This is an optimization exercise on Yosys and OpenROAD, whose aim is small area and a short achievable clock period, not a production implementation. Function was checked by simulation only, so behaviour that the tests miss may differ from the original. The series may have gaps, and a smaller design here may also do less where the tests do not look. No activity file was given, so power comes from the tool's default toggle rates.

Fig. 1: run 1, worst path highlighted
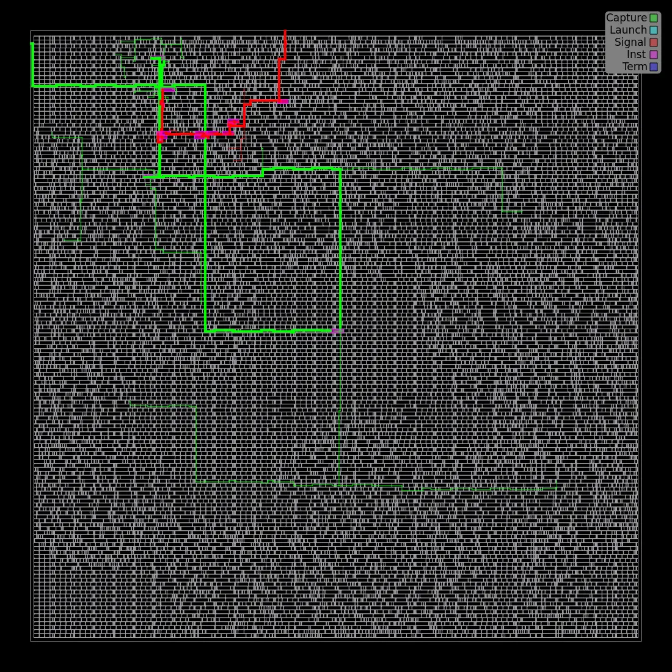
Fig. 2: run 1, cell area per tile
Drawn at 1 px/um. 21 x 21 tiles, from dark blue (low) to red (high), 0 to 100% covered.
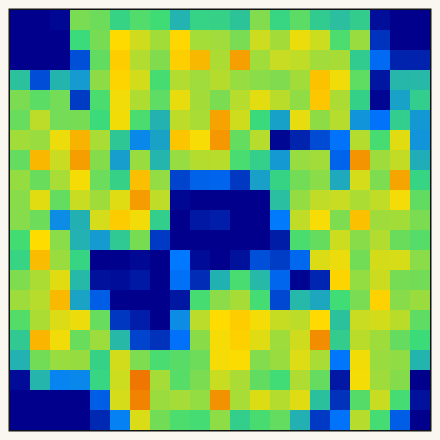
Fig. 3: run 1, CTS result over the die
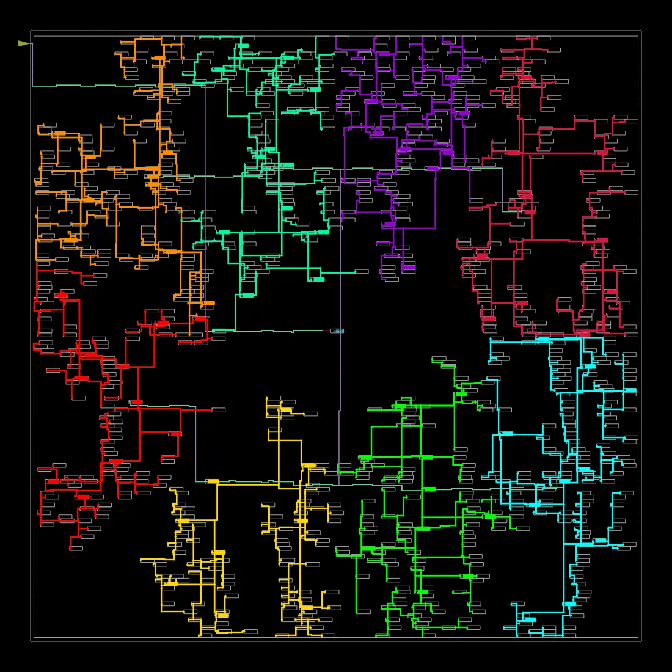
Fig. 4: run 1, zoomed window
Region (95, 95) to (115, 115) um. Cells in gray, sequential cells in the stronger gray; small squares are vias.
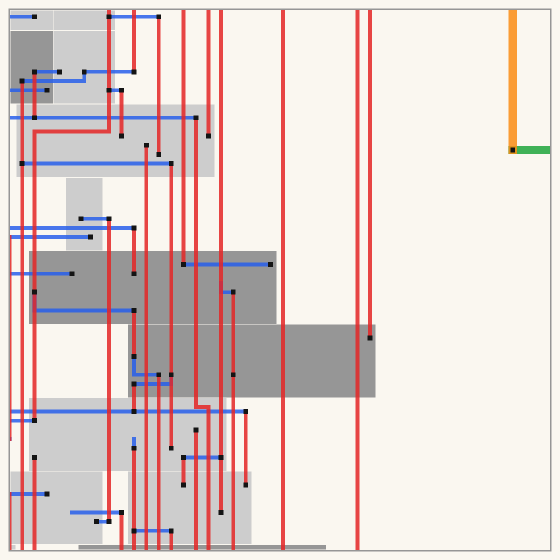
[flow/run.sh]
#!/bin/bash
# Own layout flow: the standard synthesis unchanged, then the standard
# ORFS layout with two changes: the port buffers are the smallest plain
# buffer (buffer_ports would otherwise pick the 10 um2 clkdlybuf4s50_1 delay
# cell), and clock tree synthesis uses larger sink clusters and no dummy loads.
set -euo pipefail
bash standard.sh synth > synth.log 2>&1
bash standard.sh "BUFFER_PORTS_ARGS=-buffer_cell sky130_fd_sc_hd__buf_1" \
  "CTS_ARGS=-sink_clustering_enable -repair_clock_nets -sink_clustering_size 30 -sink_clustering_max_diameter 80 -buf_list {sky130_fd_sc_hd__clkbuf_8 sky130_fd_sc_hd__clkbuf_16} -dont_use_dummy_load" \
  finish > layout.log 2>&1
[standard.sh]
#!/bin/bash
# synth_recipe.tcl (not shown) runs the flow's synth.tcl, then flattens the netlist and writes it again
# the make line also repeats each setting of config.mk as NAME=value (left out here)
make -C /OpenROAD-flow-scripts/flow DESIGN_CONFIG=/design/flow/config.mk WORK_HOME=/design/flow/orfs CLKGATE_MAP_FILE= SYNTH_SCRIPT=/design/flow/synth_recipe.tcl "${@:-finish}"
[config.mk]
export PLATFORM = sky130hd
export DESIGN_NAME = PE_Array
export DESIGN_NICKNAME = PE_Array
export VERILOG_FILES = /design/flow/design.v
export SDC_FILE = /design/flow/constraint.sdc
export NUM_CORES = 4
export LEC_CHECK = 0
export CAP_MARGIN = 20
export CORE_MARGIN = 2
export CORE_UTILIZATION = 40
export CTS_BUF_LIST = sky130_fd_sc_hd__clkbuf_4 sky130_fd_sc_hd__clkbuf_8
export SETUP_SLACK_MARGIN = 3.2
export SLEW_MARGIN = 20
[constraint.sdc]
create_clock -name core_clock -period 7.0 [get_ports {clk}]
set_input_delay 1.4000 -clock core_clock [delete_from_list [all_inputs] [get_ports {clk}]]
set_output_delay 1.4000 -clock core_clock [all_outputs]
set_load 0.01 [all_outputs]
[design.v]
module PE (
    input  [7:0]  ifm_in,
    input  [7:0]  w_in,
    input         clk,
    input         rst_n,
    input         done,
    output [7:0]  ifm_pass,
    output [7:0]  w_pass,
    output [31:0] psum_out
);
    reg [7:0]  ifm_pass_r;
    reg [7:0]  w_pass_r;
    assign ifm_pass = ifm_pass_r;
    assign w_pass = w_pass_r;
    reg [15:0] lo_a;    
    reg [9:0] lo_b;    
    reg [0:0] cy;    
    reg [15:0] hi;
    wire [15:0] ra = {lo_a[15], lo_a[14], lo_a[13], lo_a[12], lo_a[11], lo_a[10], lo_a[9], lo_a[8], lo_a[7], lo_a[6], lo_a[5], lo_a[4], lo_a[3], lo_a[2], lo_a[1], lo_a[0]};
    wire [15:0] rb = {lo_b[9], 1'b0, 1'b0, lo_b[8], lo_b[7], lo_b[6], lo_b[5], lo_b[4], lo_b[3], lo_b[2], 1'b0, lo_b[1], lo_b[0], 1'b0, 1'b0, 1'b0};
    wire [15:0] lo0 = ra[15:0] + rb[15:0];
    wire [15:0] lo = {lo0};
    wire [15:0] hi_inc = hi + 16'd1;
    wire [15:0] p_hi = cy[0] ? hi_inc : hi;
    assign psum_out = {p_hi, lo};
    wire [15:0] acc = lo & {16{~done}};
    wire [15:0] acc_hi = p_hi & {16{~done}};
    wire pp0_0 = w_in[0] & ifm_in[0];
    wire pp0_1 = w_in[0] & ifm_in[1];
    wire pp0_2 = w_in[0] & ifm_in[2];
    wire pp0_3 = w_in[0] & ifm_in[3];
    wire pp0_4 = w_in[0] & ifm_in[4];
    wire pp0_5 = w_in[0] & ifm_in[5];
    wire pp0_6 = w_in[0] & ifm_in[6];
    wire pp0_7 = w_in[0] & ifm_in[7];
    wire pp1_0 = w_in[1] & ifm_in[0];
    wire pp1_1 = w_in[1] & ifm_in[1];
    wire pp1_2 = w_in[1] & ifm_in[2];
    wire pp1_3 = w_in[1] & ifm_in[3];
    wire pp1_4 = w_in[1] & ifm_in[4];
    wire pp1_5 = w_in[1] & ifm_in[5];
    wire pp1_6 = w_in[1] & ifm_in[6];
    wire pp1_7 = w_in[1] & ifm_in[7];
    wire pp2_0 = w_in[2] & ifm_in[0];
    wire pp2_1 = w_in[2] & ifm_in[1];
    wire pp2_2 = w_in[2] & ifm_in[2];
    wire pp2_3 = w_in[2] & ifm_in[3];
    wire pp2_4 = w_in[2] & ifm_in[4];
    wire pp2_5 = w_in[2] & ifm_in[5];
    wire pp2_6 = w_in[2] & ifm_in[6];
    wire pp2_7 = w_in[2] & ifm_in[7];
    wire pp3_0 = w_in[3] & ifm_in[0];
    wire pp3_1 = w_in[3] & ifm_in[1];
    wire pp3_2 = w_in[3] & ifm_in[2];
    wire pp3_3 = w_in[3] & ifm_in[3];
    wire pp3_4 = w_in[3] & ifm_in[4];
    wire pp3_5 = w_in[3] & ifm_in[5];
    wire pp3_6 = w_in[3] & ifm_in[6];
    wire pp3_7 = w_in[3] & ifm_in[7];
    wire pp4_0 = w_in[4] & ifm_in[0];
    wire pp4_1 = w_in[4] & ifm_in[1];
    wire pp4_2 = w_in[4] & ifm_in[2];
    wire pp4_3 = w_in[4] & ifm_in[3];
    wire pp4_4 = w_in[4] & ifm_in[4];
    wire pp4_5 = w_in[4] & ifm_in[5];
    wire pp4_6 = w_in[4] & ifm_in[6];
    wire pp4_7 = w_in[4] & ifm_in[7];
    wire pp5_0 = w_in[5] & ifm_in[0];
    wire pp5_1 = w_in[5] & ifm_in[1];
    wire pp5_2 = w_in[5] & ifm_in[2];
    wire pp5_3 = w_in[5] & ifm_in[3];
    wire pp5_4 = w_in[5] & ifm_in[4];
    wire pp5_5 = w_in[5] & ifm_in[5];
    wire pp5_6 = w_in[5] & ifm_in[6];
    wire pp5_7 = w_in[5] & ifm_in[7];
    wire pp6_0 = w_in[6] & ifm_in[0];
    wire pp6_1 = w_in[6] & ifm_in[1];
    wire pp6_2 = w_in[6] & ifm_in[2];
    wire pp6_3 = w_in[6] & ifm_in[3];
    wire pp6_4 = w_in[6] & ifm_in[4];
    wire pp6_5 = w_in[6] & ifm_in[5];
    wire pp6_6 = w_in[6] & ifm_in[6];
    wire pp6_7 = w_in[6] & ifm_in[7];
    wire pp7_0 = w_in[7] & ifm_in[0];
    wire pp7_1 = w_in[7] & ifm_in[1];
    wire pp7_2 = w_in[7] & ifm_in[2];
    wire pp7_3 = w_in[7] & ifm_in[3];
    wire pp7_4 = w_in[7] & ifm_in[4];
    wire pp7_5 = w_in[7] & ifm_in[5];
    wire pp7_6 = w_in[7] & ifm_in[6];
    wire pp7_7 = w_in[7] & ifm_in[7];
    wire hs0 = pp0_0 ^ acc[0];
    wire hc0 = pp0_0 & acc[0];
    wire ts0 = pp0_1 ^ pp1_0 ^ acc[1];
    wire tc0 = (pp0_1 & pp1_0) | (pp0_1 & acc[1]) | (pp1_0 & acc[1]);
    wire hs1 = hc0 ^ ts0;
    wire hc1 = hc0 & ts0;
    wire ts1 = pp0_2 ^ pp1_1 ^ pp2_0;
    wire tc1 = (pp0_2 & pp1_1) | (pp0_2 & pp2_0) | (pp1_1 & pp2_0);
    wire ts2 = ts1 ^ acc[2] ^ tc0;
    wire tc2 = (ts1 & acc[2]) | (ts1 & tc0) | (acc[2] & tc0);
    wire hs2 = hc1 ^ ts2;
    wire hc2 = hc1 & ts2;
    wire ts3 = pp0_3 ^ pp1_2 ^ pp2_1;
    wire tc3 = (pp0_3 & pp1_2) | (pp0_3 & pp2_1) | (pp1_2 & pp2_1);
    wire ts4 = pp3_0 ^ tc1 ^ ts3;
    wire tc4 = (pp3_0 & tc1) | (pp3_0 & ts3) | (tc1 & ts3);
    wire ts5 = ts4 ^ acc[3] ^ tc2;
    wire tc5 = (ts4 & acc[3]) | (ts4 & tc2) | (acc[3] & tc2);
    wire ts6 = pp0_4 ^ pp1_3 ^ pp2_2;
    wire tc6 = (pp0_4 & pp1_3) | (pp0_4 & pp2_2) | (pp1_3 & pp2_2);
    wire ts7 = pp3_1 ^ pp4_0 ^ tc3;
    wire tc7 = (pp3_1 & pp4_0) | (pp3_1 & tc3) | (pp4_0 & tc3);
    wire ts8 = ts6 ^ tc4 ^ ts7;
    wire tc8 = (ts6 & tc4) | (ts6 & ts7) | (tc4 & ts7);
    wire hs3 = acc[4] ^ ts8;
    wire hc3 = acc[4] & ts8;
    wire ts9 = pp0_5 ^ pp1_4 ^ pp2_3;
    wire tc9 = (pp0_5 & pp1_4) | (pp0_5 & pp2_3) | (pp1_4 & pp2_3);
    wire ts10 = pp3_2 ^ pp4_1 ^ pp5_0;
    wire tc10 = (pp3_2 & pp4_1) | (pp3_2 & pp5_0) | (pp4_1 & pp5_0);
    wire ts11 = tc6 ^ ts10 ^ ts9;
    wire tc11 = (tc6 & ts10) | (tc6 & ts9) | (ts10 & ts9);
    wire ts12 = tc7 ^ ts11 ^ acc[5];
    wire tc12 = (tc7 & ts11) | (tc7 & acc[5]) | (ts11 & acc[5]);
    wire ts13 = tc8 ^ ts12 ^ hc3;
    wire tc13 = (tc8 & ts12) | (tc8 & hc3) | (ts12 & hc3);
    wire ts14 = pp0_6 ^ pp1_5 ^ pp2_4;
    wire tc14 = (pp0_6 & pp1_5) | (pp0_6 & pp2_4) | (pp1_5 & pp2_4);
    wire ts15 = pp3_3 ^ pp4_2 ^ pp5_1;
    wire tc15 = (pp3_3 & pp4_2) | (pp3_3 & pp5_1) | (pp4_2 & pp5_1);
    wire ts16 = pp6_0 ^ tc10 ^ tc9;
    wire tc16 = (pp6_0 & tc10) | (pp6_0 & tc9) | (tc10 & tc9);
    wire ts17 = ts14 ^ ts15 ^ tc11;
    wire tc17 = (ts14 & ts15) | (ts14 & tc11) | (ts15 & tc11);
    wire ts18 = ts16 ^ acc[6] ^ ts17;
    wire tc18 = (ts16 & acc[6]) | (ts16 & ts17) | (acc[6] & ts17);
    wire hs4 = tc12 ^ ts18;
    wire hc4 = tc12 & ts18;
    wire ts19 = pp0_7 ^ pp1_6 ^ pp2_5;
    wire tc19 = (pp0_7 & pp1_6) | (pp0_7 & pp2_5) | (pp1_6 & pp2_5);
    wire ts20 = pp3_4 ^ pp4_3 ^ pp5_2;
    wire tc20 = (pp3_4 & pp4_3) | (pp3_4 & pp5_2) | (pp4_3 & pp5_2);
    wire ts21 = pp6_1 ^ pp7_0 ^ tc14;
    wire tc21 = (pp6_1 & pp7_0) | (pp6_1 & tc14) | (pp7_0 & tc14);
    wire ts22 = tc15 ^ ts19 ^ ts20;
    wire tc22 = (tc15 & ts19) | (tc15 & ts20) | (ts19 & ts20);
    wire ts23 = tc16 ^ ts21 ^ ts22;
    wire tc23 = (tc16 & ts21) | (tc16 & ts22) | (ts21 & ts22);
    wire ts24 = acc[7] ^ tc17 ^ ts23;
    wire tc24 = (acc[7] & tc17) | (acc[7] & ts23) | (tc17 & ts23);
    wire hs5 = tc18 ^ ts24;
    wire hc5 = tc18 & ts24;
    wire ts25 = pp1_7 ^ pp2_6 ^ pp3_5;
    wire tc25 = (pp1_7 & pp2_6) | (pp1_7 & pp3_5) | (pp2_6 & pp3_5);
    wire ts26 = pp4_4 ^ pp5_3 ^ pp6_2;
    wire tc26 = (pp4_4 & pp5_3) | (pp4_4 & pp6_2) | (pp5_3 & pp6_2);
    wire ts27 = pp7_1 ^ tc19 ^ tc20;
    wire tc27 = (pp7_1 & tc19) | (pp7_1 & tc20) | (tc19 & tc20);
    wire ts28 = ts25 ^ ts26 ^ tc21;
    wire tc28 = (ts25 & ts26) | (ts25 & tc21) | (ts26 & tc21);
    wire ts29 = tc22 ^ ts27 ^ acc[8];
    wire tc29 = (tc22 & ts27) | (tc22 & acc[8]) | (ts27 & acc[8]);
    wire ts30 = ts28 ^ tc23 ^ ts29;
    wire tc30 = (ts28 & tc23) | (ts28 & ts29) | (tc23 & ts29);
    wire hs6 = tc24 ^ ts30;
    wire hc6 = tc24 & ts30;
    wire ts31 = pp2_7 ^ pp3_6 ^ pp4_5;
    wire tc31 = (pp2_7 & pp3_6) | (pp2_7 & pp4_5) | (pp3_6 & pp4_5);
    wire ts32 = pp5_4 ^ pp6_3 ^ pp7_2;
    wire tc32 = (pp5_4 & pp6_3) | (pp5_4 & pp7_2) | (pp6_3 & pp7_2);
    wire ts33 = tc25 ^ tc26 ^ ts31;
    wire tc33 = (tc25 & tc26) | (tc25 & ts31) | (tc26 & ts31);
    wire ts34 = ts32 ^ tc27 ^ ts33;
    wire tc34 = (ts32 & tc27) | (ts32 & ts33) | (tc27 & ts33);
    wire ts35 = acc[9] ^ tc28 ^ ts34;
    wire tc35 = (acc[9] & tc28) | (acc[9] & ts34) | (tc28 & ts34);
    wire ts36 = tc29 ^ ts35 ^ tc30;
    wire tc36 = (tc29 & ts35) | (tc29 & tc30) | (ts35 & tc30);
    wire ts37 = pp3_7 ^ pp4_6 ^ pp5_5;
    wire tc37 = (pp3_7 & pp4_6) | (pp3_7 & pp5_5) | (pp4_6 & pp5_5);
    wire ts38 = pp6_4 ^ pp7_3 ^ tc31;
    wire tc38 = (pp6_4 & pp7_3) | (pp6_4 & tc31) | (pp7_3 & tc31);
    wire ts39 = tc32 ^ ts37 ^ tc33;
    wire tc39 = (tc32 & ts37) | (tc32 & tc33) | (ts37 & tc33);
    wire ts40 = ts38 ^ acc[10] ^ tc34;
    wire tc40 = (ts38 & acc[10]) | (ts38 & tc34) | (acc[10] & tc34);
    wire ts41 = ts39 ^ tc35 ^ ts40;
    wire tc41 = (ts39 & tc35) | (ts39 & ts40) | (tc35 & ts40);
    wire ts42 = pp4_7 ^ pp5_6 ^ pp6_5;
    wire tc42 = (pp4_7 & pp5_6) | (pp4_7 & pp6_5) | (pp5_6 & pp6_5);
    wire ts43 = pp7_4 ^ tc37 ^ ts42;
    wire tc43 = (pp7_4 & tc37) | (pp7_4 & ts42) | (tc37 & ts42);
    wire ts44 = tc38 ^ ts43 ^ acc[11];
    wire tc44 = (tc38 & ts43) | (tc38 & acc[11]) | (ts43 & acc[11]);
    wire ts45 = tc39 ^ ts44 ^ tc40;
    wire tc45 = (tc39 & ts44) | (tc39 & tc40) | (ts44 & tc40);
    wire ts46 = pp5_7 ^ pp6_6 ^ pp7_5;
    wire tc46 = (pp5_7 & pp6_6) | (pp5_7 & pp7_5) | (pp6_6 & pp7_5);
    wire ts47 = tc42 ^ ts46 ^ tc43;
    wire tc47 = (tc42 & ts46) | (tc42 & tc43) | (ts46 & tc43);
    wire ts48 = acc[12] ^ ts47 ^ tc44;
    wire tc48 = (acc[12] & ts47) | (acc[12] & tc44) | (ts47 & tc44);
    wire ts49 = pp6_7 ^ pp7_6 ^ tc46;
    wire tc49 = (pp6_7 & pp7_6) | (pp6_7 & tc46) | (pp7_6 & tc46);
    wire ts50 = ts49 ^ acc[13] ^ tc47;
    wire tc50 = (ts49 & acc[13]) | (ts49 & tc47) | (acc[13] & tc47);
    wire hs7 = ts50 ^ tc48;
    wire hc7 = ts50 & tc48;
    wire ts51 = pp7_7 ^ tc49 ^ acc[14];
    wire tc51 = (pp7_7 & tc49) | (pp7_7 & acc[14]) | (tc49 & acc[14]);
    wire hs8 = ts51 ^ tc50;
    wire hc8 = ts51 & tc50;
    wire hs9 = hs8 ^ hc7;
    wire hc9 = hs8 & hc7;
    wire ts52 = acc[15] ^ tc51 ^ hc8;
    wire tc52 = (acc[15] & tc51) | (acc[15] & hc8) | (tc51 & hc8);
    wire [15:0] ta = {hc9, hs9, hs7, ts48, tc41, ts41, hc6, hc5, hc4, tc13, ts13, hs3, hc2, hs2, hs1, hs0};
    wire [15:0] tb = {ts52, 1'b0, 1'b0, tc45, ts45, tc36, ts36, hs6, hs5, hs4, 1'b0, tc5, ts5, 1'b0, 1'b0, 1'b0};
    wire [16:0] tsum16 = {1'b0, ta[15:0]} + {1'b0, tb[15:0]};
    always @(posedge clk or negedge rst_n) begin
        if (!rst_n) begin
            ifm_pass_r <= 8'd0;
            w_pass_r <= 8'd0;
            lo_a <= 0;
            lo_b <= 0;
            cy <= 0;
            hi <= 16'd0;
        end else begin
            ifm_pass_r <= ifm_in;
            w_pass_r <= w_in;
            lo_a <= {hc9, hs9, hs7, ts48, tc41, ts41, hc6, hc5, hc4, tc13, ts13, hs3, hc2, hs2, hs1, hs0};
            lo_b <= {ts52, tc45, ts45, tc36, ts36, hs6, hs5, hs4, tc5, ts5};
            cy <= {(tsum16[16] | tc52)};
            hi <= acc_hi;
        end
    end
endmodule
module PE_Array #(
    parameter DATA_WIDTH = 8,
    parameter ARRAY_SIZE = 4,
    parameter DIAG_NUM = 2 * ARRAY_SIZE - 1,
    parameter SUM_WIDTH = 32
)(
    input [ARRAY_SIZE*DATA_WIDTH-1:0] ifm_in,
    input [ARRAY_SIZE*DATA_WIDTH-1:0] w_in,
    input clk,
    input rst_n,
    input [DIAG_NUM-1:0] done,
    output [ARRAY_SIZE*DATA_WIDTH-1:0] ifm_pass,
    output [ARRAY_SIZE*DATA_WIDTH-1:0] w_pass,
    output [ARRAY_SIZE*ARRAY_SIZE*SUM_WIDTH-1:0] psum_out
);
    wire [DATA_WIDTH-1:0] ifm_wire [0:ARRAY_SIZE-1][0:ARRAY_SIZE];
    wire [DATA_WIDTH-1:0] w_wire [0:ARRAY_SIZE][0:ARRAY_SIZE-1];
    generate
        for(genvar i=0; i<ARRAY_SIZE; i=i+1) begin : input_connections
            assign ifm_wire[i][0] = ifm_in[DATA_WIDTH*i +: DATA_WIDTH];
            assign w_wire[0][i] = w_in[DATA_WIDTH*i +: DATA_WIDTH];
        end
    endgenerate
    generate
        for(genvar i=0; i<ARRAY_SIZE; i=i+1) begin : output_connections
            assign ifm_pass[DATA_WIDTH*i +: DATA_WIDTH] = ifm_wire[i][ARRAY_SIZE];
            assign w_pass[DATA_WIDTH*i +: DATA_WIDTH] = w_wire[ARRAY_SIZE][i];
        end
    endgenerate
    generate
        for(genvar i=0;i<ARRAY_SIZE;i=i+1) begin : row_gen
            for(genvar j=0;j<ARRAY_SIZE;j=j+1) begin : col_gen
                PE Processing_Element(
                .ifm_in(ifm_wire[i][j]),
                .w_in(w_wire[i][j]),
                .clk(clk),
                .rst_n(rst_n),
                .done(done[i+j]),
                .ifm_pass(ifm_wire[i][j+1]),
                .w_pass(w_wire[i+1][j]),
                .psum_out(psum_out[SUM_WIDTH*(i*ARRAY_SIZE+j) +: SUM_WIDTH])
                );
            end
        end
    endgenerate
endmodule
==> flow_summary.json, run 1 <==
{
  "synth-simple-area-share": 0.176,
  "ys_ff_latch": 944,
  "p_per_area_nw_per_um2": 408,
  "power.share.sequential": 0.216,
  "area_growth_pct": 24.6,
  "fmax_mhz": 226,
  "viasPerCell": 4.89,
  "comb_power_mw": 23.4,
  "dp.cells": 9123,
  "ios": 649,
  "clk_pin_slew_worst_paths_ps": 100,
  "layout.cells.non_filler": 9635,
  "power-top-group": "combinational cells",
  "seq_power_mw": 7.61,
  "place_congestion": 0.873,
  "p_total_mw": 35.2,
  "worstPathRequired_ps": 7590,
  "avgSynthCellArea_um2": 11.1,
  "routed_wl_um": 184000,
  "hpwl_um": 138000,
  "crit_path_start_kind": "input pin",
  "p_comb_frac": 0.666,
  "synthDistinctLibCells": 79,
  "swShare": 0.438,
  "synthMuxAreaShare": 0.00338,
  "cap_violations": 0,
  "final_common_cell": "dfrtp_1",
  "clock_skew_ps": 75.2,
  "globalRouteTotalUtil": 0.209,
  "grt_max_degree": 163,
  "layout-drive-gt1-share": 0.253,
  "relSlewSlack": 0.356,
  "end_kind": "flip-flop",
  "cp_top_family": "adder cells",
  "portBuffers": 648,
  "dr.pass1.iters": 7,
  "synth_top_flop_cell": "dfrtp_1",
  "drt-initial-drc-count": 1851,
  "cts_tree": "yes",
  "grt_first_pass_wirelength_um": 288000,
  "syn-cell-area_um2": 69200,
  "worstPathMaxFanout": 7,
  "synth_top_family_by_area": "adder cells",
  "arrival_ps": 5020,
  "path_class": "in2reg",
  "leakagePower_nw": 40.7,
  "nets": 8725,
  "critPathBufInv": 3,
  "whs_ps": 456,
  "dpl_worst_slack_ps": 1490,
  "final_area_um2": 86200,
  "via_count": 47100,
  "synth_warnings": 2,
  "synth_compound_gate_area_share": 0.0386,
  "rsz0062_at_grt": "yes",
  "postSynthCellCount": 6238,
  "syn-num-nets": 7639,
  "tightest_slew_ps": 966,
  "async_flop_share": 1.00,
  "clkPwrFrac": 0.118,
  "finalWorstSetupSlack_ps": 2570,
  "status": "no timing/DRC/antenna violations",
  "switchingPower_mw": 15.4,
  "hp-class": "reg2reg",
  "synth_xor_area_frac": 0.0539,
  "drcViolationCount": 0,
  "grt-ovfl-total": 0,
  "ant_nets": 0,
  "period_minus_slack_ps": 4430,
  "fp.dieArea_um2": 176000,
  "min_period_over_period": 0.633,
  "ys_seq_area_frac": 0.341,
  "report.final.slew_viol_count": 0,
  "setup_viol": 0,
  "intPower_mw": 19.8,
  "cpPeakStageDelay_ps": 590,
  "avgRoutedWirePerCell_um": 19.1,
  "cp_slowest_cell": "fa_2",
  "final_cell_mix": "dfrtp_1, inv_1, and2_1",
  "clk-power_mw": 4.16,
  "synth_edf_count": 0,
  "ir_drop_mv": 0.335,
  "clock_path_buffers": 3,
  "dpl_cell_area_um2": 74900,
  "crit_chain": "buf_12 > and2_4 > fa_1 > inv_1 > fa_1 > fa_1 > inv_1 > fa_1 > fa_2 > ha_4 > and3_1 > a221oi_2 > o21ai_1",
  "clock_latency_ps": 710,
  "synth-adder-area-share": 0.334,
  "die_y_um": 420,
  "final_hold_viol_count": 0,
  "antenna_found_initial": 5,
  "grt_pass1_vias": 51600,
  "row_count": 152,
  "cp_common_cell": "fa_1",
  "die_w_um": 420
}
Back to the opening pictures, Fig. 1:
TNS Setup: 0 ps
Final Util: 0.502

Back to the opening pictures, Fig. 2:
emptiest ninth of the die = center
fullest tile = 87%
nearly empty tiles = 11%
initial core utilization: 0.403
Std-Cell Core Area: 172,000 um2

Back to the opening pictures, Fig. 3:
CTS H-Tree Depth: 3
CTS root buf: clkbuf_16
seq_cells: 944
TritonCTS buffer count: 85
Sink Count: 944

Back to the opening pictures, Fig. 4:
met3 -> green
met4 -> orange
met2 -> red
met1 -> blue
netlist names of flops here include = row_gen.col_gen.Processing_Element.lo_a (1), row_gen.col_gen.Processing_Element.lo_b (1)
sequential cells in the window = 2
most frequent = fa_1 (2), dfrtp_1 (2)
cells with their middle in the window = 7

-- run 1: cell usage after synthesis, types with 32 or more instances --
master / number / share of area
dfrtp_1: 944 / 0.34
fa_1: 864 / 0.25
inv_1: 834 / 0.045
and2_1: 750 / 0.068
nand2_1: 477 / 0.026
ha_1: 464 / 0.084
nor2b_1: 414 / 0.037
xnor2_1: 273 / 0.035
xor2_1: 142 / 0.018
a21oi_1: 125 / 0.0090
nor2_1: 121 / 0.0066
nand3_1: 110 / 0.0080
nand2b_1: 93 / 0.0084
nand4_1: 71 / 0.0064
o21ai_0: 56 / 0.0040
clkbuf_1: 53 / 0.0029
buf_4: 48 / 0.0052
a21o_1: 45 / 0.0049
a31oi_1: 36 / 0.0033
nor3_1: 33 / 0.0024
and3_1: 32 / 0.0029
-- run 1: worst paths after layout --
| kind | startpoint | endpoint | slack (ps) | cells past startpoint |
|---|---|---|---|---|
| setup / recovery | ifm_in[21] | row_gen[2].col_gen[0].Processing_Element.cy | 2570 | 13 |
| hold / removal | flip-flop | flip-flop | 460 | 0 |
| setup reg to reg | flip-flop | row_gen[2].col_gen[1].Processing_Element.cy | 2720 | 13 |
| hold reg to reg | flip-flop | flip-flop | 460 | 0 |
| max in group asynchronous | rst_n | asynchronous set/reset pin | 4790 | 2 |
| min in group asynchronous | rst_n | row_gen[3].col_gen[3].Processing_Element.hi[7] | 700 | 1 |
-- run 1: what timing repair did --
item	CTS	global route
hold buffers	0	0
gates resized for setup	1032	460
setup buffers	274	150
pin swaps	453	333
endpoints found under the setup margin	267	267
-- run 1: cell type report --
type	count	area [um2]
clock buffers	85	2130
fillers	15300	85500
repair buffers	1100	7110
flip-flops and latches	944	23800
well taps	2310	2890
multi-input cells	4359	47200
diodes	3	7.51
inverters	834	3130
-- run 1: registers in the layout (all words and copies together) (netlist names) --
| signal | count |
|---|---|
| row_gen.col_gen.Processing_Element.cy | 16 |
| row_gen.col_gen.Processing_Element.hi | 256 |
| row_gen.col_gen.Processing_Element.ifm_pass_r | 128 |
| row_gen.col_gen.Processing_Element.lo_a | 256 |
| row_gen.col_gen.Processing_Element.lo_b | 160 |
| row_gen.col_gen.Processing_Element.w_pass_r | 128 |
-- run 1: routing by layer --
layer,global-route usage,vias to the layer above,routed length (um)
met3,0.0386,263,8450
li1,-,21600,-
met2,0.370,801,94600
met1,0.255,24500,75300
met4,0.0665,2,6190
met5,0,-,11
==> inputs of run 2 (changes only) <==
--- a/config.mk
+++ b/config.mk
@@ -9,5 +9,5 @@
 export CORE_MARGIN = 2
 export CORE_UTILIZATION = 40
 export CTS_BUF_LIST = sky130_fd_sc_hd__clkbuf_4 sky130_fd_sc_hd__clkbuf_8
-export SETUP_SLACK_MARGIN = 3.2
+export SETUP_SLACK_MARGIN = 0.2
 export SLEW_MARGIN = 20
==> flow_summary.json, run 2 <==
{
  "status": "no timing/DRC/antenna violations",
  "die_y_um": 420,
  "syn-cell-area_um2": 69200,
  "synth_top_family_by_area": "adder cells",
  "synth-simple-area-share": 0.176,
  "final_hold_viol_count": 0,
  "r2r-start": "row_gen[1].col_gen[2].Processing_Element.lo_b[0]",
  "dr.pass1.iters": 5,
  "ys_seq_area_frac": 0.341,
  "ir_drop_mv": 0.215,
  "cts_made_buffers": 79,
  "relSlewSlack": 0.335,
  "ant_nets": 0,
  "drt-initial-drc-count": 2138,
  "grt_pass1_vias": 49500,
  "rsz0062_at_grt": "no",
  "min_period_over_period": 0.718,
  "clock_skew_ps": 79.0,
  "row_count": 152,
  "fp.dieArea_um2": 176000,
  "cts_tree": "yes",
  "final_common_cell": "dfrtp_1",
  "drcViolationCount": 0,
  "dpl_cell_area_um2": 74200,
  "die_w_um": 420,
  "synth_xor_area_frac": 0.0539,
  "cts-htree-levels": 3,
  "viasPerCell": 4.88,
  "postSynthCellCount": 6238,
  "cts.sinks": 944,
  "synthDistinctLibCells": 79,
  "layout-drive-gt1-share": 0.0270,
  "nFillCells": 16300,
  "core-area_um2": 172000,
  "whs_ps": 499,
  "globalRouteTotalUtil": 0.201,
  "routed_wl_um": 172000,
  "syn-num-nets": 7639,
  "final_area_um2": 76200,
  "synth_common_cells": "dfrtp_1, fa_1, inv_1",
  "reg2reg_slack_ps": 1970,
  "synth_top_flop_cell": "dfrtp_1",
  "synthMuxAreaShare": 0.00338,
  "report.final.slew_viol_count": 0,
  "grt_first_pass_wirelength_um": 279000,
  "arrival_ps": 5470,
  "clock_latency_ps": 740,
  "post_cts_buffers": 0,
  "regArea_um2": 23600,
  "via_count": 44900,
  "async_flop_share": 1.00,
  "reg_top3": "row_gen.col_gen.Processing_Element.hi: 256 flops, row_gen.col_gen.Processing_Element.lo_a: 256 flops, row_gen.col_gen.Processing_Element.lo_b: 160 flops",
  "cp_common_cell": "ha_1",
  "root_buffer": "clkbuf_16",
  "yosysMostFrequentCell": "dfrtp_1",
  "crit_path_start_kind": "flip-flop",
  "portBuffers": 648,
  "yosysTopAreaCell": "dfrtp_1",
  "cp_top_family": "adder cells",
  "grt-ovfl-total": 0,
  "ys_top_cells_by_area": "dfrtp_1, fa_1, ha_1, and2_1, inv_1",
  "worstPathMaxFanout": 3,
  "cts_resized": 0,
  "fmax_mhz": 199,
  "worstPathRequired_ps": 7450,
  "clk_pin_slew_worst_paths_ps": 80,
  "multi_input_area_um2": 41900,
  "synth_warnings": 2,
  "crit_chain": "ha_1 > fa_1 > a311o_1 > a21oi_2 > o21ai_1 > xor2_1 > nor2b_1 > fa_1 > fa_1 > ha_1 > ha_1 > ha_1 > and4_1 > a2111oi_0 > o21ai_0",
  "p_per_area_nw_per_um2": 373,
  "leakagePower_nw": 36.6,
  "cap_violations": 0,
  "avgSynthCellArea_um2": 11.1,
  "tightest_slew_ps": 998,
  "hpwl_um": 139000,
  "synth_top_area_frac": 0.341,
  "clock_path_buffers": 3,
  "nets": 8291,
  "final_cell_mix": "dfrtp_1, fa_1, inv_1",
  "reg2reg_depth": 15,
  "grt_max_degree": 162,
  "synth_edf_count": 0,
  "area_growth_pct": 10.1,
  "critPathBufInv": 0,
  "ios": 649,
  "antenna_found_initial": 2,
  "reg2reg_to": "row_gen[1].col_gen[2].Processing_Element.cy",
  "place_congestion": 0.871,
  "avgRoutedWirePerCell_um": 18.7,
  "cpPeakStageDelay_ps": 500,
  "path_class": "reg2reg",
  "hold_depth": 0,
  "synth_compound_gate_area_share": 0.0386,
  "synth-adder-area-share": 0.334,
  "start_util": 0.403,
  "cts_hold_buf": 0,
  "finalSetupTns_ps": 0,
  "p_total_mw": 28.5,
  "cp_slowest_cell": "a2111oi_0",
  "setup_viol": 0,
  "ys_ff_latch": 944,
  "hp-class": "reg2reg",
  "end_kind": "flip-flop"
}
[run 2: cell types whose count changed in the layout (fill, tap and decap cells not counted), moves of 127 or more]
cell     before  now
buf_4       432   19
buf_1       393  642
fa_1        696  864
fa_2        168    0
ha_1        329  464
dfrtp_1     817  944
[run 2: how the worst max path moves through the flow]
stage	from	end	slack, ps	cells past startpoint
4_1_cts	row_gen[1].col_gen[2].Processing_Element.lo_b[0]	row_gen[1].col_gen[2].Processing_Element.cy	1840	15
3_5_place_dp	ifm_in[18]	row_gen[2].col_gen[0].Processing_Element.cy	1310	15
2_1_floorplan	ifm_in[21]	row_gen[2].col_gen[0].Processing_Element.cy	1900	11
5_1_grt	flip-flop	row_gen[1].col_gen[2].Processing_Element.cy	1640	11
3_3_place_gp	ifm_in[21]	row_gen[2].col_gen[0].Processing_Element.cy	1370	15
6_report	row_gen[1].col_gen[2].Processing_Element.lo_b[0]	row_gen[1].col_gen[2].Processing_Element.cy	1970	15
[run 2: kinds of logic after synthesis]
group	count (synthesis)
AO/OA/AOI/OAI	408
XOR/XNOR	421
adder cells (fa/ha/maj)	1328
buffers and inverters	935
flip-flops	944
multiplexers	21
AND/OR/NAND/NOR	2181
[run 2: area by class of cell]
type,count,share of cell area
Timing Repair Buffer,672,0.0353
Clock buffer,79,0.0259
Multi-Input combinational cell,4359,0.550
Sequential cell,944,0.310
Inverter,834,0.0411
Antenna cell,1,0.0000328
Tap cell,2310,0.0379
[run 2: metal layers]
layer / part of all wire / GRT usage / wire length (um)
met4: 0.035 / 0.0666 / 6010
met1: 0.41 / 0.248 / 70500
met5: 0.000075 / 0 / 13
met2: 0.51 / 0.354 / 87600
met3: 0.048 / 0.0375 / 8240
[run 2: power by group]
group | switching (mW) | internal (mW) | leakage, nW
sequential | 0.695 | 6.71 | 11.9
clock | 2.00 | 1.98 | 0.974
combinational | 10.3 | 6.76 | 23.7
total | 13.0 | 15.5 | 36.6
[run 2: stage by stage]
step           utilization  std cells  worst slack, ps
2_1_floorplan            -       6238             1900
4_1_cts              0.444       9198             1840
3_3_place_gp         0.432       9119             1370
6_report             0.444       9199             1970
3_5_place_dp         0.432       9119             1310
5_1_grt              0.444       9199             1640
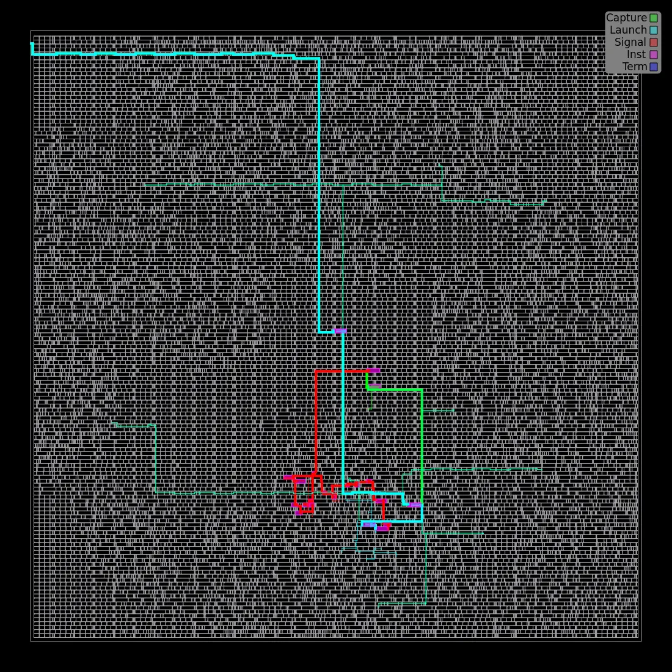
Fig. 5. Worst path highlighted (run 2).
non-filler cells in the finished layout: 9,199
Final Util: 0.444
fin worst setup slack: 1970 ps
post-layout minimum cycle time: 5030 ps

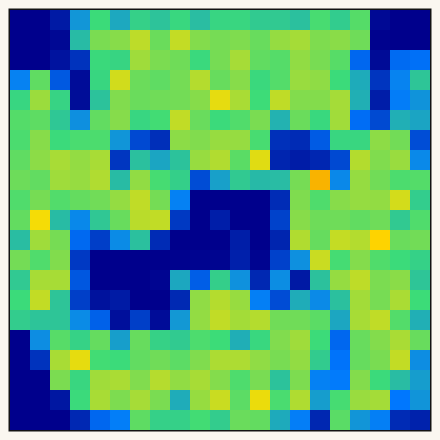
Fig. 6. Cell area per tile (run 2).
Drawn at 1 px/um. 21 x 21 tiles, from dark blue (low) to red (high), 0 to 100% covered.
tiles over 75% full = 0.50%
mean over tiles = 42%
emptiest ninth of the die = center

--- run 3 (changed files replaced; the others as in run 2) ---
==> flow/run.sh <==
#!/bin/bash
# Own layout flow:
#  1. the standard synthesis, unchanged;
#  2. flow/polarity.py removes inverters from the synthesised netlist by
#     flipping full adders (self-dual) and swapping gates for their
#     complementary twins; registers and ports are untouched;
#  3. the standard ORFS layout, with the port buffers made from the smallest
#     plain buffer (buffer_ports would otherwise pick the 10 um2
#     clkdlybuf4s50_1 delay cell) and clock tree synthesis with larger sink
#     clusters and no dummy loads.
set -euo pipefail
bash standard.sh synth > synth.log 2>&1
R=orfs/results/sky130hd/PE_Array/base
cp $R/1_2_yosys.v $R/1_2_yosys_standard.v
python3 flow/polarity.py $R/1_2_yosys_standard.v $R/1_2_yosys.v > polarity.log 2>&1
rm -f $R/1_synth.odb $R/1_synth.sdc
bash standard.sh "BUFFER_PORTS_ARGS=-buffer_cell sky130_fd_sc_hd__buf_1" \
  "CTS_ARGS=-sink_clustering_enable -repair_clock_nets -sink_clustering_size 30 -sink_clustering_max_diameter 80 -buf_list {sky130_fd_sc_hd__clkbuf_8 sky130_fd_sc_hd__clkbuf_16} -dont_use_dummy_load" \
  finish > layout.log 2>&1
==> flow/polarity.py <==
#!/usr/bin/env python3
"""Remove inverters from a flat Yosys netlist by choosing output polarities.

Usage: polarity.py IN.v OUT.v

A full adder is self-dual: complementing its three inputs complements its sum
and carry.  So each full adder may be "flipped" (same cell, inputs and
outputs read complemented), and each and2/nand2 (or2/nor2, xor2/xnor2) may be
swapped for its complement.  Given the inverters of the netlist, this picks
the flips that need the fewest inverters (by area) with a local search, then
rewrites the netlist: every driver feeds its loads directly or through one
new inverter.  Registers, ports and every other cell are left as they are;
a driver whose inverter chain reaches a port keeps its chain untouched.
"""
import re, sys, os, json, math, collections, random

src = open(sys.argv[1]).read()
mod_start = src.index("module ")
first = re.search(r"^\s*sky130_fd_sc_hd__\w+\s+\S+\s*\(", src, re.M)
header = src[:first.start()]
end = src.rindex("endmodule")
body = src[first.start():end]

inst = []
for m in re.finditer(r"^\s*(sky130_fd_sc_hd__\w+)\s+(\S+)\s*\((.*?)\);", body, re.S | re.M):
    pins = [(p, n.strip()) for p, n in re.findall(r"\.(\w+)\(([^()]*)\)", m.group(3))]
    inst.append([m.group(1), m.group(2), pins])

ports = set()
for m in re.finditer(r"^\s*(input|output)\s+(\[[^\]]*\]\s*)?(\S+);", header, re.M):
    ports.add(m.group(3))
def is_port(net):
    return re.sub(r"\s*\[\d+\]$", "", net) in ports

OUTP = {"X", "Y", "Q", "Q_N", "SUM", "COUT", "HI", "LO"}
drv = {}
loads = collections.defaultdict(list)
for i, (c, nm, pins) in enumerate(inst):
    for p, n in pins:
        if p in OUTP:
            drv[n] = (i, p)
        else:
            loads[n].append((i, p))

def isinv(i):
    return re.match(r"sky130_fd_sc_hd__(inv|clkinv)_\d+$", inst[i][0]) is not None
def isfa(i):
    return re.match(r"sky130_fd_sc_hd__fa_\d+$", inst[i][0]) is not None
# complementary cell pairs (same inputs, complemented output): cell -> [twin, out pin, twin's out pin, area change]
SWAP = json.load(open(os.path.join(os.path.dirname(os.path.abspath(__file__)), "swap.json")))
INV = 3.7536

# roots: nets driven by a non-inverter cell, or input ports feeding cells
roots = {}
for n, (i, p) in drv.items():
    if not isinv(i):
        roots[n] = (i, p)
for n in loads:
    if n not in drv:
        roots[n] = (None, None)      # input port or constant

sinks = {}        # root net -> [(inst, pin, parity)]
chain_to_port = set()
used_inv = set()
def walk(net, par, out, invs):
    if is_port(net) and par is not None and net not in roots:
        out.append(("PORT", net, par))
    for (j, p) in loads.get(net, []):
        if isinv(j):
            invs.append(j)
            ynet = dict(inst[j][2])["Y"]
            walk(ynet, par ^ 1, out, invs)
        else:
            out.append((j, p, par))
for n in roots:
    out, invs = [], []
    walk(n, 0, out, invs)
    if any(s[0] == "PORT" for s in out) or is_port(n):
        chain_to_port.add(n)
        continue
    sinks[n] = out
    used_inv.update(invs)

fixed_cells = set()
for n in chain_to_port:
    i, p = roots[n]
    if i is not None:
        fixed_cells.add(i)
cand = [i for i in range(len(inst))
        if i not in fixed_cells and (isfa(i) or inst[i][0] in SWAP)]
flip = collections.defaultdict(int)

def fin(j):
    """inversion a flipped cell applies to its inputs (full adders only)"""
    return flip[j] if (j != "PORT" and isfa(j)) else 0

def root_cost(n):
    i, p = roots[n]
    fd = flip[i] if i is not None else 0
    return INV if any((par ^ fd ^ fin(j)) for j, q, par in sinks[n]) else 0.0
def cell_cost(i):
    return SWAP[inst[i][0]][3] if (flip[i] and inst[i][0] in SWAP) else 0.0

touch = collections.defaultdict(set)
for n, lst in sinks.items():
    i, p = roots[n]
    if i is not None:
        touch[i].add(n)
    for j, q, par in lst:
        touch[j].add(n)

before = sum(root_cost(n) for n in sinks)
random.seed(1)
for rnd in range(20):
    changed = False
    order = cand[:]
    random.shuffle(order)
    for i in order:
        b = sum(root_cost(n) for n in touch[i]) + cell_cost(i)
        flip[i] ^= 1
        a = sum(root_cost(n) for n in touch[i]) + cell_cost(i)
        if a < b - 1e-9:
            changed = True
        else:
            flip[i] ^= 1
    if not changed:
        break
cur = sum(root_cost(n) for n in sinks) + sum(cell_cost(i) for i in cand)
best, best_flip = cur, dict(flip)
steps = int(os.environ.get("POL_STEPS", "400000"))
for k in range(steps):
    T = 3.0 * (0.01 / 3.0) ** (k / steps)
    i = cand[random.randrange(len(cand))]
    b = sum(root_cost(n) for n in touch[i]) + cell_cost(i)
    flip[i] ^= 1
    a = sum(root_cost(n) for n in touch[i]) + cell_cost(i)
    d = a - b
    if d <= 0 or random.random() < math.exp(-d / T):
        cur += d
        if cur < best - 1e-9:
            best, best_flip = cur, dict(flip)
    else:
        flip[i] ^= 1
flip = collections.defaultdict(int, best_flip)
after = sum(root_cost(n) for n in sinks) + sum(cell_cost(i) for i in cand)
ninv_before = len(used_inv)

# rewrite
drop = set(used_inv)
newwires = []
conn = {}          # (inst, pin) -> net
ninv_after = 0
newinst = []
for n, lst in sinks.items():
    i, p = roots[n]
    fd = flip[i] if i is not None else 0
    inv_net = None
    for j, q, par in lst:
        need = par ^ fd ^ fin(j)
        if need:
            if inv_net is None:
                inv_net = f"_pol{len(newwires)}_"
                newwires.append(inv_net)
                newinst.append(["sky130_fd_sc_hd__inv_1", f"_polinv{len(newwires)}_",
                                [("A", n), ("Y", inv_net)]])
                ninv_after += 1
            conn[(j, q)] = inv_net
        else:
            conn[(j, q)] = n

def fmt(n):
    return n + " " if n.startswith("\\") else n

out = [header]
for w in newwires:
    out.append(f"  wire {w};\n")
for i, (c, nm, pins) in enumerate(inst):
    if i in drop:
        continue
    if flip[i] and c in SWAP:
        nc, po, pn, _ = SWAP[c]
        pins = [(pn if p == po else p, n) for p, n in pins]
        c = nc
    pins = [(p, conn.get((i, p), n)) for p, n in pins]
    out.append(f"  {c} {nm} (\n" + ",\n".join(f"    .{p}({fmt(n)})" for p, n in pins) + "\n  );\n")
for c, nm, pins in newinst:
    out.append(f"  {c} {nm} (\n" + ",\n".join(f"    .{p}({fmt(n)})" for p, n in pins) + "\n  );\n")
out.append(src[end:])
open(sys.argv[2], "w").write("".join(out))
nfl = sum(1 for i in cand if flip[i])
print(f"polarity: inverters {ninv_before} -> {ninv_after}, flipped {nfl} of {len(cand)} cells, "
      f"model cost {before:.1f} -> {after:.1f} um2")
==> flow/swap.json <==
{
"sky130_fd_sc_hd__a2111o_1": [
"sky130_fd_sc_hd__a2111oi_1",
"X",
"Y",
-1.2512
],
"sky130_fd_sc_hd__a2111o_2": [
"sky130_fd_sc_hd__a2111oi_2",
"X",
"Y",
2.5024
],
"sky130_fd_sc_hd__a2111o_4": [
"sky130_fd_sc_hd__a2111oi_4",
"X",
"Y",
6.256
],
"sky130_fd_sc_hd__a2111oi_0": [
"sky130_fd_sc_hd__a2111o_1",
"Y",
"X",
2.5024
],
"sky130_fd_sc_hd__a2111oi_1": [
"sky130_fd_sc_hd__a2111o_1",
"Y",
"X",
1.2512
],
"sky130_fd_sc_hd__a2111oi_2": [
"sky130_fd_sc_hd__a2111o_2",
"Y",
"X",
-2.5024
],
"sky130_fd_sc_hd__a2111oi_4": [
"sky130_fd_sc_hd__a2111o_4",
"Y",
"X",
-6.256
],
"sky130_fd_sc_hd__a211o_1": [
"sky130_fd_sc_hd__a211oi_1",
"X",
"Y",
-1.2512
],
"sky130_fd_sc_hd__a211o_2": [
"sky130_fd_sc_hd__a211oi_2",
"X",
"Y",
2.5024
],
"sky130_fd_sc_hd__a211o_4": [
"sky130_fd_sc_hd__a211oi_4",
"X",
"Y",
2.5024
],
"sky130_fd_sc_hd__a211oi_1": [
"sky130_fd_sc_hd__a211o_1",
"Y",
"X",
1.2512
],
"sky130_fd_sc_hd__a211oi_2": [
"sky130_fd_sc_hd__a211o_2",
"Y",
"X",
-2.5024
],
"sky130_fd_sc_hd__a211oi_4": [
"sky130_fd_sc_hd__a211o_4",
"Y",
"X",
-2.5024
],
"sky130_fd_sc_hd__a21bo_1": [
"sky130_fd_sc_hd__a21boi_1",
"X",
"Y",
-2.5024
],
"sky130_fd_sc_hd__a21bo_2": [
"sky130_fd_sc_hd__a21boi_2",
"X",
"Y",
1.2512
],
"sky130_fd_sc_hd__a21bo_4": [
"sky130_fd_sc_hd__a21boi_4",
"X",
"Y",
2.5024
],
"sky130_fd_sc_hd__a21boi_0": [
"sky130_fd_sc_hd__a21bo_1",
"Y",
"X",
2.5024
],
"sky130_fd_sc_hd__a21boi_1": [
"sky130_fd_sc_hd__a21bo_1",
"Y",
"X",
2.5024
],
"sky130_fd_sc_hd__a21boi_2": [
"sky130_fd_sc_hd__a21bo_2",
"Y",
"X",
-1.2512
],
"sky130_fd_sc_hd__a21boi_4": [
"sky130_fd_sc_hd__a21bo_4",
"Y",
"X",
-2.5024
],
"sky130_fd_sc_hd__a21o_1": [
"sky130_fd_sc_hd__a21oi_1",
"X",
"Y",
-2.5024
],
"sky130_fd_sc_hd__a21o_2": [
"sky130_fd_sc_hd__a21oi_2",
"X",
"Y",
0.0
],
"sky130_fd_sc_hd__a21o_4": [
"sky130_fd_sc_hd__a21oi_4",
"X",
"Y",
1.2512
],
"sky130_fd_sc_hd__a21oi_1": [
"sky130_fd_sc_hd__a21o_1",
"Y",
"X",
2.5024
],
"sky130_fd_sc_hd__a21oi_2": [
"sky130_fd_sc_hd__a21o_2",
"Y",
"X",
0.0
],
"sky130_fd_sc_hd__a21oi_4": [
"sky130_fd_sc_hd__a21o_4",
"Y",
"X",
-1.2512
],
"sky130_fd_sc_hd__a221o_1": [
"sky130_fd_sc_hd__a221oi_1",
"X",
"Y",
-1.2512
],
"sky130_fd_sc_hd__a221o_2": [
"sky130_fd_sc_hd__a221oi_2",
"X",
"Y",
3.7536
],
"sky130_fd_sc_hd__a221o_4": [
"sky130_fd_sc_hd__a221oi_4",
"X",
"Y",
5.0048
],
"sky130_fd_sc_hd__a221oi_1": [
"sky130_fd_sc_hd__a221o_1",
"Y",
"X",
1.2512
],
"sky130_fd_sc_hd__a221oi_2": [
"sky130_fd_sc_hd__a221o_2",
"Y",
"X",
-3.7536
],
"sky130_fd_sc_hd__a221oi_4": [
"sky130_fd_sc_hd__a221o_4",
"Y",
"X",
-5.0048
],
"sky130_fd_sc_hd__a22o_1": [
"sky130_fd_sc_hd__a22oi_1",
"X",
"Y",
-1.2512
],
"sky130_fd_sc_hd__a22o_2": [
"sky130_fd_sc_hd__a22oi_2",
"X",
"Y",
2.5024
],
"sky130_fd_sc_hd__a22o_4": [
"sky130_fd_sc_hd__a22oi_4",
"X",
"Y",
3.7536
],
"sky130_fd_sc_hd__a22oi_1": [
"sky130_fd_sc_hd__a22o_1",
"Y",
"X",
1.2512
],
"sky130_fd_sc_hd__a22oi_2": [
"sky130_fd_sc_hd__a22o_2",
"Y",
"X",
-2.5024
],
"sky130_fd_sc_hd__a22oi_4": [
"sky130_fd_sc_hd__a22o_4",
"Y",
"X",
-3.7536
],
"sky130_fd_sc_hd__a2bb2o_1": [
"sky130_fd_sc_hd__a2bb2oi_1",
"X",
"Y",
-1.2512
],
"sky130_fd_sc_hd__a2bb2o_2": [
"sky130_fd_sc_hd__a2bb2oi_2",
"X",
"Y",
3.7536
],
"sky130_fd_sc_hd__a2bb2o_4": [
"sky130_fd_sc_hd__a2bb2oi_4",
"X",
"Y",
6.256
],
"sky130_fd_sc_hd__a2bb2oi_1": [
"sky130_fd_sc_hd__a2bb2o_1",
"Y",
"X",
1.2512
],
"sky130_fd_sc_hd__a2bb2oi_2": [
"sky130_fd_sc_hd__a2bb2o_2",
"Y",
"X",
-3.7536
],
"sky130_fd_sc_hd__a2bb2oi_4": [
"sky130_fd_sc_hd__a2bb2o_4",
"Y",
"X",
-6.256
],
"sky130_fd_sc_hd__a311o_1": [
"sky130_fd_sc_hd__a311oi_1",
"X",
"Y",
-1.2512
],
"sky130_fd_sc_hd__a311o_2": [
"sky130_fd_sc_hd__a311oi_2",
"X",
"Y",
3.7536
],
"sky130_fd_sc_hd__a311o_4": [
"sky130_fd_sc_hd__a311oi_4",
"X",
"Y",
6.256
],
"sky130_fd_sc_hd__a311oi_1": [
"sky130_fd_sc_hd__a311o_1",
"Y",
"X",
1.2512
],
"sky130_fd_sc_hd__a311oi_2": [
"sky130_fd_sc_hd__a311o_2",
"Y",
"X",
-3.7536
],
"sky130_fd_sc_hd__a311oi_4": [
"sky130_fd_sc_hd__a311o_4",
"Y",
"X",
-6.256
],
"sky130_fd_sc_hd__a31o_1": [
"sky130_fd_sc_hd__a31oi_1",
"X",
"Y",
-2.5024
],
"sky130_fd_sc_hd__a31o_2": [
"sky130_fd_sc_hd__a31oi_2",
"X",
"Y",
3.7536
],
"sky130_fd_sc_hd__a31o_4": [
"sky130_fd_sc_hd__a31oi_4",
"X",
"Y",
3.7536
],
"sky130_fd_sc_hd__a31oi_1": [
"sky130_fd_sc_hd__a31o_1",
"Y",
"X",
2.5024
],
"sky130_fd_sc_hd__a31oi_2": [
"sky130_fd_sc_hd__a31o_2",
"Y",
"X",
-3.7536
],
"sky130_fd_sc_hd__a31oi_4": [
"sky130_fd_sc_hd__a31o_4",
"Y",
"X",
-3.7536
],
"sky130_fd_sc_hd__a32o_1": [
"sky130_fd_sc_hd__a32oi_1",
"X",
"Y",
-1.2512
],
"sky130_fd_sc_hd__a32o_2": [
"sky130_fd_sc_hd__a32oi_2",
"X",
"Y",
5.0048
],
"sky130_fd_sc_hd__a32o_4": [
"sky130_fd_sc_hd__a32oi_4",
"X",
"Y",
6.256
],
"sky130_fd_sc_hd__a32oi_1": [
"sky130_fd_sc_hd__a32o_1",
"Y",
"X",
1.2512
],
"sky130_fd_sc_hd__a32oi_2": [
"sky130_fd_sc_hd__a32o_2",
"Y",
"X",
-5.0048
],
"sky130_fd_sc_hd__a32oi_4": [
"sky130_fd_sc_hd__a32o_4",
"Y",
"X",
-6.256
],
"sky130_fd_sc_hd__a41o_1": [
"sky130_fd_sc_hd__a41oi_1",
"X",
"Y",
-1.2512
],
"sky130_fd_sc_hd__a41o_2": [
"sky130_fd_sc_hd__a41oi_2",
"X",
"Y",
5.0048
],
"sky130_fd_sc_hd__a41o_4": [
"sky130_fd_sc_hd__a41oi_4",
"X",
"Y",
6.256
],
"sky130_fd_sc_hd__a41oi_1": [
"sky130_fd_sc_hd__a41o_1",
"Y",
"X",
1.2512
],
"sky130_fd_sc_hd__a41oi_2": [
"sky130_fd_sc_hd__a41o_2",
"Y",
"X",
-5.0048
],
"sky130_fd_sc_hd__a41oi_4": [
"sky130_fd_sc_hd__a41o_4",
"Y",
"X",
-6.256
],
"sky130_fd_sc_hd__and2_0": [
"sky130_fd_sc_hd__nand2_1",
"X",
"Y",
-2.5024
],
"sky130_fd_sc_hd__and2_1": [
"sky130_fd_sc_hd__nand2_1",
"X",
"Y",
-2.5024
],
"sky130_fd_sc_hd__and2_2": [
"sky130_fd_sc_hd__nand2_2",
"X",
"Y",
-1.2512
],
"sky130_fd_sc_hd__and2_4": [
"sky130_fd_sc_hd__nand2_4",
"X",
"Y",
2.5024
],
"sky130_fd_sc_hd__and2b_1": [
"sky130_fd_sc_hd__nand2b_1",
"X",
"Y",
-1.2512
],
"sky130_fd_sc_hd__and2b_2": [
"sky130_fd_sc_hd__nand2b_2",
"X",
"Y",
0.0
],
"sky130_fd_sc_hd__and2b_4": [
"sky130_fd_sc_hd__nand2b_4",
"X",
"Y",
3.7536
],
"sky130_fd_sc_hd__and3_1": [
"sky130_fd_sc_hd__nand3_1",
"X",
"Y",
-1.2512
],
"sky130_fd_sc_hd__and3_2": [
"sky130_fd_sc_hd__nand3_2",
"X",
"Y",
2.5024
],
"sky130_fd_sc_hd__and3_4": [
"sky130_fd_sc_hd__nand3_4",
"X",
"Y",
6.256
],
"sky130_fd_sc_hd__and3b_1": [
"sky130_fd_sc_hd__nand3b_1",
"X",
"Y",
-1.2512
],
"sky130_fd_sc_hd__and3b_2": [
"sky130_fd_sc_hd__nand3b_2",
"X",
"Y",
1.2512
],
"sky130_fd_sc_hd__and3b_4": [
"sky130_fd_sc_hd__nand3b_4",
"X",
"Y",
7.5072
],
"sky130_fd_sc_hd__and4_1": [
"sky130_fd_sc_hd__nand4_1",
"X",
"Y",
-2.5024
],
"sky130_fd_sc_hd__and4_2": [
"sky130_fd_sc_hd__nand4_2",
"X",
"Y",
2.5024
],
"sky130_fd_sc_hd__and4_4": [
"sky130_fd_sc_hd__nand4_4",
"X",
"Y",
10.0096
],
"sky130_fd_sc_hd__and4b_1": [
"sky130_fd_sc_hd__nand4b_1",
"X",
"Y",
-1.2512
],
"sky130_fd_sc_hd__and4b_2": [
"sky130_fd_sc_hd__nand4b_2",
"X",
"Y",
3.7536
],
"sky130_fd_sc_hd__and4b_4": [
"sky130_fd_sc_hd__nand4b_4",
"X",
"Y",
10.0096
],
"sky130_fd_sc_hd__and4bb_1": [
"sky130_fd_sc_hd__nand4bb_1",
"X",
"Y",
-1.2512
],
"sky130_fd_sc_hd__and4bb_2": [
"sky130_fd_sc_hd__nand4bb_2",
"X",
"Y",
3.7536
],
"sky130_fd_sc_hd__and4bb_4": [
"sky130_fd_sc_hd__nand4bb_4",
"X",
"Y",
11.2608
],
"sky130_fd_sc_hd__ebufn_1": [
"sky130_fd_sc_hd__einvn_1",
"Z",
"Z",
-3.7536
],
"sky130_fd_sc_hd__ebufn_2": [
"sky130_fd_sc_hd__einvn_2",
"Z",
"Z",
-2.5024
],
"sky130_fd_sc_hd__ebufn_4": [
"sky130_fd_sc_hd__einvn_4",
"Z",
"Z",
-2.5024
],
"sky130_fd_sc_hd__ebufn_8": [
"sky130_fd_sc_hd__einvn_8",
"Z",
"Z",
-3.7536
],
"sky130_fd_sc_hd__einvn_0": [
"sky130_fd_sc_hd__ebufn_1",
"Z",
"Z",
5.0048
],
"sky130_fd_sc_hd__einvn_1": [
"sky130_fd_sc_hd__ebufn_1",
"Z",
"Z",
3.7536
],
"sky130_fd_sc_hd__einvn_2": [
"sky130_fd_sc_hd__ebufn_2",
"Z",
"Z",
2.5024
],
"sky130_fd_sc_hd__einvn_4": [
"sky130_fd_sc_hd__ebufn_4",
"Z",
"Z",
2.5024
],
"sky130_fd_sc_hd__einvn_8": [
"sky130_fd_sc_hd__ebufn_8",
"Z",
"Z",
3.7536
],
"sky130_fd_sc_hd__mux2_1": [
"sky130_fd_sc_hd__mux2i_1",
"X",
"Y",
-1.2512
],
"sky130_fd_sc_hd__mux2_2": [
"sky130_fd_sc_hd__mux2i_2",
"X",
"Y",
2.5024
],
"sky130_fd_sc_hd__mux2_4": [
"sky130_fd_sc_hd__mux2i_4",
"X",
"Y",
7.5072
],
"sky130_fd_sc_hd__mux2_8": [
"sky130_fd_sc_hd__mux2i_1",
"X",
"Y",
-16.2656
],
"sky130_fd_sc_hd__mux2i_1": [
"sky130_fd_sc_hd__mux2_1",
"Y",
"X",
1.2512
],
"sky130_fd_sc_hd__mux2i_2": [
"sky130_fd_sc_hd__mux2_2",
"Y",
"X",
-2.5024
],
"sky130_fd_sc_hd__mux2i_4": [
"sky130_fd_sc_hd__mux2_4",
"Y",
"X",
-7.5072
],
"sky130_fd_sc_hd__nand2_1": [
"sky130_fd_sc_hd__and2_1",
"Y",
"X",
2.5024
],
"sky130_fd_sc_hd__nand2_2": [
"sky130_fd_sc_hd__and2_2",
"Y",
"X",
1.2512
],
"sky130_fd_sc_hd__nand2_4": [
"sky130_fd_sc_hd__and2_4",
"Y",
"X",
-2.5024
],
"sky130_fd_sc_hd__nand2_8": [
"sky130_fd_sc_hd__and2_0",
"Y",
"X",
-13.7632
],
"sky130_fd_sc_hd__nand2b_1": [
"sky130_fd_sc_hd__and2b_1",
"Y",
"X",
1.2512
],
"sky130_fd_sc_hd__nand2b_2": [
"sky130_fd_sc_hd__and2b_2",
"Y",
"X",
0.0
],
"sky130_fd_sc_hd__nand2b_4": [
"sky130_fd_sc_hd__and2b_4",
"Y",
"X",
-3.7536
],
"sky130_fd_sc_hd__nand3_1": [
"sky130_fd_sc_hd__and3_1",
"Y",
"X",
1.2512
],
"sky130_fd_sc_hd__nand3_2": [
"sky130_fd_sc_hd__and3_2",
"Y",
"X",
-2.5024
],
"sky130_fd_sc_hd__nand3_4": [
"sky130_fd_sc_hd__and3_4",
"Y",
"X",
-6.256
],
"sky130_fd_sc_hd__nand3b_1": [
"sky130_fd_sc_hd__and3b_1",
"Y",
"X",
1.2512
],
"sky130_fd_sc_hd__nand3b_2": [
"sky130_fd_sc_hd__and3b_2",
"Y",
"X",
-1.2512
],
"sky130_fd_sc_hd__nand3b_4": [
"sky130_fd_sc_hd__and3b_4",
"Y",
"X",
-7.5072
],
"sky130_fd_sc_hd__nand4_1": [
"sky130_fd_sc_hd__and4_1",
"Y",
"X",
2.5024
],
"sky130_fd_sc_hd__nand4_2": [
"sky130_fd_sc_hd__and4_2",
"Y",
"X",
-2.5024
],
"sky130_fd_sc_hd__nand4_4": [
"sky130_fd_sc_hd__and4_4",
"Y",
"X",
-10.0096
],
"sky130_fd_sc_hd__nand4b_1": [
"sky130_fd_sc_hd__and4b_1",
"Y",
"X",
1.2512
],
"sky130_fd_sc_hd__nand4b_2": [
"sky130_fd_sc_hd__and4b_2",
"Y",
"X",
-3.7536
],
"sky130_fd_sc_hd__nand4b_4": [
"sky130_fd_sc_hd__and4b_4",
"Y",
"X",
-10.0096
],
"sky130_fd_sc_hd__nand4bb_1": [
"sky130_fd_sc_hd__and4bb_1",
"Y",
"X",
1.2512
],
"sky130_fd_sc_hd__nand4bb_2": [
"sky130_fd_sc_hd__and4bb_2",
"Y",
"X",
-3.7536
],
"sky130_fd_sc_hd__nand4bb_4": [
"sky130_fd_sc_hd__and4bb_4",
"Y",
"X",
-11.2608
],
"sky130_fd_sc_hd__nor2_1": [
"sky130_fd_sc_hd__or2_1",
"Y",
"X",
2.5024
],
"sky130_fd_sc_hd__nor2_2": [
"sky130_fd_sc_hd__or2_2",
"Y",
"X",
0.0
],
"sky130_fd_sc_hd__nor2_4": [
"sky130_fd_sc_hd__or2_4",
"Y",
"X",
-2.5024
],
"sky130_fd_sc_hd__nor2_8": [
"sky130_fd_sc_hd__or2_0",
"Y",
"X",
-13.7632
],
"sky130_fd_sc_hd__nor2b_1": [
"sky130_fd_sc_hd__or2b_1",
"Y",
"X",
1.2512
],
"sky130_fd_sc_hd__nor2b_2": [
"sky130_fd_sc_hd__or2b_2",
"Y",
"X",
0.0
],
"sky130_fd_sc_hd__nor2b_4": [
"sky130_fd_sc_hd__or2b_4",
"Y",
"X",
-2.5024
],
"sky130_fd_sc_hd__nor3_1": [
"sky130_fd_sc_hd__or3_1",
"Y",
"X",
1.2512
],
"sky130_fd_sc_hd__nor3_2": [
"sky130_fd_sc_hd__or3_2",
"Y",
"X",
-2.5024
],
"sky130_fd_sc_hd__nor3_4": [
"sky130_fd_sc_hd__or3_4",
"Y",
"X",
-5.0048
],
"sky130_fd_sc_hd__nor3b_1": [
"sky130_fd_sc_hd__or3b_1",
"Y",
"X",
1.2512
],
"sky130_fd_sc_hd__nor3b_2": [
"sky130_fd_sc_hd__or3b_2",
"Y",
"X",
-3.7536
],
"sky130_fd_sc_hd__nor3b_4": [
"sky130_fd_sc_hd__or3b_4",
"Y",
"X",
-7.5072
],
"sky130_fd_sc_hd__nor4_1": [
"sky130_fd_sc_hd__or4_1",
"Y",
"X",
1.2512
],
"sky130_fd_sc_hd__nor4_2": [
"sky130_fd_sc_hd__or4_2",
"Y",
"X",
-3.7536
],
"sky130_fd_sc_hd__nor4_4": [
"sky130_fd_sc_hd__or4_4",
"Y",
"X",
-10.0096
],
"sky130_fd_sc_hd__nor4b_1": [
"sky130_fd_sc_hd__or4b_1",
"Y",
"X",
1.2512
],
"sky130_fd_sc_hd__nor4b_2": [
"sky130_fd_sc_hd__or4b_2",
"Y",
"X",
-5.0048
],
"sky130_fd_sc_hd__nor4b_4": [
"sky130_fd_sc_hd__or4b_4",
"Y",
"X",
-10.0096
],
"sky130_fd_sc_hd__nor4bb_1": [
"sky130_fd_sc_hd__or4bb_1",
"Y",
"X",
1.2512
],
"sky130_fd_sc_hd__nor4bb_2": [
"sky130_fd_sc_hd__or4bb_2",
"Y",
"X",
-3.7536
],
"sky130_fd_sc_hd__nor4bb_4": [
"sky130_fd_sc_hd__or4bb_4",
"Y",
"X",
-10.0096
],
"sky130_fd_sc_hd__o2111a_1": [
"sky130_fd_sc_hd__o2111ai_1",
"X",
"Y",
-2.5024
],
"sky130_fd_sc_hd__o2111a_2": [
"sky130_fd_sc_hd__o2111ai_2",
"X",
"Y",
2.5024
],
"sky130_fd_sc_hd__o2111a_4": [
"sky130_fd_sc_hd__o2111ai_4",
"X",
"Y",
6.256
],
"sky130_fd_sc_hd__o2111ai_1": [
"sky130_fd_sc_hd__o2111a_1",
"Y",
"X",
2.5024
],
"sky130_fd_sc_hd__o2111ai_2": [
"sky130_fd_sc_hd__o2111a_2",
"Y",
"X",
-2.5024
],
"sky130_fd_sc_hd__o2111ai_4": [
"sky130_fd_sc_hd__o2111a_4",
"Y",
"X",
-6.256
],
"sky130_fd_sc_hd__o211a_1": [
"sky130_fd_sc_hd__o211ai_1",
"X",
"Y",
-2.5024
],
"sky130_fd_sc_hd__o211a_2": [
"sky130_fd_sc_hd__o211ai_2",
"X",
"Y",
2.5024
],
"sky130_fd_sc_hd__o211a_4": [
"sky130_fd_sc_hd__o211ai_4",
"X",
"Y",
3.7536
],
"sky130_fd_sc_hd__o211ai_1": [
"sky130_fd_sc_hd__o211a_1",
"Y",
"X",
2.5024
],
"sky130_fd_sc_hd__o211ai_2": [
"sky130_fd_sc_hd__o211a_2",
"Y",
"X",
-2.5024
],
"sky130_fd_sc_hd__o211ai_4": [
"sky130_fd_sc_hd__o211a_4",
"Y",
"X",
-3.7536
],
"sky130_fd_sc_hd__o21a_1": [
"sky130_fd_sc_hd__o21ai_1",
"X",
"Y",
-2.5024
],
"sky130_fd_sc_hd__o21a_2": [
"sky130_fd_sc_hd__o21ai_2",
"X",
"Y",
0.0
],
"sky130_fd_sc_hd__o21a_4": [
"sky130_fd_sc_hd__o21ai_4",
"X",
"Y",
1.2512
],
"sky130_fd_sc_hd__o21ai_0": [
"sky130_fd_sc_hd__o21a_1",
"Y",
"X",
2.5024
],
"sky130_fd_sc_hd__o21ai_1": [
"sky130_fd_sc_hd__o21a_1",
"Y",
"X",
2.5024
],
"sky130_fd_sc_hd__o21ai_2": [
"sky130_fd_sc_hd__o21a_2",
"Y",
"X",
0.0
],
"sky130_fd_sc_hd__o21ai_4": [
"sky130_fd_sc_hd__o21a_4",
"Y",
"X",
-1.2512
],
"sky130_fd_sc_hd__o21ba_1": [
"sky130_fd_sc_hd__o21bai_1",
"X",
"Y",
-2.5024
],
"sky130_fd_sc_hd__o21ba_2": [
"sky130_fd_sc_hd__o21bai_2",
"X",
"Y",
1.2512
],
"sky130_fd_sc_hd__o21ba_4": [
"sky130_fd_sc_hd__o21bai_4",
"X",
"Y",
2.5024
],
"sky130_fd_sc_hd__o21bai_1": [
"sky130_fd_sc_hd__o21ba_1",
"Y",
"X",
2.5024
],
"sky130_fd_sc_hd__o21bai_2": [
"sky130_fd_sc_hd__o21ba_2",
"Y",
"X",
-1.2512
],
"sky130_fd_sc_hd__o21bai_4": [
"sky130_fd_sc_hd__o21ba_4",
"Y",
"X",
-2.5024
],
"sky130_fd_sc_hd__o221a_1": [
"sky130_fd_sc_hd__o221ai_1",
"X",
"Y",
-2.5024
],
"sky130_fd_sc_hd__o221a_2": [
"sky130_fd_sc_hd__o221ai_2",
"X",
"Y",
3.7536
],
"sky130_fd_sc_hd__o221a_4": [
"sky130_fd_sc_hd__o221ai_4",
"X",
"Y",
6.256
],
"sky130_fd_sc_hd__o221ai_1": [
"sky130_fd_sc_hd__o221a_1",
"Y",
"X",
2.5024
],
"sky130_fd_sc_hd__o221ai_2": [
"sky130_fd_sc_hd__o221a_2",
"Y",
"X",
-3.7536
],
"sky130_fd_sc_hd__o221ai_4": [
"sky130_fd_sc_hd__o221a_4",
"Y",
"X",
-6.256
],
"sky130_fd_sc_hd__o22a_1": [
"sky130_fd_sc_hd__o22ai_1",
"X",
"Y",
-2.5024
],
"sky130_fd_sc_hd__o22a_2": [
"sky130_fd_sc_hd__o22ai_2",
"X",
"Y",
2.5024
],
"sky130_fd_sc_hd__o22a_4": [
"sky130_fd_sc_hd__o22ai_4",
"X",
"Y",
2.5024
],
"sky130_fd_sc_hd__o22ai_1": [
"sky130_fd_sc_hd__o22a_1",
"Y",
"X",
2.5024
],
"sky130_fd_sc_hd__o22ai_2": [
"sky130_fd_sc_hd__o22a_2",
"Y",
"X",
-2.5024
],
"sky130_fd_sc_hd__o22ai_4": [
"sky130_fd_sc_hd__o22a_4",
"Y",
"X",
-2.5024
],
"sky130_fd_sc_hd__o2bb2a_1": [
"sky130_fd_sc_hd__o2bb2ai_1",
"X",
"Y",
-1.2512
],
"sky130_fd_sc_hd__o2bb2a_2": [
"sky130_fd_sc_hd__o2bb2ai_2",
"X",
"Y",
3.7536
],
"sky130_fd_sc_hd__o2bb2a_4": [
"sky130_fd_sc_hd__o2bb2ai_4",
"X",
"Y",
7.5072
],
"sky130_fd_sc_hd__o2bb2ai_1": [
"sky130_fd_sc_hd__o2bb2a_1",
"Y",
"X",
1.2512
],
"sky130_fd_sc_hd__o2bb2ai_2": [
"sky130_fd_sc_hd__o2bb2a_2",
"Y",
"X",
-3.7536
],
"sky130_fd_sc_hd__o2bb2ai_4": [
"sky130_fd_sc_hd__o2bb2a_4",
"Y",
"X",
-7.5072
],
"sky130_fd_sc_hd__o311a_1": [
"sky130_fd_sc_hd__o311ai_1",
"X",
"Y",
-1.2512
],
"sky130_fd_sc_hd__o311a_2": [
"sky130_fd_sc_hd__o311ai_2",
"X",
"Y",
5.0048
],
"sky130_fd_sc_hd__o311a_4": [
"sky130_fd_sc_hd__o311ai_4",
"X",
"Y",
5.0048
],
"sky130_fd_sc_hd__o311ai_0": [
"sky130_fd_sc_hd__o311a_1",
"Y",
"X",
1.2512
],
"sky130_fd_sc_hd__o311ai_1": [
"sky130_fd_sc_hd__o311a_1",
"Y",
"X",
1.2512
],
"sky130_fd_sc_hd__o311ai_2": [
"sky130_fd_sc_hd__o311a_2",
"Y",
"X",
-5.0048
],
"sky130_fd_sc_hd__o311ai_4": [
"sky130_fd_sc_hd__o311a_4",
"Y",
"X",
-5.0048
],
"sky130_fd_sc_hd__o31a_1": [
"sky130_fd_sc_hd__o31ai_1",
"X",
"Y",
-1.2512
],
"sky130_fd_sc_hd__o31a_2": [
"sky130_fd_sc_hd__o31ai_2",
"X",
"Y",
2.5024
],
"sky130_fd_sc_hd__o31a_4": [
"sky130_fd_sc_hd__o31ai_4",
"X",
"Y",
3.7536
],
"sky130_fd_sc_hd__o31ai_1": [
"sky130_fd_sc_hd__o31a_1",
"Y",
"X",
1.2512
],
"sky130_fd_sc_hd__o31ai_2": [
"sky130_fd_sc_hd__o31a_2",
"Y",
"X",
-2.5024
],
"sky130_fd_sc_hd__o31ai_4": [
"sky130_fd_sc_hd__o31a_4",
"Y",
"X",
-3.7536
],
"sky130_fd_sc_hd__o32a_1": [
"sky130_fd_sc_hd__o32ai_1",
"X",
"Y",
-1.2512
],
"sky130_fd_sc_hd__o32a_2": [
"sky130_fd_sc_hd__o32ai_2",
"X",
"Y",
5.0048
],
"sky130_fd_sc_hd__o32a_4": [
"sky130_fd_sc_hd__o32ai_4",
"X",
"Y",
5.0048
],
"sky130_fd_sc_hd__o32ai_1": [
"sky130_fd_sc_hd__o32a_1",
"Y",
"X",
1.2512
],
"sky130_fd_sc_hd__o32ai_2": [
"sky130_fd_sc_hd__o32a_2",
"Y",
"X",
-5.0048
],
"sky130_fd_sc_hd__o32ai_4": [
"sky130_fd_sc_hd__o32a_4",
"Y",
"X",
-5.0048
],
"sky130_fd_sc_hd__o41a_1": [
"sky130_fd_sc_hd__o41ai_1",
"X",
"Y",
-2.5024
],
"sky130_fd_sc_hd__o41a_2": [
"sky130_fd_sc_hd__o41ai_2",
"X",
"Y",
3.7536
],
"sky130_fd_sc_hd__o41a_4": [
"sky130_fd_sc_hd__o41ai_4",
"X",
"Y",
6.256
],
"sky130_fd_sc_hd__o41ai_1": [
"sky130_fd_sc_hd__o41a_1",
"Y",
"X",
2.5024
],
"sky130_fd_sc_hd__o41ai_2": [
"sky130_fd_sc_hd__o41a_2",
"Y",
"X",
-3.7536
],
"sky130_fd_sc_hd__o41ai_4": [
"sky130_fd_sc_hd__o41a_4",
"Y",
"X",
-6.256
],
"sky130_fd_sc_hd__or2_0": [
"sky130_fd_sc_hd__nor2_1",
"X",
"Y",
-2.5024
],
"sky130_fd_sc_hd__or2_1": [
"sky130_fd_sc_hd__nor2_1",
"X",
"Y",
-2.5024
],
"sky130_fd_sc_hd__or2_2": [
"sky130_fd_sc_hd__nor2_2",
"X",
"Y",
0.0
],
"sky130_fd_sc_hd__or2_4": [
"sky130_fd_sc_hd__nor2_4",
"X",
"Y",
2.5024
],
"sky130_fd_sc_hd__or2b_1": [
"sky130_fd_sc_hd__nor2b_1",
"X",
"Y",
-1.2512
],
"sky130_fd_sc_hd__or2b_2": [
"sky130_fd_sc_hd__nor2b_2",
"X",
"Y",
0.0
],
"sky130_fd_sc_hd__or2b_4": [
"sky130_fd_sc_hd__nor2b_4",
"X",
"Y",
2.5024
],
"sky130_fd_sc_hd__or3_1": [
"sky130_fd_sc_hd__nor3_1",
"X",
"Y",
-1.2512
],
"sky130_fd_sc_hd__or3_2": [
"sky130_fd_sc_hd__nor3_2",
"X",
"Y",
2.5024
],
"sky130_fd_sc_hd__or3_4": [
"sky130_fd_sc_hd__nor3_4",
"X",
"Y",
5.0048
],
"sky130_fd_sc_hd__or3b_1": [
"sky130_fd_sc_hd__nor3b_1",
"X",
"Y",
-1.2512
],
"sky130_fd_sc_hd__or3b_2": [
"sky130_fd_sc_hd__nor3b_2",
"X",
"Y",
3.7536
],
"sky130_fd_sc_hd__or3b_4": [
"sky130_fd_sc_hd__nor3b_4",
"X",
"Y",
7.5072
],
"sky130_fd_sc_hd__or4_1": [
"sky130_fd_sc_hd__nor4_1",
"X",
"Y",
-1.2512
],
"sky130_fd_sc_hd__or4_2": [
"sky130_fd_sc_hd__nor4_2",
"X",
"Y",
3.7536
],
"sky130_fd_sc_hd__or4_4": [
"sky130_fd_sc_hd__nor4_4",
"X",
"Y",
10.0096
],
"sky130_fd_sc_hd__or4b_1": [
"sky130_fd_sc_hd__nor4b_1",
"X",
"Y",
-1.2512
],
"sky130_fd_sc_hd__or4b_2": [
"sky130_fd_sc_hd__nor4b_2",
"X",
"Y",
5.0048
],
"sky130_fd_sc_hd__or4b_4": [
"sky130_fd_sc_hd__nor4b_4",
"X",
"Y",
10.0096
],
"sky130_fd_sc_hd__or4bb_1": [
"sky130_fd_sc_hd__nor4bb_1",
"X",
"Y",
-1.2512
],
"sky130_fd_sc_hd__or4bb_2": [
"sky130_fd_sc_hd__nor4bb_2",
"X",
"Y",
3.7536
],
"sky130_fd_sc_hd__or4bb_4": [
"sky130_fd_sc_hd__nor4bb_4",
"X",
"Y",
10.0096
],
"sky130_fd_sc_hd__xnor2_1": [
"sky130_fd_sc_hd__xor2_1",
"Y",
"X",
0.0
],
"sky130_fd_sc_hd__xnor2_2": [
"sky130_fd_sc_hd__xor2_2",
"Y",
"X",
0.0
],
"sky130_fd_sc_hd__xnor2_4": [
"sky130_fd_sc_hd__xor2_4",
"Y",
"X",
0.0
],
"sky130_fd_sc_hd__xnor3_1": [
"sky130_fd_sc_hd__xor3_1",
"X",
"X",
1.2512
],
"sky130_fd_sc_hd__xnor3_2": [
"sky130_fd_sc_hd__xor3_2",
"X",
"X",
1.2512
],
"sky130_fd_sc_hd__xnor3_4": [
"sky130_fd_sc_hd__xor3_4",
"X",
"X",
1.2512
],
"sky130_fd_sc_hd__xor2_1": [
"sky130_fd_sc_hd__xnor2_1",
"X",
"Y",
0.0
],
"sky130_fd_sc_hd__xor2_2": [
"sky130_fd_sc_hd__xnor2_2",
"X",
"Y",
0.0
],
"sky130_fd_sc_hd__xor2_4": [
"sky130_fd_sc_hd__xnor2_4",
"X",
"Y",
0.0
],
"sky130_fd_sc_hd__xor3_1": [
"sky130_fd_sc_hd__xnor3_1",
"X",
"X",
-1.2512
],
"sky130_fd_sc_hd__xor3_2": [
"sky130_fd_sc_hd__xnor3_2",
"X",
"X",
-1.2512
],
"sky130_fd_sc_hd__xor3_4": [
"sky130_fd_sc_hd__xnor3_4",
"X",
"X",
-1.2512
]
}
==> flow_summary.json, run 3 <==
{
  "clock_latency_ps": 690,
  "ant_nets": 0,
  "worstPathMaxFanout": 9,
  "min_period_over_period": 0.711,
  "avgRoutedWirePerCell_um": 20.0,
  "fmax_mhz": 201,
  "tightest_slew_ps": 1130,
  "cts-htree-levels": 3,
  "worstPathRequired_ps": 7540,
  "power.share.sequential": 0.263,
  "p_comb_frac": 0.598,
  "clk_pin_slew_worst_paths_ps": 90,
  "finalWorstSetupSlack_ps": 2020,
  "nets": 7748,
  "clkPwrFrac": 0.139,
  "rsz0062_at_grt": "no",
  "place_congestion": 0.863,
  "dp.cells": 8471,
  "clock_path_buffers": 3,
  "hpwl_um": 137000,
  "drcViolationCount": 0,
  "ir_drop_mv": 0.340,
  "p_total_mw": 28.3,
  "drt-initial-drc-count": 2154,
  "globalRouteTotalUtil": 0.205,
  "synth_warnings": 2,
  "reg2reg_to": "row_gen[1].col_gen[2].Processing_Element.cy",
  "final_common_cell": "dfrtp_1",
  "p_per_area_nw_per_um2": 383,
  "reg2reg_depth": 15,
  "dr.pass1.iters": 8,
  "syn-num-nets": 7091,
  "root_buffer": "clkbuf_16",
  "cts_tree": "yes",
  "grt_pass1_vias": 47100,
  "cts_hold_buf": 0,
  "area_growth_pct": 10.3,
  "layout-drive-gt1-share": 0.0299,
  "setup_viol": 0,
  "hold_depth": 0,
  "hp-class": "reg2reg",
  "postSynthCellCount": 5690,
  "switchingPower_mw": 12.8,
  "n_antenna_cell": 0,
  "intPower_mw": 15.5,
  "swShare": 0.451,
  "avgSynthCellArea_um2": 11.8,
  "end_kind": "flip-flop",
  "portBuffers": 648,
  "dpl_cell_area_um2": 72000,
  "row_count": 150,
  "post_cts_buffers": 0,
  "cap_violations": 0,
  "period_minus_slack_ps": 4980,
  "cts_resized": 0,
  "crit_path_start_kind": "input pin",
  "dpl_worst_slack_ps": 1320,
  "leakagePower_nw": 34.5,
  "relSlewSlack": 0.239,
  "cts.sinks": 944,
  "report.final.slew_viol_count": 0,
  "clock_skew_ps": 69.5,
  "antenna_found_initial": 4,
  "finalSetupTns_ps": 0,
  "r2r-start": "row_gen[1].col_gen[2].Processing_Element.lo_b[0]",
  "viasPerCell": 5.03,
  "arrival_ps": 5510,
  "reg2reg_slack_ps": 2080,
  "start_util": 0.402,
  "grt_first_pass_wirelength_um": 272000,
  "grt_max_degree": 162,
  "fp.dieArea_um2": 171000,
  "die_w_um": 413,
  "final_cell_mix": "dfrtp_1, fa_1, and2_1",
  "final_area_um2": 73900,
  "layout.cells.non_filler": 8549,
  "cts_made_buffers": 78,
  "grt-ovfl-total": 0,
  "die_y_um": 413,
  "path_class": "in2reg",
  "final_hold_viol_count": 0,
  "reg_top3": "row_gen.col_gen.Processing_Element.hi: 256 flops, row_gen.col_gen.Processing_Element.lo_a: 256 flops, row_gen.col_gen.Processing_Element.lo_b: 160 flops",
  "status": "no timing/DRC/antenna violations",
  "nFillCells": 15600,
  "ios": 649,
  "syn-cell-area_um2": 67000,
  "whs_ps": 528
}
[run 3: final cells by class]
| cell class | instances | area (um2) | area share |
|---|---|---|---|
| well taps | 2204 | 2760 | 0.0373 |
| repair buffers | 678 | 2740 | 0.0370 |
| multi-input cells | 4359 | 41800 | 0.565 |
| flip-flops and latches | 944 | 23600 | 0.320 |
| inverters | 286 | 1070 | 0.0145 |
| clock buffers | 78 | 1950 | 0.0264 |
[run 3: worst max-delay path, cell delays in order]
cell and delay (ps):
buf_1 310, nand2_1 140, fa_1 550, inv_1 60, fa_1 510, fa_1 530, fa_1 580, fa_1 460
ha_1 320, a21o_1 170, a21oi_1 150, a21oi_1 80, a211o_1 270
[run 3: how the worst max path moves through the flow]
| stage | from | end | slack [ps] | cells past startpoint |
|---|---|---|---|---|
| after CTS | flip-flop | row_gen[1].col_gen[1].Processing_Element.cy | 2030 | 11 |
| after global routing | row_gen[1].col_gen[2].Processing_Element.lo_b[0] | row_gen[1].col_gen[2].Processing_Element.cy | 1740 | 15 |
| final | w_in[20] | row_gen[0].col_gen[2].Processing_Element.cy | 2020 | 13 |
| after floorplan | ifm_in[21] | row_gen[2].col_gen[0].Processing_Element.cy | 1900 | 11 |
| after global placement | w_in[20] | row_gen[0].col_gen[2].Processing_Element.cy | 1370 | 13 |
| after detailed placement | ifm_in[13] | row_gen[1].col_gen[0].Processing_Element.cy | 1320 | 12 |
[run 3: routing by layer]
| metal | global-route usage | share of wire | up-vias |
|---|---|---|---|
| li1 | - | - | 19600 |
| met1 | 0.262 | 0.42 | 22300 |
| met2 | 0.341 | 0.48 | 902 |
| met3 | 0.0514 | 0.064 | 219 |
| met4 | 0.0621 | 0.033 | 4 |
| met5 | 0 | 0.00015 | - |
[run 3: power by group through the flow]
| stage | combinational, mW | clock [mW] | sequential (mW) |
|---|---|---|---|
| floorplan | 11.6 | 0 | 7.28 |
| global placement | 16.7 | 0 | 7.52 |
| detailed placement | 17.1 | 0 | 7.54 |
| CTS | 17.2 | 4.11 | 7.45 |
| global route | 19.4 | 4.30 | 7.57 |
| finish | 16.9 | 3.93 | 7.44 |
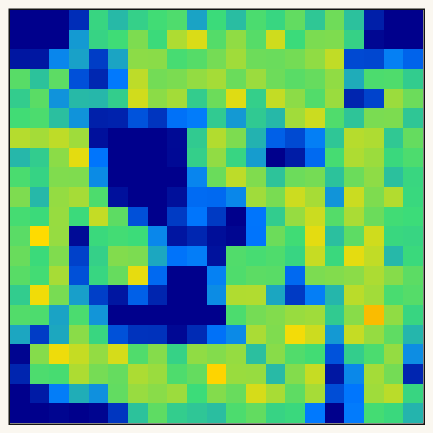
Fig. 7. Cell area per tile (run 3).
Drawn at 1 px/um. 21 x 21 tiles, from dark blue (low) to red (high), 0 to 100% covered.
tiles over 75% full = 0.70%
mean over tiles = 42%
fullest tile = 79%
emptiest ninth of the die = center
densest ninth of the die = middle right
Final Util: 0.443
Std-Cell Core Area: 167,000 um2

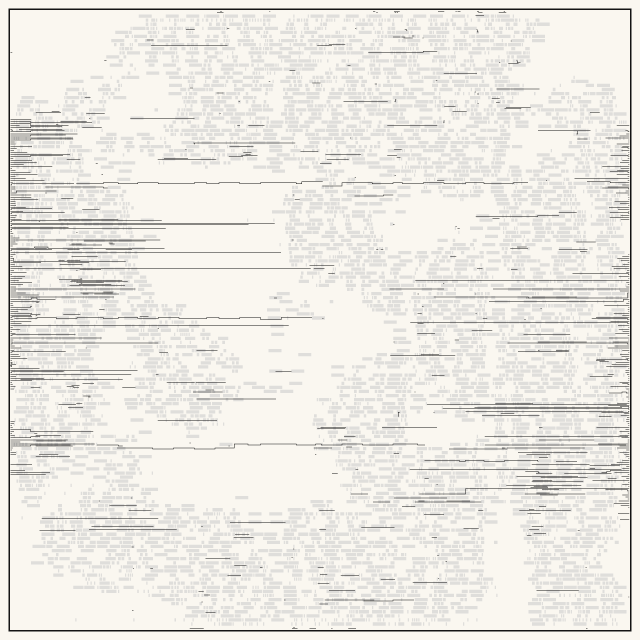
Fig. 8. The metal 3 layer (run 3).
Drawn at 1.5 px/um. Cells faint in the background.
longest straight run = 200 um
main direction = horizontal
nets with wire on the layer = 521
total number of vias: 43,000
met3 usage: 0.0514
routed wire length: 171,000 um

==> inputs of run 4 (changes only) <==
--- a/config.mk
+++ b/config.mk
@@ -9,5 +9,5 @@
 export CORE_MARGIN = 2
 export CORE_UTILIZATION = 40
 export CTS_BUF_LIST = sky130_fd_sc_hd__clkbuf_4 sky130_fd_sc_hd__clkbuf_8
-export SETUP_SLACK_MARGIN = 0.2
+export SETUP_SLACK_MARGIN = 2.5
 export SLEW_MARGIN = 20
==> flow_summary.json, run 4 <==
{
  "clock_skew_ps": 70.7,
  "fmax_mhz": 221,
  "cp_common_cell": "fa_1",
  "hp-class": "reg2reg",
  "clock_latency_ps": 710,
  "cap_violations": 0,
  "leakagePower_nw": 35.0,
  "reg2reg_to": "row_gen[2].col_gen[2].Processing_Element.cy",
  "relSlewSlack": 0.341,
  "cts_hold_buf": 0,
  "power.share.sequential": 0.257,
  "tightest_slew_ps": 989,
  "viasPerCell": 5.01,
  "die_w_um": 413,
  "hold_depth": 0,
  "layout.cells.non_filler": 8621,
  "finalSetupTns_ps": 0,
  "path_class": "in2reg",
  "final_hold_viol_count": 0,
  "drt-initial-drc-count": 2186,
  "place_congestion": 0.858,
  "crit_chain": "buf_12 > and2_4 > fa_1 > fa_1 > fa_1 > fa_1 > fa_1 > ha_1 > a21o_1 > a221oi_2 > o21ai_1",
  "cp_top_family": "adder cells",
  "avgRoutedWirePerCell_um": 20.0,
  "core-area_um2": 167000,
  "ios": 649,
  "cts-htree-levels": 3,
  "ant_nets": 0,
  "clock_path_buffers": 3,
  "regArea_um2": 23700,
  "cp_slowest_cell": "fa_1",
  "critPathBufInv": 1,
  "cts_tree": "yes",
  "reg_top3": "row_gen.col_gen.Processing_Element.hi: 256 flops, row_gen.col_gen.Processing_Element.lo_a: 256 flops, row_gen.col_gen.Processing_Element.lo_b: 160 flops",
  "final_area_um2": 75400,
  "grt_first_pass_wirelength_um": 273000,
  "layout-drive-gt1-share": 0.0887,
  "portBuffers": 648,
  "dr.pass1.iters": 5,
  "worstPathMaxFanout": 5,
  "cts.sinks": 944,
  "row_count": 150,
  "rsz0062_at_grt": "yes",
  "nFillCells": 15500,
  "die_y_um": 413,
  "avgSynthCellArea_um2": 11.8,
  "fp.dieArea_um2": 171000,
  "area_growth_pct": 12.5,
  "period_minus_slack_ps": 4530,
  "status": "no timing/DRC/antenna violations",
  "grt-ovfl-total": 0,
  "arrival_ps": 5060,
  "ir_drop_mv": 0.243,
  "via_count": 43200,
  "clkPwrFrac": 0.134,
  "reg2reg_depth": 12,
  "p_comb_frac": 0.609,
  "postSynthCellCount": 5690,
  "clk_pin_slew_worst_paths_ps": 70,
  "swShare": 0.449,
  "worstPathRequired_ps": 7530,
  "crit_path_start_kind": "input pin",
  "grt_max_degree": 171,
  "synth_warnings": 2,
  "p_per_area_nw_per_um2": 383,
  "dpl_cell_area_um2": 72200,
  "setup_viol": 0,
  "cp.depth": 11,
  "reg2reg_slack_ps": 2590,
  "antenna_found_initial": 10,
  "root_buffer": "clkbuf_16",
  "nets": 7819,
  "end_kind": "flip-flop",
  "cpPeakStageDelay_ps": 610,
  "globalRouteTotalUtil": 0.205,
  "multi_input_area_um2": 42400,
  "final_common_cell": "dfrtp_1",
  "grt_pass1_vias": 47200,
  "syn-num-nets": 7091,
  "min_period_over_period": 0.648,
  "dp.cells": 8470,
  "drcViolationCount": 0,
  "switchingPower_mw": 13.0,
  "final_cell_mix": "dfrtp_1, fa_1, and2_1",
  "intPower_mw": 15.9,
  "routed_wl_um": 172000,
  "syn-cell-area_um2": 67000,
  "hpwl_um": 137000,
  "report.final.slew_viol_count": 0
}
[run 4: per-stage QoR]
stage,power (mW),hold slack (ps),worst slack [ps],util
floorplan,19.0,431,2140,-
detailed placement,24.6,550,1530,0.433
global route,31.9,479,2350,0.452
global placement,24.3,552,1560,0.433
finish,28.9,472,2470,0.452
CTS,28.8,516,2440,0.446
[run 4: power by group through the flow]
stage,clock network (mW),logic (mW),registers [mW]
final,3.86,17.6,7.45
after global routing,4.21,20.2,7.57
after CTS,4.03,17.4,7.45
after detailed placement,0,17.1,7.55
after global placement,0,16.7,7.52
after floorplan,0,11.7,7.28
[run 4: cell type report]
class                   instances  area share
repair buffers                752      0.0468
clock buffers                  75      0.0249
diodes                          1   0.0000332
inverters                     286      0.0142
multi-input cells            4359       0.563
flip-flops and latches        944       0.315
well taps                    2204      0.0366
[run 4: worst max path at each step]
stage	from	to	slack [ps]
after floorplan	w_in[18]	row_gen[0].col_gen[2].Processing_Element.cy	2140
after global placement	w_in[26]	row_gen[0].col_gen[3].Processing_Element.cy	1560
after detailed placement	w_in[26]	row_gen[0].col_gen[3].Processing_Element.cy	1530
after CTS	flip-flop	row_gen[1].col_gen[3].Processing_Element.cy	2440
after global routing	ifm_in[7]	row_gen[0].col_gen[0].Processing_Element.cy	2350
final	ifm_in[23]	row_gen[2].col_gen[0].Processing_Element.cy	2470
[run 4: repair_timing]
item                       4_1_cts  5_1_grt
hold endpoints to repair         0        0
pin swaps                        6       79
setup endpoints to repair       28       45
gates resized for setup        107      215
setup buffers                   12       63
[run 4: routing by layer]
layer | share of wire | track usage | vias to the layer above
met5 | 0.00050 | 0 | -
met4 | 0.025 | 0.0485 | 12
met3 | 0.056 | 0.0479 | 206
met2 | 0.49 | 0.346 | 793
met1 | 0.43 | 0.267 | 22400
li1 | - | - | 19800
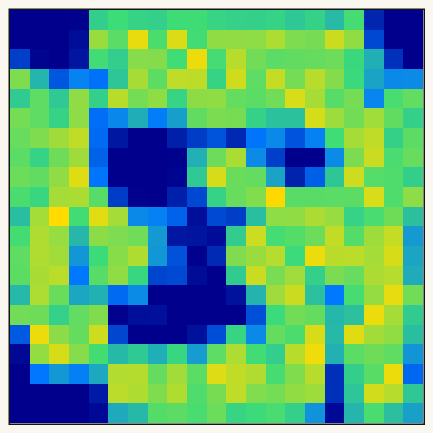
Fig. 9. Cell area per tile (run 4).
Drawn at 1 px/um. 21 x 21 tiles, from dark blue (low) to red (high), 0 to 100% covered.
nearly empty tiles = 12%
tiles over 75% full = 0.50%
fullest tile = 75%
mean over tiles = 43%
initial core utilization: 0.402
Final Util: 0.452

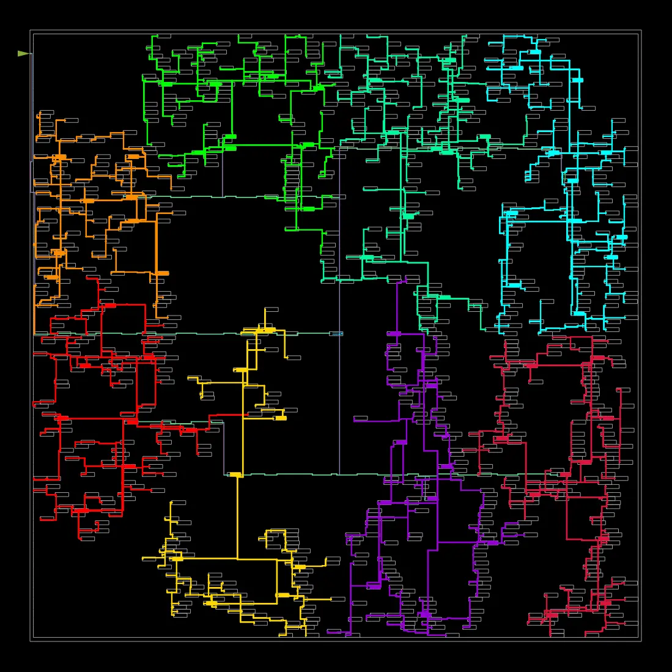
Fig. 10. CTS result over the die (run 4).
TritonCTS buffer count: 75

==> inputs of run 5 (changes only) <==
--- a/design.v
+++ b/design.v
@@ -13,15 +13,25 @@
     assign ifm_pass = ifm_pass_r;
     assign w_pass = w_pass_r;
     reg [15:0] lo_a;    
-    reg [9:0] lo_b;    
-    reg [0:0] cy;    
+    reg [10:0] lo_b;    
+    reg [3:0] g;
+    reg [3:0] p;
     reg [15:0] hi;
     wire [15:0] ra = {lo_a[15], lo_a[14], lo_a[13], lo_a[12], lo_a[11], lo_a[10], lo_a[9], lo_a[8], lo_a[7], lo_a[6], lo_a[5], lo_a[4], lo_a[3], lo_a[2], lo_a[1], lo_a[0]};
-    wire [15:0] rb = {lo_b[9], 1'b0, 1'b0, lo_b[8], lo_b[7], lo_b[6], lo_b[5], lo_b[4], lo_b[3], lo_b[2], 1'b0, lo_b[1], lo_b[0], 1'b0, 1'b0, 1'b0};
-    wire [15:0] lo0 = ra[15:0] + rb[15:0];
-    wire [15:0] lo = {lo0};
+    wire [15:0] rb = {lo_b[10], lo_b[9], 1'b0, lo_b[8], lo_b[7], lo_b[6], lo_b[5], lo_b[4], lo_b[3], lo_b[2], 1'b0, lo_b[1], lo_b[0], 1'b0, 1'b0, 1'b0};
+    wire [4:0] c;
+    assign c[0] = 1'b0;
+    assign c[1] = g[0] | (p[0] & c[0]);
+    assign c[2] = g[1] | (p[1] & c[1]);
+    assign c[3] = g[2] | (p[2] & c[2]);
+    assign c[4] = g[3] | (p[3] & c[3]);
+    wire [3:0] lo0 = ra[3:0] + rb[3:0];
+    wire [3:0] lo1 = ra[7:4] + rb[7:4] + {3'd0, c[1]};
+    wire [3:0] lo2 = ra[11:8] + rb[11:8] + {3'd0, c[2]};
+    wire [3:0] lo3 = ra[15:12] + rb[15:12] + {3'd0, c[3]};
+    wire [15:0] lo = {lo3, lo2, lo1, lo0};
     wire [15:0] hi_inc = hi + 16'd1;
-    wire [15:0] p_hi = cy[0] ? hi_inc : hi;
+    wire [15:0] p_hi = c[4] ? hi_inc : hi;
     assign psum_out = {p_hi, lo};
     wire [15:0] acc = lo & {16{~done}};
     wire [15:0] acc_hi = p_hi & {16{~done}};
@@ -105,8 +115,8 @@
     wire tc3 = (pp0_3 & pp1_2) | (pp0_3 & pp2_1) | (pp1_2 & pp2_1);
     wire ts4 = pp3_0 ^ tc1 ^ ts3;
     wire tc4 = (pp3_0 & tc1) | (pp3_0 & ts3) | (tc1 & ts3);
-    wire ts5 = ts4 ^ acc[3] ^ tc2;
-    wire tc5 = (ts4 & acc[3]) | (ts4 & tc2) | (acc[3] & tc2);
+    wire ts5 = acc[3] ^ ts4 ^ tc2;
+    wire tc5 = (acc[3] & ts4) | (acc[3] & tc2) | (ts4 & tc2);
     wire ts6 = pp0_4 ^ pp1_3 ^ pp2_2;
     wire tc6 = (pp0_4 & pp1_3) | (pp0_4 & pp2_2) | (pp1_3 & pp2_2);
     wire ts7 = pp3_1 ^ pp4_0 ^ tc3;
@@ -121,8 +131,8 @@
     wire tc10 = (pp3_2 & pp4_1) | (pp3_2 & pp5_0) | (pp4_1 & pp5_0);
     wire ts11 = tc6 ^ ts10 ^ ts9;
     wire tc11 = (tc6 & ts10) | (tc6 & ts9) | (ts10 & ts9);
-    wire ts12 = tc7 ^ ts11 ^ acc[5];
-    wire tc12 = (tc7 & ts11) | (tc7 & acc[5]) | (ts11 & acc[5]);
+    wire ts12 = tc7 ^ acc[5] ^ ts11;
+    wire tc12 = (tc7 & acc[5]) | (tc7 & ts11) | (acc[5] & ts11);
     wire ts13 = tc8 ^ ts12 ^ hc3;
     wire tc13 = (tc8 & ts12) | (tc8 & hc3) | (ts12 & hc3);
     wire ts14 = pp0_6 ^ pp1_5 ^ pp2_4;
@@ -133,10 +143,10 @@
     wire tc16 = (pp6_0 & tc10) | (pp6_0 & tc9) | (tc10 & tc9);
     wire ts17 = ts14 ^ ts15 ^ tc11;
     wire tc17 = (ts14 & ts15) | (ts14 & tc11) | (ts15 & tc11);
-    wire ts18 = ts16 ^ acc[6] ^ ts17;
-    wire tc18 = (ts16 & acc[6]) | (ts16 & ts17) | (acc[6] & ts17);
-    wire hs4 = tc12 ^ ts18;
-    wire hc4 = tc12 & ts18;
+    wire ts18 = ts16 ^ acc[6] ^ tc12;
+    wire tc18 = (ts16 & acc[6]) | (ts16 & tc12) | (acc[6] & tc12);
+    wire hs4 = ts17 ^ ts18;
+    wire hc4 = ts17 & ts18;
     wire ts19 = pp0_7 ^ pp1_6 ^ pp2_5;
     wire tc19 = (pp0_7 & pp1_6) | (pp0_7 & pp2_5) | (pp1_6 & pp2_5);
     wire ts20 = pp3_4 ^ pp4_3 ^ pp5_2;
@@ -145,10 +155,10 @@
     wire tc21 = (pp6_1 & pp7_0) | (pp6_1 & tc14) | (pp7_0 & tc14);
     wire ts22 = tc15 ^ ts19 ^ ts20;
     wire tc22 = (tc15 & ts19) | (tc15 & ts20) | (ts19 & ts20);
-    wire ts23 = tc16 ^ ts21 ^ ts22;
-    wire tc23 = (tc16 & ts21) | (tc16 & ts22) | (ts21 & ts22);
-    wire ts24 = acc[7] ^ tc17 ^ ts23;
-    wire tc24 = (acc[7] & tc17) | (acc[7] & ts23) | (tc17 & ts23);
+    wire ts23 = tc16 ^ ts21 ^ acc[7];
+    wire tc23 = (tc16 & ts21) | (tc16 & acc[7]) | (ts21 & acc[7]);
+    wire ts24 = ts22 ^ tc17 ^ ts23;
+    wire tc24 = (ts22 & tc17) | (ts22 & ts23) | (tc17 & ts23);
     wire hs5 = tc18 ^ ts24;
     wire hc5 = tc18 & ts24;
     wire ts25 = pp1_7 ^ pp2_6 ^ pp3_5;
@@ -171,12 +181,12 @@
     wire tc32 = (pp5_4 & pp6_3) | (pp5_4 & pp7_2) | (pp6_3 & pp7_2);
     wire ts33 = tc25 ^ tc26 ^ ts31;
     wire tc33 = (tc25 & tc26) | (tc25 & ts31) | (tc26 & ts31);
-    wire ts34 = ts32 ^ tc27 ^ ts33;
-    wire tc34 = (ts32 & tc27) | (ts32 & ts33) | (tc27 & ts33);
-    wire ts35 = acc[9] ^ tc28 ^ ts34;
-    wire tc35 = (acc[9] & tc28) | (acc[9] & ts34) | (tc28 & ts34);
-    wire ts36 = tc29 ^ ts35 ^ tc30;
-    wire tc36 = (tc29 & ts35) | (tc29 & tc30) | (ts35 & tc30);
+    wire ts34 = ts32 ^ tc27 ^ acc[9];
+    wire tc34 = (ts32 & tc27) | (ts32 & acc[9]) | (tc27 & acc[9]);
+    wire ts35 = ts33 ^ tc28 ^ tc29;
+    wire tc35 = (ts33 & tc28) | (ts33 & tc29) | (tc28 & tc29);
+    wire ts36 = ts34 ^ tc30 ^ ts35;
+    wire tc36 = (ts34 & tc30) | (ts34 & ts35) | (tc30 & ts35);
     wire ts37 = pp3_7 ^ pp4_6 ^ pp5_5;
     wire tc37 = (pp3_7 & pp4_6) | (pp3_7 & pp5_5) | (pp4_6 & pp5_5);
     wire ts38 = pp6_4 ^ pp7_3 ^ tc31;
@@ -191,47 +201,50 @@
     wire tc42 = (pp4_7 & pp5_6) | (pp4_7 & pp6_5) | (pp5_6 & pp6_5);
     wire ts43 = pp7_4 ^ tc37 ^ ts42;
     wire tc43 = (pp7_4 & tc37) | (pp7_4 & ts42) | (tc37 & ts42);
-    wire ts44 = tc38 ^ ts43 ^ acc[11];
-    wire tc44 = (tc38 & ts43) | (tc38 & acc[11]) | (ts43 & acc[11]);
+    wire ts44 = tc38 ^ acc[11] ^ ts43;
+    wire tc44 = (tc38 & acc[11]) | (tc38 & ts43) | (acc[11] & ts43);
     wire ts45 = tc39 ^ ts44 ^ tc40;
     wire tc45 = (tc39 & ts44) | (tc39 & tc40) | (ts44 & tc40);
     wire ts46 = pp5_7 ^ pp6_6 ^ pp7_5;
     wire tc46 = (pp5_7 & pp6_6) | (pp5_7 & pp7_5) | (pp6_6 & pp7_5);
     wire ts47 = tc42 ^ ts46 ^ tc43;
     wire tc47 = (tc42 & ts46) | (tc42 & tc43) | (ts46 & tc43);
-    wire ts48 = acc[12] ^ ts47 ^ tc44;
-    wire tc48 = (acc[12] & ts47) | (acc[12] & tc44) | (ts47 & tc44);
+    wire ts48 = acc[12] ^ tc44 ^ ts47;
+    wire tc48 = (acc[12] & tc44) | (acc[12] & ts47) | (tc44 & ts47);
     wire ts49 = pp6_7 ^ pp7_6 ^ tc46;
     wire tc49 = (pp6_7 & pp7_6) | (pp6_7 & tc46) | (pp7_6 & tc46);
     wire ts50 = ts49 ^ acc[13] ^ tc47;
     wire tc50 = (ts49 & acc[13]) | (ts49 & tc47) | (acc[13] & tc47);
-    wire hs7 = ts50 ^ tc48;
-    wire hc7 = ts50 & tc48;
+    wire hs7 = tc48 ^ ts50;
+    wire hc7 = tc48 & ts50;
     wire ts51 = pp7_7 ^ tc49 ^ acc[14];
     wire tc51 = (pp7_7 & tc49) | (pp7_7 & acc[14]) | (tc49 & acc[14]);
     wire hs8 = ts51 ^ tc50;
     wire hc8 = ts51 & tc50;
-    wire hs9 = hs8 ^ hc7;
-    wire hc9 = hs8 & hc7;
-    wire ts52 = acc[15] ^ tc51 ^ hc8;
-    wire tc52 = (acc[15] & tc51) | (acc[15] & hc8) | (tc51 & hc8);
-    wire [15:0] ta = {hc9, hs9, hs7, ts48, tc41, ts41, hc6, hc5, hc4, tc13, ts13, hs3, hc2, hs2, hs1, hs0};
-    wire [15:0] tb = {ts52, 1'b0, 1'b0, tc45, ts45, tc36, ts36, hs6, hs5, hs4, 1'b0, tc5, ts5, 1'b0, 1'b0, 1'b0};
-    wire [16:0] tsum16 = {1'b0, ta[15:0]} + {1'b0, tb[15:0]};
+    wire hs9 = acc[15] ^ tc51;
+    wire hc9 = acc[15] & tc51;
+    wire [15:0] ta = {hs9, hs8, hs7, ts48, ts45, tc36, hc6, hc5, hc4, tc13, ts13, hs3, hc2, hs2, hs1, hs0};
+    wire [15:0] tb = {hc8, hc7, 1'b0, tc45, tc41, ts41, ts36, hs6, hs5, hs4, 1'b0, tc5, ts5, 1'b0, 1'b0, 1'b0};
+    wire [4:0] gsum0 = {1'b0, ta[3:0]} + {1'b0, tb[3:0]};
+    wire [4:0] gsum1 = {1'b0, ta[7:4]} + {1'b0, tb[7:4]};
+    wire [4:0] gsum2 = {1'b0, ta[11:8]} + {1'b0, tb[11:8]};
+    wire [4:0] gsum3 = {1'b0, ta[15:12]} + {1'b0, tb[15:12]};
     always @(posedge clk or negedge rst_n) begin
         if (!rst_n) begin
             ifm_pass_r <= 8'd0;
             w_pass_r <= 8'd0;
             lo_a <= 0;
             lo_b <= 0;
-            cy <= 0;
+            g <= 0;
+            p <= 0;
             hi <= 16'd0;
         end else begin
             ifm_pass_r <= ifm_in;
             w_pass_r <= w_in;
-            lo_a <= {hc9, hs9, hs7, ts48, tc41, ts41, hc6, hc5, hc4, tc13, ts13, hs3, hc2, hs2, hs1, hs0};
-            lo_b <= {ts52, tc45, ts45, tc36, ts36, hs6, hs5, hs4, tc5, ts5};
-            cy <= {(tsum16[16] | tc52)};
+            lo_a <= {hs9, hs8, hs7, ts48, ts45, tc36, hc6, hc5, hc4, tc13, ts13, hs3, hc2, hs2, hs1, hs0};
+            lo_b <= {hc8, hc7, tc45, tc41, ts41, ts36, hs6, hs5, hs4, tc5, ts5};
+            g <= {(gsum3[4] | hc9), gsum2[4], gsum1[4], gsum0[4]};
+            p <= {(&(ta[15:12] ^ tb[15:12])), (&(ta[11:8] ^ tb[11:8])), (&(ta[7:4] ^ tb[7:4])), (&(ta[3:0] ^ tb[3:0]))};
             hi <= acc_hi;
         end
     end
--- a/config.mk
+++ b/config.mk
@@ -9,5 +9,5 @@
 export CORE_MARGIN = 2
 export CORE_UTILIZATION = 40
 export CTS_BUF_LIST = sky130_fd_sc_hd__clkbuf_4 sky130_fd_sc_hd__clkbuf_8
-export SETUP_SLACK_MARGIN = 2.5
+export SETUP_SLACK_MARGIN = 3.3
 export SLEW_MARGIN = 20
==> flow_summary.json, run 5 <==
{
  "status": "no timing/DRC/antenna violations",
  "intPower_mw": 21.7,
  "synth_warnings": 2,
  "drcViolationCount": 0,
  "postSynthCellCount": 5711,
  "area_growth_pct": 31.7,
  "syn-cell-area_um2": 69300,
  "die_w_um": 420,
  "final_cell_mix": "dfrtp_1, fa_1, and2_1",
  "p_total_mw": 36.8,
  "whs_ps": 455,
  "period_minus_slack_ps": 4050,
  "clk_pin_slew_worst_paths_ps": 80,
  "cap_violations": 0,
  "dr.pass1.iters": 5,
  "grt_first_pass_wirelength_um": 295000,
  "ant_nets": 0,
  "crit_path_start_kind": "flip-flop",
  "min_period_over_period": 0.578,
  "dpl_cell_area_um2": 75400,
  "reg2reg_slack_ps": 3150,
  "n_antenna_cell": 0,
  "root_buffer": "clkbuf_16",
  "cts_hold_buf": 0,
  "place_congestion": 0.846,
  "finalSetupTns_ps": 0,
  "tightest_slew_ps": 937,
  "ios": 649,
  "die_y_um": 420,
  "hp-class": "reg2reg",
  "grt_max_degree": 162,
  "layout-drive-gt1-share": 0.383,
  "swShare": 0.411,
  "antenna_found_initial": 1,
  "hpwl_um": 139000,
  "final_area_um2": 91300,
  "syn-num-nets": 7112,
  "switchingPower_mw": 15.1,
  "avgRoutedWirePerCell_um": 20.9,
  "crit_chain": "and4_4 > and4_4 > clkinvlp_4 > or4_4 > inv_2 > xor2_2 > buf_4",
  "fmax_mhz": 247,
  "worstPathMaxFanout": 5,
  "cts_tree": "yes",
  "reg2reg_to": "row_gen[1].col_gen[0].Processing_Element.g[2]",
  "nets": 8374,
  "p_per_area_nw_per_um2": 404,
  "grt-ovfl-total": 0,
  "cts-htree-levels": 3,
  "p_comb_frac": 0.649,
  "nFillCells": 14400,
  "cp-startpoint": "row_gen[3].col_gen[0].Processing_Element.hi[4]",
  "setup_viol": 0,
  "arrival_ps": 2650,
  "report.final.slew_viol_count": 0,
  "cpPeakStageDelay_ps": 520,
  "cp_slowest_cell": "or4_4",
  "portBuffers": 648,
  "clock_path_buffers": 3,
  "cts_made_buffers": 84,
  "globalRouteTotalUtil": 0.217,
  "clkPwrFrac": 0.117,
  "viasPerCell": 4.99,
  "path_class": "reg2out",
  "relSlewSlack": 0.376,
  "reg2reg_depth": 12,
  "fp.dieArea_um2": 177000,
  "clock_skew_ps": 94.8,
  "reg_top3": "row_gen.col_gen.Processing_Element.hi: 256 flops, row_gen.col_gen.Processing_Element.lo_a: 256 flops, row_gen.col_gen.Processing_Element.lo_b: 176 flops",
  "hold_depth": 0,
  "cp_top_family": "simple AND/OR/NAND/NOR gates",
  "worstPathRequired_ps": 5600,
  "leakagePower_nw": 43.9,
  "avgSynthCellArea_um2": 12.1,
  "ir_drop_mv": 0.408,
  "critPathBufInv": 3,
  "row_count": 152,
  "cts.sinks": 1056,
  "final_hold_viol_count": 0,
  "rsz0062_at_grt": "yes",
  "cp_common_cell": "and4_4",
  "final_common_cell": "dfrtp_1",
  "drt-initial-drc-count": 1933,
  "end_kind": "output pin",
  "power.share.sequential": 0.234,
  "grt_pass1_vias": 50200,
  "clock_latency_ps": 750
}
## run 5: routing by layer
layer / wire length [um] / up-vias / share of wire / global-route usage
met5: 13 / - / 0.000067 / 0
met4: 9240 / 2 / 0.048 / 0.0880
met3: 7770 / 301 / 0.040 / 0.0322
met2: 102000 / 933 / 0.52 / 0.388
met1: 75200 / 24500 / 0.39 / 0.261
li1: - / 20600 / - / -
## run 5: worst register-to-register path: stages (launching register included)
cell and delay (ps):
dfrtp_1 720, nand2_4 100, fa_2 400, fa_2 530, inv_2 40, fa_2 360, fa_2 550, fa_1 470
ha_4 240, a21oi_2 110, nor2b_1 50, o21ai_1 120, nand2b_1 70
## run 5: cell type report
class | instances | area (um2) | share of cell area
sequential | 1056 | 26600 | 0.292
multi-input combinational | 4070 | 47900 | 0.524
timing repair buffer | 1294 | 9970 | 0.109
clock buffer | 84 | 2100 | 0.0230
tap | 2310 | 2890 | 0.0317
inverter | 467 | 1840 | 0.0202
## run 5: power groups by stage
stage	Sequential, mW	Combinational [mW]	Clock [mW]
2_1_floorplan	8.32	11.9	0
3_3_place_gp	8.55	17.2	0
3_5_place_dp	8.61	17.5	0
4_1_cts	8.57	21.6	4.47
5_1_grt	8.76	26.5	4.70
6_report	8.62	23.9	4.30
## run 5: how the worst max path moves through the flow
stage	to	slack, ps	depth (start not counted)
after global routing	psum_out[413]	2870	7
after floorplan	row_gen[0].col_gen[2].Processing_Element.g[2]	2530	11
after detailed placement	row_gen[0].col_gen[0].Processing_Element.g[2]	1850	13
after global placement	row_gen[0].col_gen[0].Processing_Element.g[2]	1880	13
final	psum_out[413]	2950	7
after CTS	psum_out[125]	2900	7
## run 5: repair_timing
item,4_1_cts,5_1_grt
pin swaps,579,501
buffers inserted,425,181
endpoints found under the setup margin,477,437
resized for setup,1633,811
gates cloned,4,1
## run 5: through the flow
stage	setup WS (ps)	instances
after floorplan	2530	5711
after global placement	1880	8586
after detailed placement	1850	8586
after CTS	2900	9099
after global routing	2870	9281
final	2950	9281
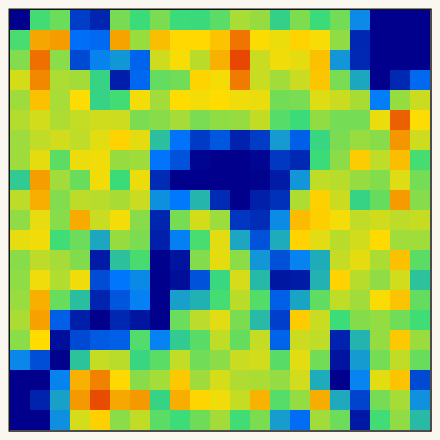
Fig. 11. Cell area per tile (run 5).
Drawn at 1 px/um. 21 x 21 tiles, from dark blue (low) to red (high), 0 to 100% covered.
emptiest ninth of the die = center
mean over tiles = 50%
tiles over 75% full = 13%
fullest tile = 92%
nearly empty tiles = 7.5%
Final Util: 0.531
initial core utilization: 0.403
Std-Cell Core Area: 172,000 um2

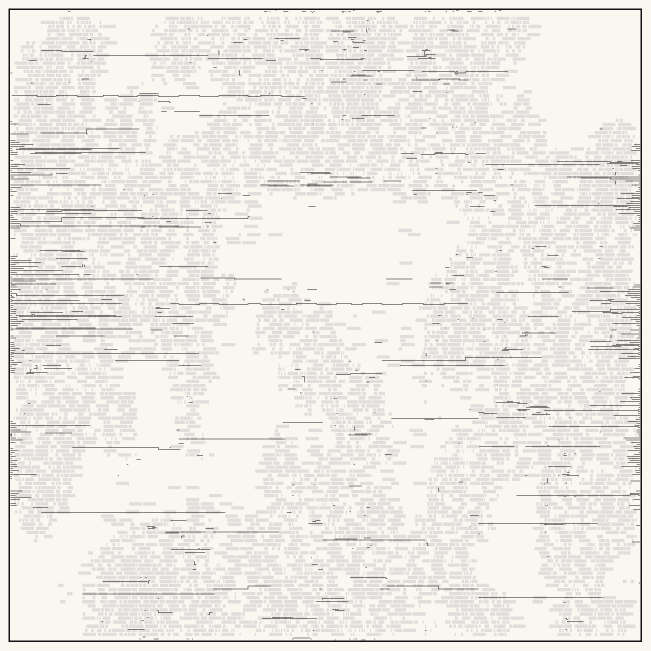
Fig. 12. The metal 3 layer (run 5).
Drawn at 1.5 px/um. Cells faint in the background.
longest straight run = 124 um
nets with wire on the layer = 508
main direction = horizontal
total number of vias: 46,300
met3 usage: 0.0322
routed wire length: 194,000 um

==> inputs of run 6 (changes only) <==
--- a/config.mk
+++ b/config.mk
@@ -9,5 +9,5 @@
 export CORE_MARGIN = 2
 export CORE_UTILIZATION = 40
 export CTS_BUF_LIST = sky130_fd_sc_hd__clkbuf_4 sky130_fd_sc_hd__clkbuf_8
-export SETUP_SLACK_MARGIN = 3.3
+export SETUP_SLACK_MARGIN = 2.9
 export SLEW_MARGIN = 20
==> flow_summary.json, run 6 <==
{
  "status": "no timing/DRC/antenna violations",
  "nFillCells": 15800,
  "root_buffer": "clkbuf_16",
  "path_class": "in2reg",
  "swShare": 0.427,
  "fmax_mhz": 246,
  "clock_path_buffers": 3,
  "place_congestion": 0.846,
  "p_per_area_nw_per_um2": 385,
  "nets": 7897,
  "ir_drop_mv": 0.387,
  "tightest_slew_ps": 966,
  "avgRoutedWirePerCell_um": 20.3,
  "arrival_ps": 4610,
  "globalRouteTotalUtil": 0.206,
  "fp.dieArea_um2": 177000,
  "start_util": 0.403,
  "dr.pass1.iters": 7,
  "via_count": 43600,
  "reg2reg_to": "row_gen[3].col_gen[1].Processing_Element.g[2]",
  "clkPwrFrac": 0.146,
  "core-area_um2": 172000,
  "intPower_mw": 17.6,
  "switchingPower_mw": 13.1,
  "drt-initial-drc-count": 1955,
  "syn-num-nets": 7112,
  "worstPathRequired_ps": 7540,
  "final_common_cell": "dfrtp_1",
  "syn-cell-area_um2": 69300,
  "report.final.slew_viol_count": 0,
  "period_minus_slack_ps": 4070,
  "setup_viol": 0,
  "reg_top3": "row_gen.col_gen.Processing_Element.hi: 256 flops, row_gen.col_gen.Processing_Element.lo_a: 256 flops, row_gen.col_gen.Processing_Element.lo_b: 176 flops",
  "dp.cells": 8582,
  "final_cell_mix": "dfrtp_1, fa_1, and2_1",
  "clock_latency_ps": 750,
  "final_hold_viol_count": 0,
  "portBuffers": 648,
  "antenna_found_initial": 9,
  "grt_max_degree": 174,
  "hp-class": "reg2reg",
  "hold_depth": 0,
  "finalSetupTns_ps": 0,
  "grt_pass1_vias": 48000,
  "viasPerCell": 4.95,
  "die_y_um": 420,
  "min_period_over_period": 0.581,
  "whs_ps": 440,
  "cts_hold_buf": 0,
  "ant_nets": 0,
  "hpwl_um": 138000,
  "clk_pin_slew_worst_paths_ps": 100,
  "crit_path_start_kind": "input pin",
  "avgSynthCellArea_um2": 12.1,
  "reg2reg_depth": 11,
  "cts-htree-levels": 3,
  "area_growth_pct": 14.9,
  "rsz0062_at_grt": "yes",
  "layout.cells.non_filler": 8807,
  "cts_tree": "yes",
  "relSlewSlack": 0.356,
  "row_count": 152,
  "layout-drive-gt1-share": 0.139,
  "clock_skew_ps": 117,
  "cap_violations": 0,
  "grt-ovfl-total": 0,
  "leakagePower_nw": 38.0,
  "worstPathMaxFanout": 9,
  "die_w_um": 420,
  "drcViolationCount": 0,
  "postSynthCellCount": 5711,
  "grt_first_pass_wirelength_um": 280000,
  "synth_warnings": 2,
  "ios": 649,
  "reg2reg_slack_ps": 3020,
  "power.share.sequential": 0.277,
  "p_comb_frac": 0.577,
  "end_kind": "flip-flop"
}
## run 6: area by class of cell
type,count,area (um2),share of cell area
clock buffer,90,2250,0.0283
timing repair buffer,812,4110,0.0515
tap,2310,2890,0.0363
antenna,3,7.51,0.0000942
inverter,467,1780,0.0223
multi-input combinational,4069,42100,0.528
sequential,1056,26500,0.333
## run 6: worst max-delay path, stage by stage
cell and delay (ps):
buf_2 160, and2_4 180, fa_2 390, fa_2 570
fa_2 440, fa_2 340, fa_1 550, ha_4 220
a21oi_2 110, nor2b_1 50, o21ai_1 140, nand2b_1 60
## run 6: power groups by stage
| stage | logic, mW | clock network, mW | registers [mW] |
|---|---|---|---|
| after floorplan | 11.6 | 0 | 8.32 |
| after global placement | 16.9 | 0 | 8.55 |
| after detailed placement | 17.2 | 0 | 8.60 |
| after CTS | 17.7 | 4.68 | 8.52 |
| after global routing | 20.2 | 4.89 | 8.67 |
| final | 17.7 | 4.47 | 8.51 |
## run 6: through the flow
stage	instance area [um2]	setup WS (ps)	power [mW]	util
final	79700	2930	30.7	0.463
after global routing	79700	2800	33.8	0.463
after CTS	78500	2800	30.9	0.457
after detailed placement	75100	1730	25.8	0.437
after global placement	75100	1800	25.4	0.437
after floorplan	70100	2530	19.9	-
## run 6: worst max-delay path by stage
stage	from	endpoint	slack (ps)	cells after the start
final	ifm_in[31]	row_gen[3].col_gen[0].Processing_Element.g[2]	2930	12
after global routing	row_gen[0].col_gen[3].Processing_Element.g[0]	psum_out[125]	2800	7
after CTS	row_gen[0].col_gen[3].Processing_Element.g[0]	psum_out[125]	2800	7
after detailed placement	ifm_in[17]	row_gen[2].col_gen[0].Processing_Element.g[2]	1730	13
after global placement	ifm_in[17]	row_gen[2].col_gen[0].Processing_Element.g[2]	1800	13
after floorplan	w_in[21]	row_gen[0].col_gen[2].Processing_Element.g[2]	2530	11
## run 6: metal layers
metal,global-route usage,vias to the layer above,share of wire
li1,-,19600,-
met1,0.252,22900,0.40
met2,0.362,822,0.51
met3,0.0393,244,0.047
met4,0.0707,8,0.037
met5,0,-,0.00030
## run 6: repair_timing
item	CTS	global route
gates resized for setup	259	214
buffers inserted	64	67
endpoints found under the setup margin	196	126
pin swaps	47	64
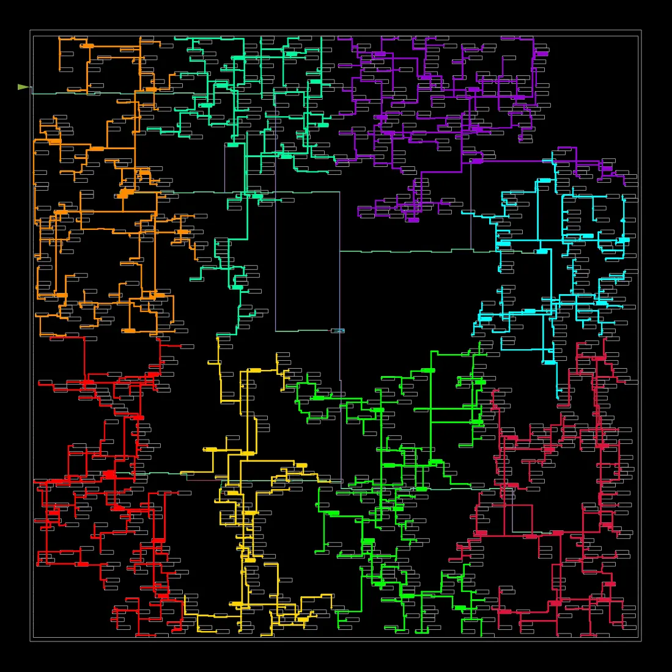
Fig. 13. CTS result over the die (run 6).
Sink Count: 1,056
TritonCTS buffer count: 90
seq_cells: 1,056

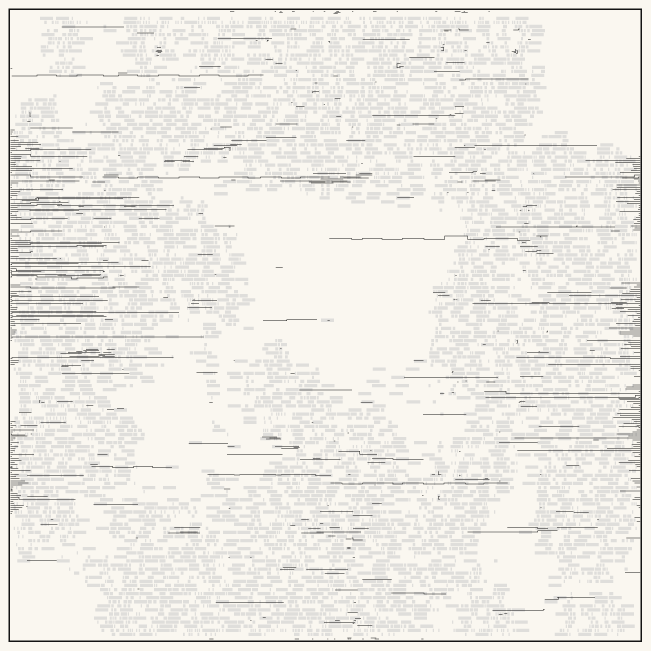
Fig. 14. The metal 3 layer (run 6).
Drawn at 1.5 px/um. Cells faint in the background.
nets with wire on the layer = 466
wire length on this layer = 8,350 um
share of all routed wire = 4.7%
main direction = horizontal
longest straight run = 128 um
met3 usage: 0.0393
routed wire length: 178,000 um

==> inputs of run 7 (changes only) <==
--- a/flow/polarity.py
+++ b/flow/polarity.py
@@ -127,7 +127,7 @@
         break
 cur = sum(root_cost(n) for n in sinks) + sum(cell_cost(i) for i in cand)
 best, best_flip = cur, dict(flip)
-steps = int(os.environ.get("POL_STEPS", "400000"))
+steps = int(os.environ.get("POL_STEPS", "2000000"))
 for k in range(steps):
     T = 3.0 * (0.01 / 3.0) ** (k / steps)
     i = cand[random.randrange(len(cand))]
--- a/config.mk
+++ b/config.mk
@@ -7,7 +7,7 @@
 export LEC_CHECK = 0
 export CAP_MARGIN = 20
 export CORE_MARGIN = 2
-export CORE_UTILIZATION = 40
+export CORE_UTILIZATION = 75
 export CTS_BUF_LIST = sky130_fd_sc_hd__clkbuf_4 sky130_fd_sc_hd__clkbuf_8
 export SETUP_SLACK_MARGIN = 2.9
 export SLEW_MARGIN = 20
==> flow_summary.json, run 7 <==
{
  "relSlewSlack": 0.371,
  "arrival_ps": 2740,
  "ant_nets": 0,
  "grt_first_pass_wirelength_um": 264000,
  "die_w_um": 307,
  "syn-num-nets": 7200,
  "final_cell_mix": "dfrtp_1, fa_1, nand2_1",
  "hpwl_um": 129000,
  "portBuffers": 648,
  "via_count": 45400,
  "worstPathRequired_ps": 5600,
  "layout-drive-gt1-share": 0.120,
  "viasPerCell": 5.90,
  "clk_pin_slew_worst_paths_ps": 100,
  "postSynthCellCount": 5799,
  "grt_max_degree": 170,
  "leakagePower_nw": 36.8,
  "status": "no timing/DRC/antenna violations",
  "nFillCells": 5025,
  "crit_path_start_kind": "flip-flop",
  "antenna_found_initial": 5,
  "syn-cell-area_um2": 69000,
  "report.final.slew_viol_count": 0,
  "cts_hold_buf": 0,
  "cts_tree": "yes",
  "cap_violations": 0,
  "worstPathMaxFanout": 11,
  "final_hold_viol_count": 0,
  "grt-ovfl-total": 0,
  "reg_top3": "row_gen.col_gen.Processing_Element.hi: 256 flops, row_gen.col_gen.Processing_Element.lo_a: 256 flops, row_gen.col_gen.Processing_Element.lo_b: 176 flops",
  "hp-class": "reg2reg",
  "end_kind": "output pin",
  "dr.pass1.iters": 8,
  "finalWorstSetupSlack_ps": 2860,
  "clock_skew_ps": 63.9,
  "fmax_mhz": 241,
  "row_count": 111,
  "ios": 649,
  "hold_depth": 0,
  "period_minus_slack_ps": 4140,
  "avgRoutedWirePerCell_um": 21.8,
  "reg2reg_slack_ps": 2980,
  "setup_viol": 0,
  "clock_path_buffers": 3,
  "min_period_over_period": 0.592,
  "nets": 7909,
  "root_buffer": "clkbuf_16",
  "fp.dieArea_um2": 94400,
  "cts.sinks": 1056,
  "drcViolationCount": 0,
  "p_total_mw": 29.9,
  "routed_wl_um": 168000,
  "place_congestion": 0.902,
  "clock_latency_ps": 720,
  "grt_pass1_vias": 49200,
  "die_y_um": 307,
  "globalRouteTotalUtil": 0.364,
  "rsz0062_at_grt": "yes",
  "p_per_area_nw_per_um2": 391,
  "tightest_slew_ps": 943,
  "path_class": "reg2out",
  "synth_warnings": 2,
  "drt-initial-drc-count": 3756,
  "avgSynthCellArea_um2": 11.9,
  "dpl_worst_slack_ps": 1830,
  "final_common_cell": "dfrtp_1",
  "ir_drop_mv": 0.353,
  "reg2reg_depth": 13,
  "finalSetupTns_ps": 0,
  "area_growth_pct": 10.9
}
run 7: changes by cell type in the layout (fill, tap and decap cells not counted), sizes merged, moves of 12 or more:
cell    previous run  this run
and2b             63        51
nor2b            429       414
nand2b            29        41
nand2            542       816
clkbuf           140        85
inv              462       553
buf              762       741
and2             576       302
or2b               6        21
run 7: cell type report:
cell class | count | area (um2) | area share
multi-input cells | 4069 | 41200 | 0.538
flip-flops and latches | 1056 | 26600 | 0.347
repair buffers | 775 | 3910 | 0.0511
inverters | 555 | 2090 | 0.0274
well taps | 1186 | 1480 | 0.0194
clock buffers | 51 | 1280 | 0.0167
diodes | 4 | 10.0 | 0.000131
run 7: critical path, stage by stage (launching register included):
cell and delay, ps:
dfrtp_1 380, a21oi_4 90, o21ai_1 560, nand2_1 220, or4_1 530, nand2_1 80
buf_1 200
run 7: where the power goes:
group          leakage, nW  internal (mW)  switching (mW)  total, mW
clock network        0.629           1.30            1.94       3.24
logic                 22.8           7.60            10.5       18.1
registers             13.3           7.66           0.880       8.54
run 7: path summary, 6_finish.rpt:
kind / start / to
setup / recovery: row_gen[1].col_gen[1].Processing_Element.p[1] / psum_out[188]
hold / removal: flip-flop / flip-flop
setup reg to reg: row_gen[3].col_gen[0].Processing_Element.g[0] / row_gen[3].col_gen[0].Processing_Element.g[2]
hold reg to reg: flip-flop / flip-flop
max in group asynchronous: rst_n / row_gen[1].col_gen[2].Processing_Element.g[0]
min in group asynchronous: rst_n / row_gen[3].col_gen[2].Processing_Element.hi[0]
run 7: timing repair:
item | 4_1_cts | 5_1_grt
setup endpoints to repair | 133 | 100
setup buffers | 22 | 77
pin swaps | 10 | 80
gates resized for setup | 146 | 343
run 7: per-stage QoR:
| stage | std cells | hold WS, ps | utilization | cell area, um2 |
|---|---|---|---|---|
| floorplan | 5799 | 442 | - | 69800 |
| CTS | 7615 | 523 | 0.822 | 75100 |
| global route | 7693 | 527 | 0.837 | 76500 |
| global placement | 7542 | 536 | 0.802 | 73300 |
| finish | 7696 | 509 | 0.837 | 76500 |
| detailed placement | 7542 | 543 | 0.802 | 73300 |
run 7: routing by layer:
| metal | wire length (um) | global-route usage | up-vias |
|---|---|---|---|
| met3 | 12600 | 0.0716 | 464 |
| met2 | 83600 | 0.600 | 1684 |
| met4 | 10300 | 0.188 | 6 |
| met5 | 27 | 0 | - |
| met1 | 61500 | 0.467 | 23600 |
| li1 | - | - | 19700 |
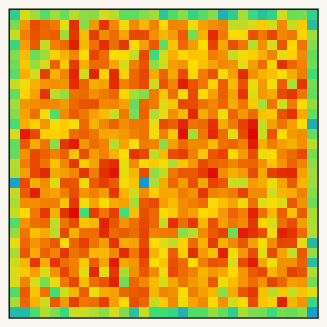
Fig. 15. Cell area per tile (run 7).
Drawn at 1 px/um. 31 x 31 tiles, from dark blue (low) to red (high), 0 to 100% covered.
fullest tile = 99%
mean over tiles = 79%
tiles over 75% full = 72%
Std-Cell Core Area: 91,400 um2
initial core utilization: 0.755
Final Util: 0.837

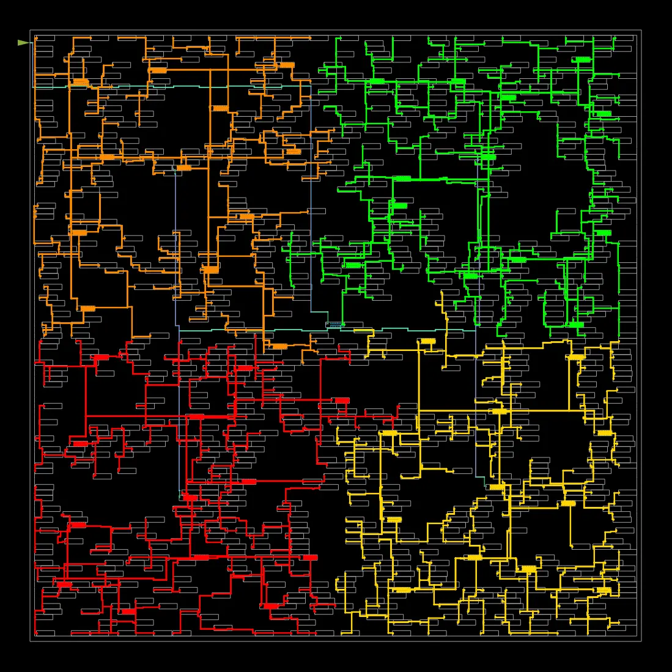
Fig. 16. CTS result over the die (run 7).
CTS H-Tree Depth: 2
TritonCTS buffer count: 51

-- afterwards: timing with drivers on the ports --
Ports are ideal in the flow. The routed layouts listed here were re-timed in OpenROAD. Step 1, drivers: a clkbuf_16 drives clk and a buf_2 each remaining input, both assumed. Step 2, shift: input delay + t, output delay - t, t = (earliest + latest rising clock arrival at the registers) / 2. This alone moves slack from input paths to output paths. a / b / c = no drivers / after step 1 / after step 2; a / b = the first two.
| run | shift t [ns] | setup slack, ns | worst setup path after step 2 | worst register clock-pin slew, ns |
|---|---|---|---|---|
| run 1 | 0.766 | 2.569 / 2.582 / 1.816 | input to register | 0.11 / 0.11 |
| run 2 | 0.777 | 1.973 / 1.973 / 1.245 | input to register | 0.11 / 0.11 |
| run 3 | 0.750 | 2.024 / 2.080 / 1.331 | input to register | 0.10 / 0.10 |
| run 4 | 0.765 | 2.467 / 2.486 / 1.721 | input to register | 0.11 / 0.11 |
| run 5 | 0.781 | 2.951 / 2.872 / 2.247 | input to register | 0.10 / 0.10 |
| run 6 | 0.775 | 2.931 / 2.877 / 2.149 | input to register | 0.11 / 0.11 |
| run 7 | 0.758 | 2.856 / 2.780 / 2.198 | input to register | 0.12 / 0.12 |
After both steps setup and hold are still met in every run listed. The setup slack of run 6, which loses most, moves by -0.054 ns with the drivers and by -0.782 ns with both steps.
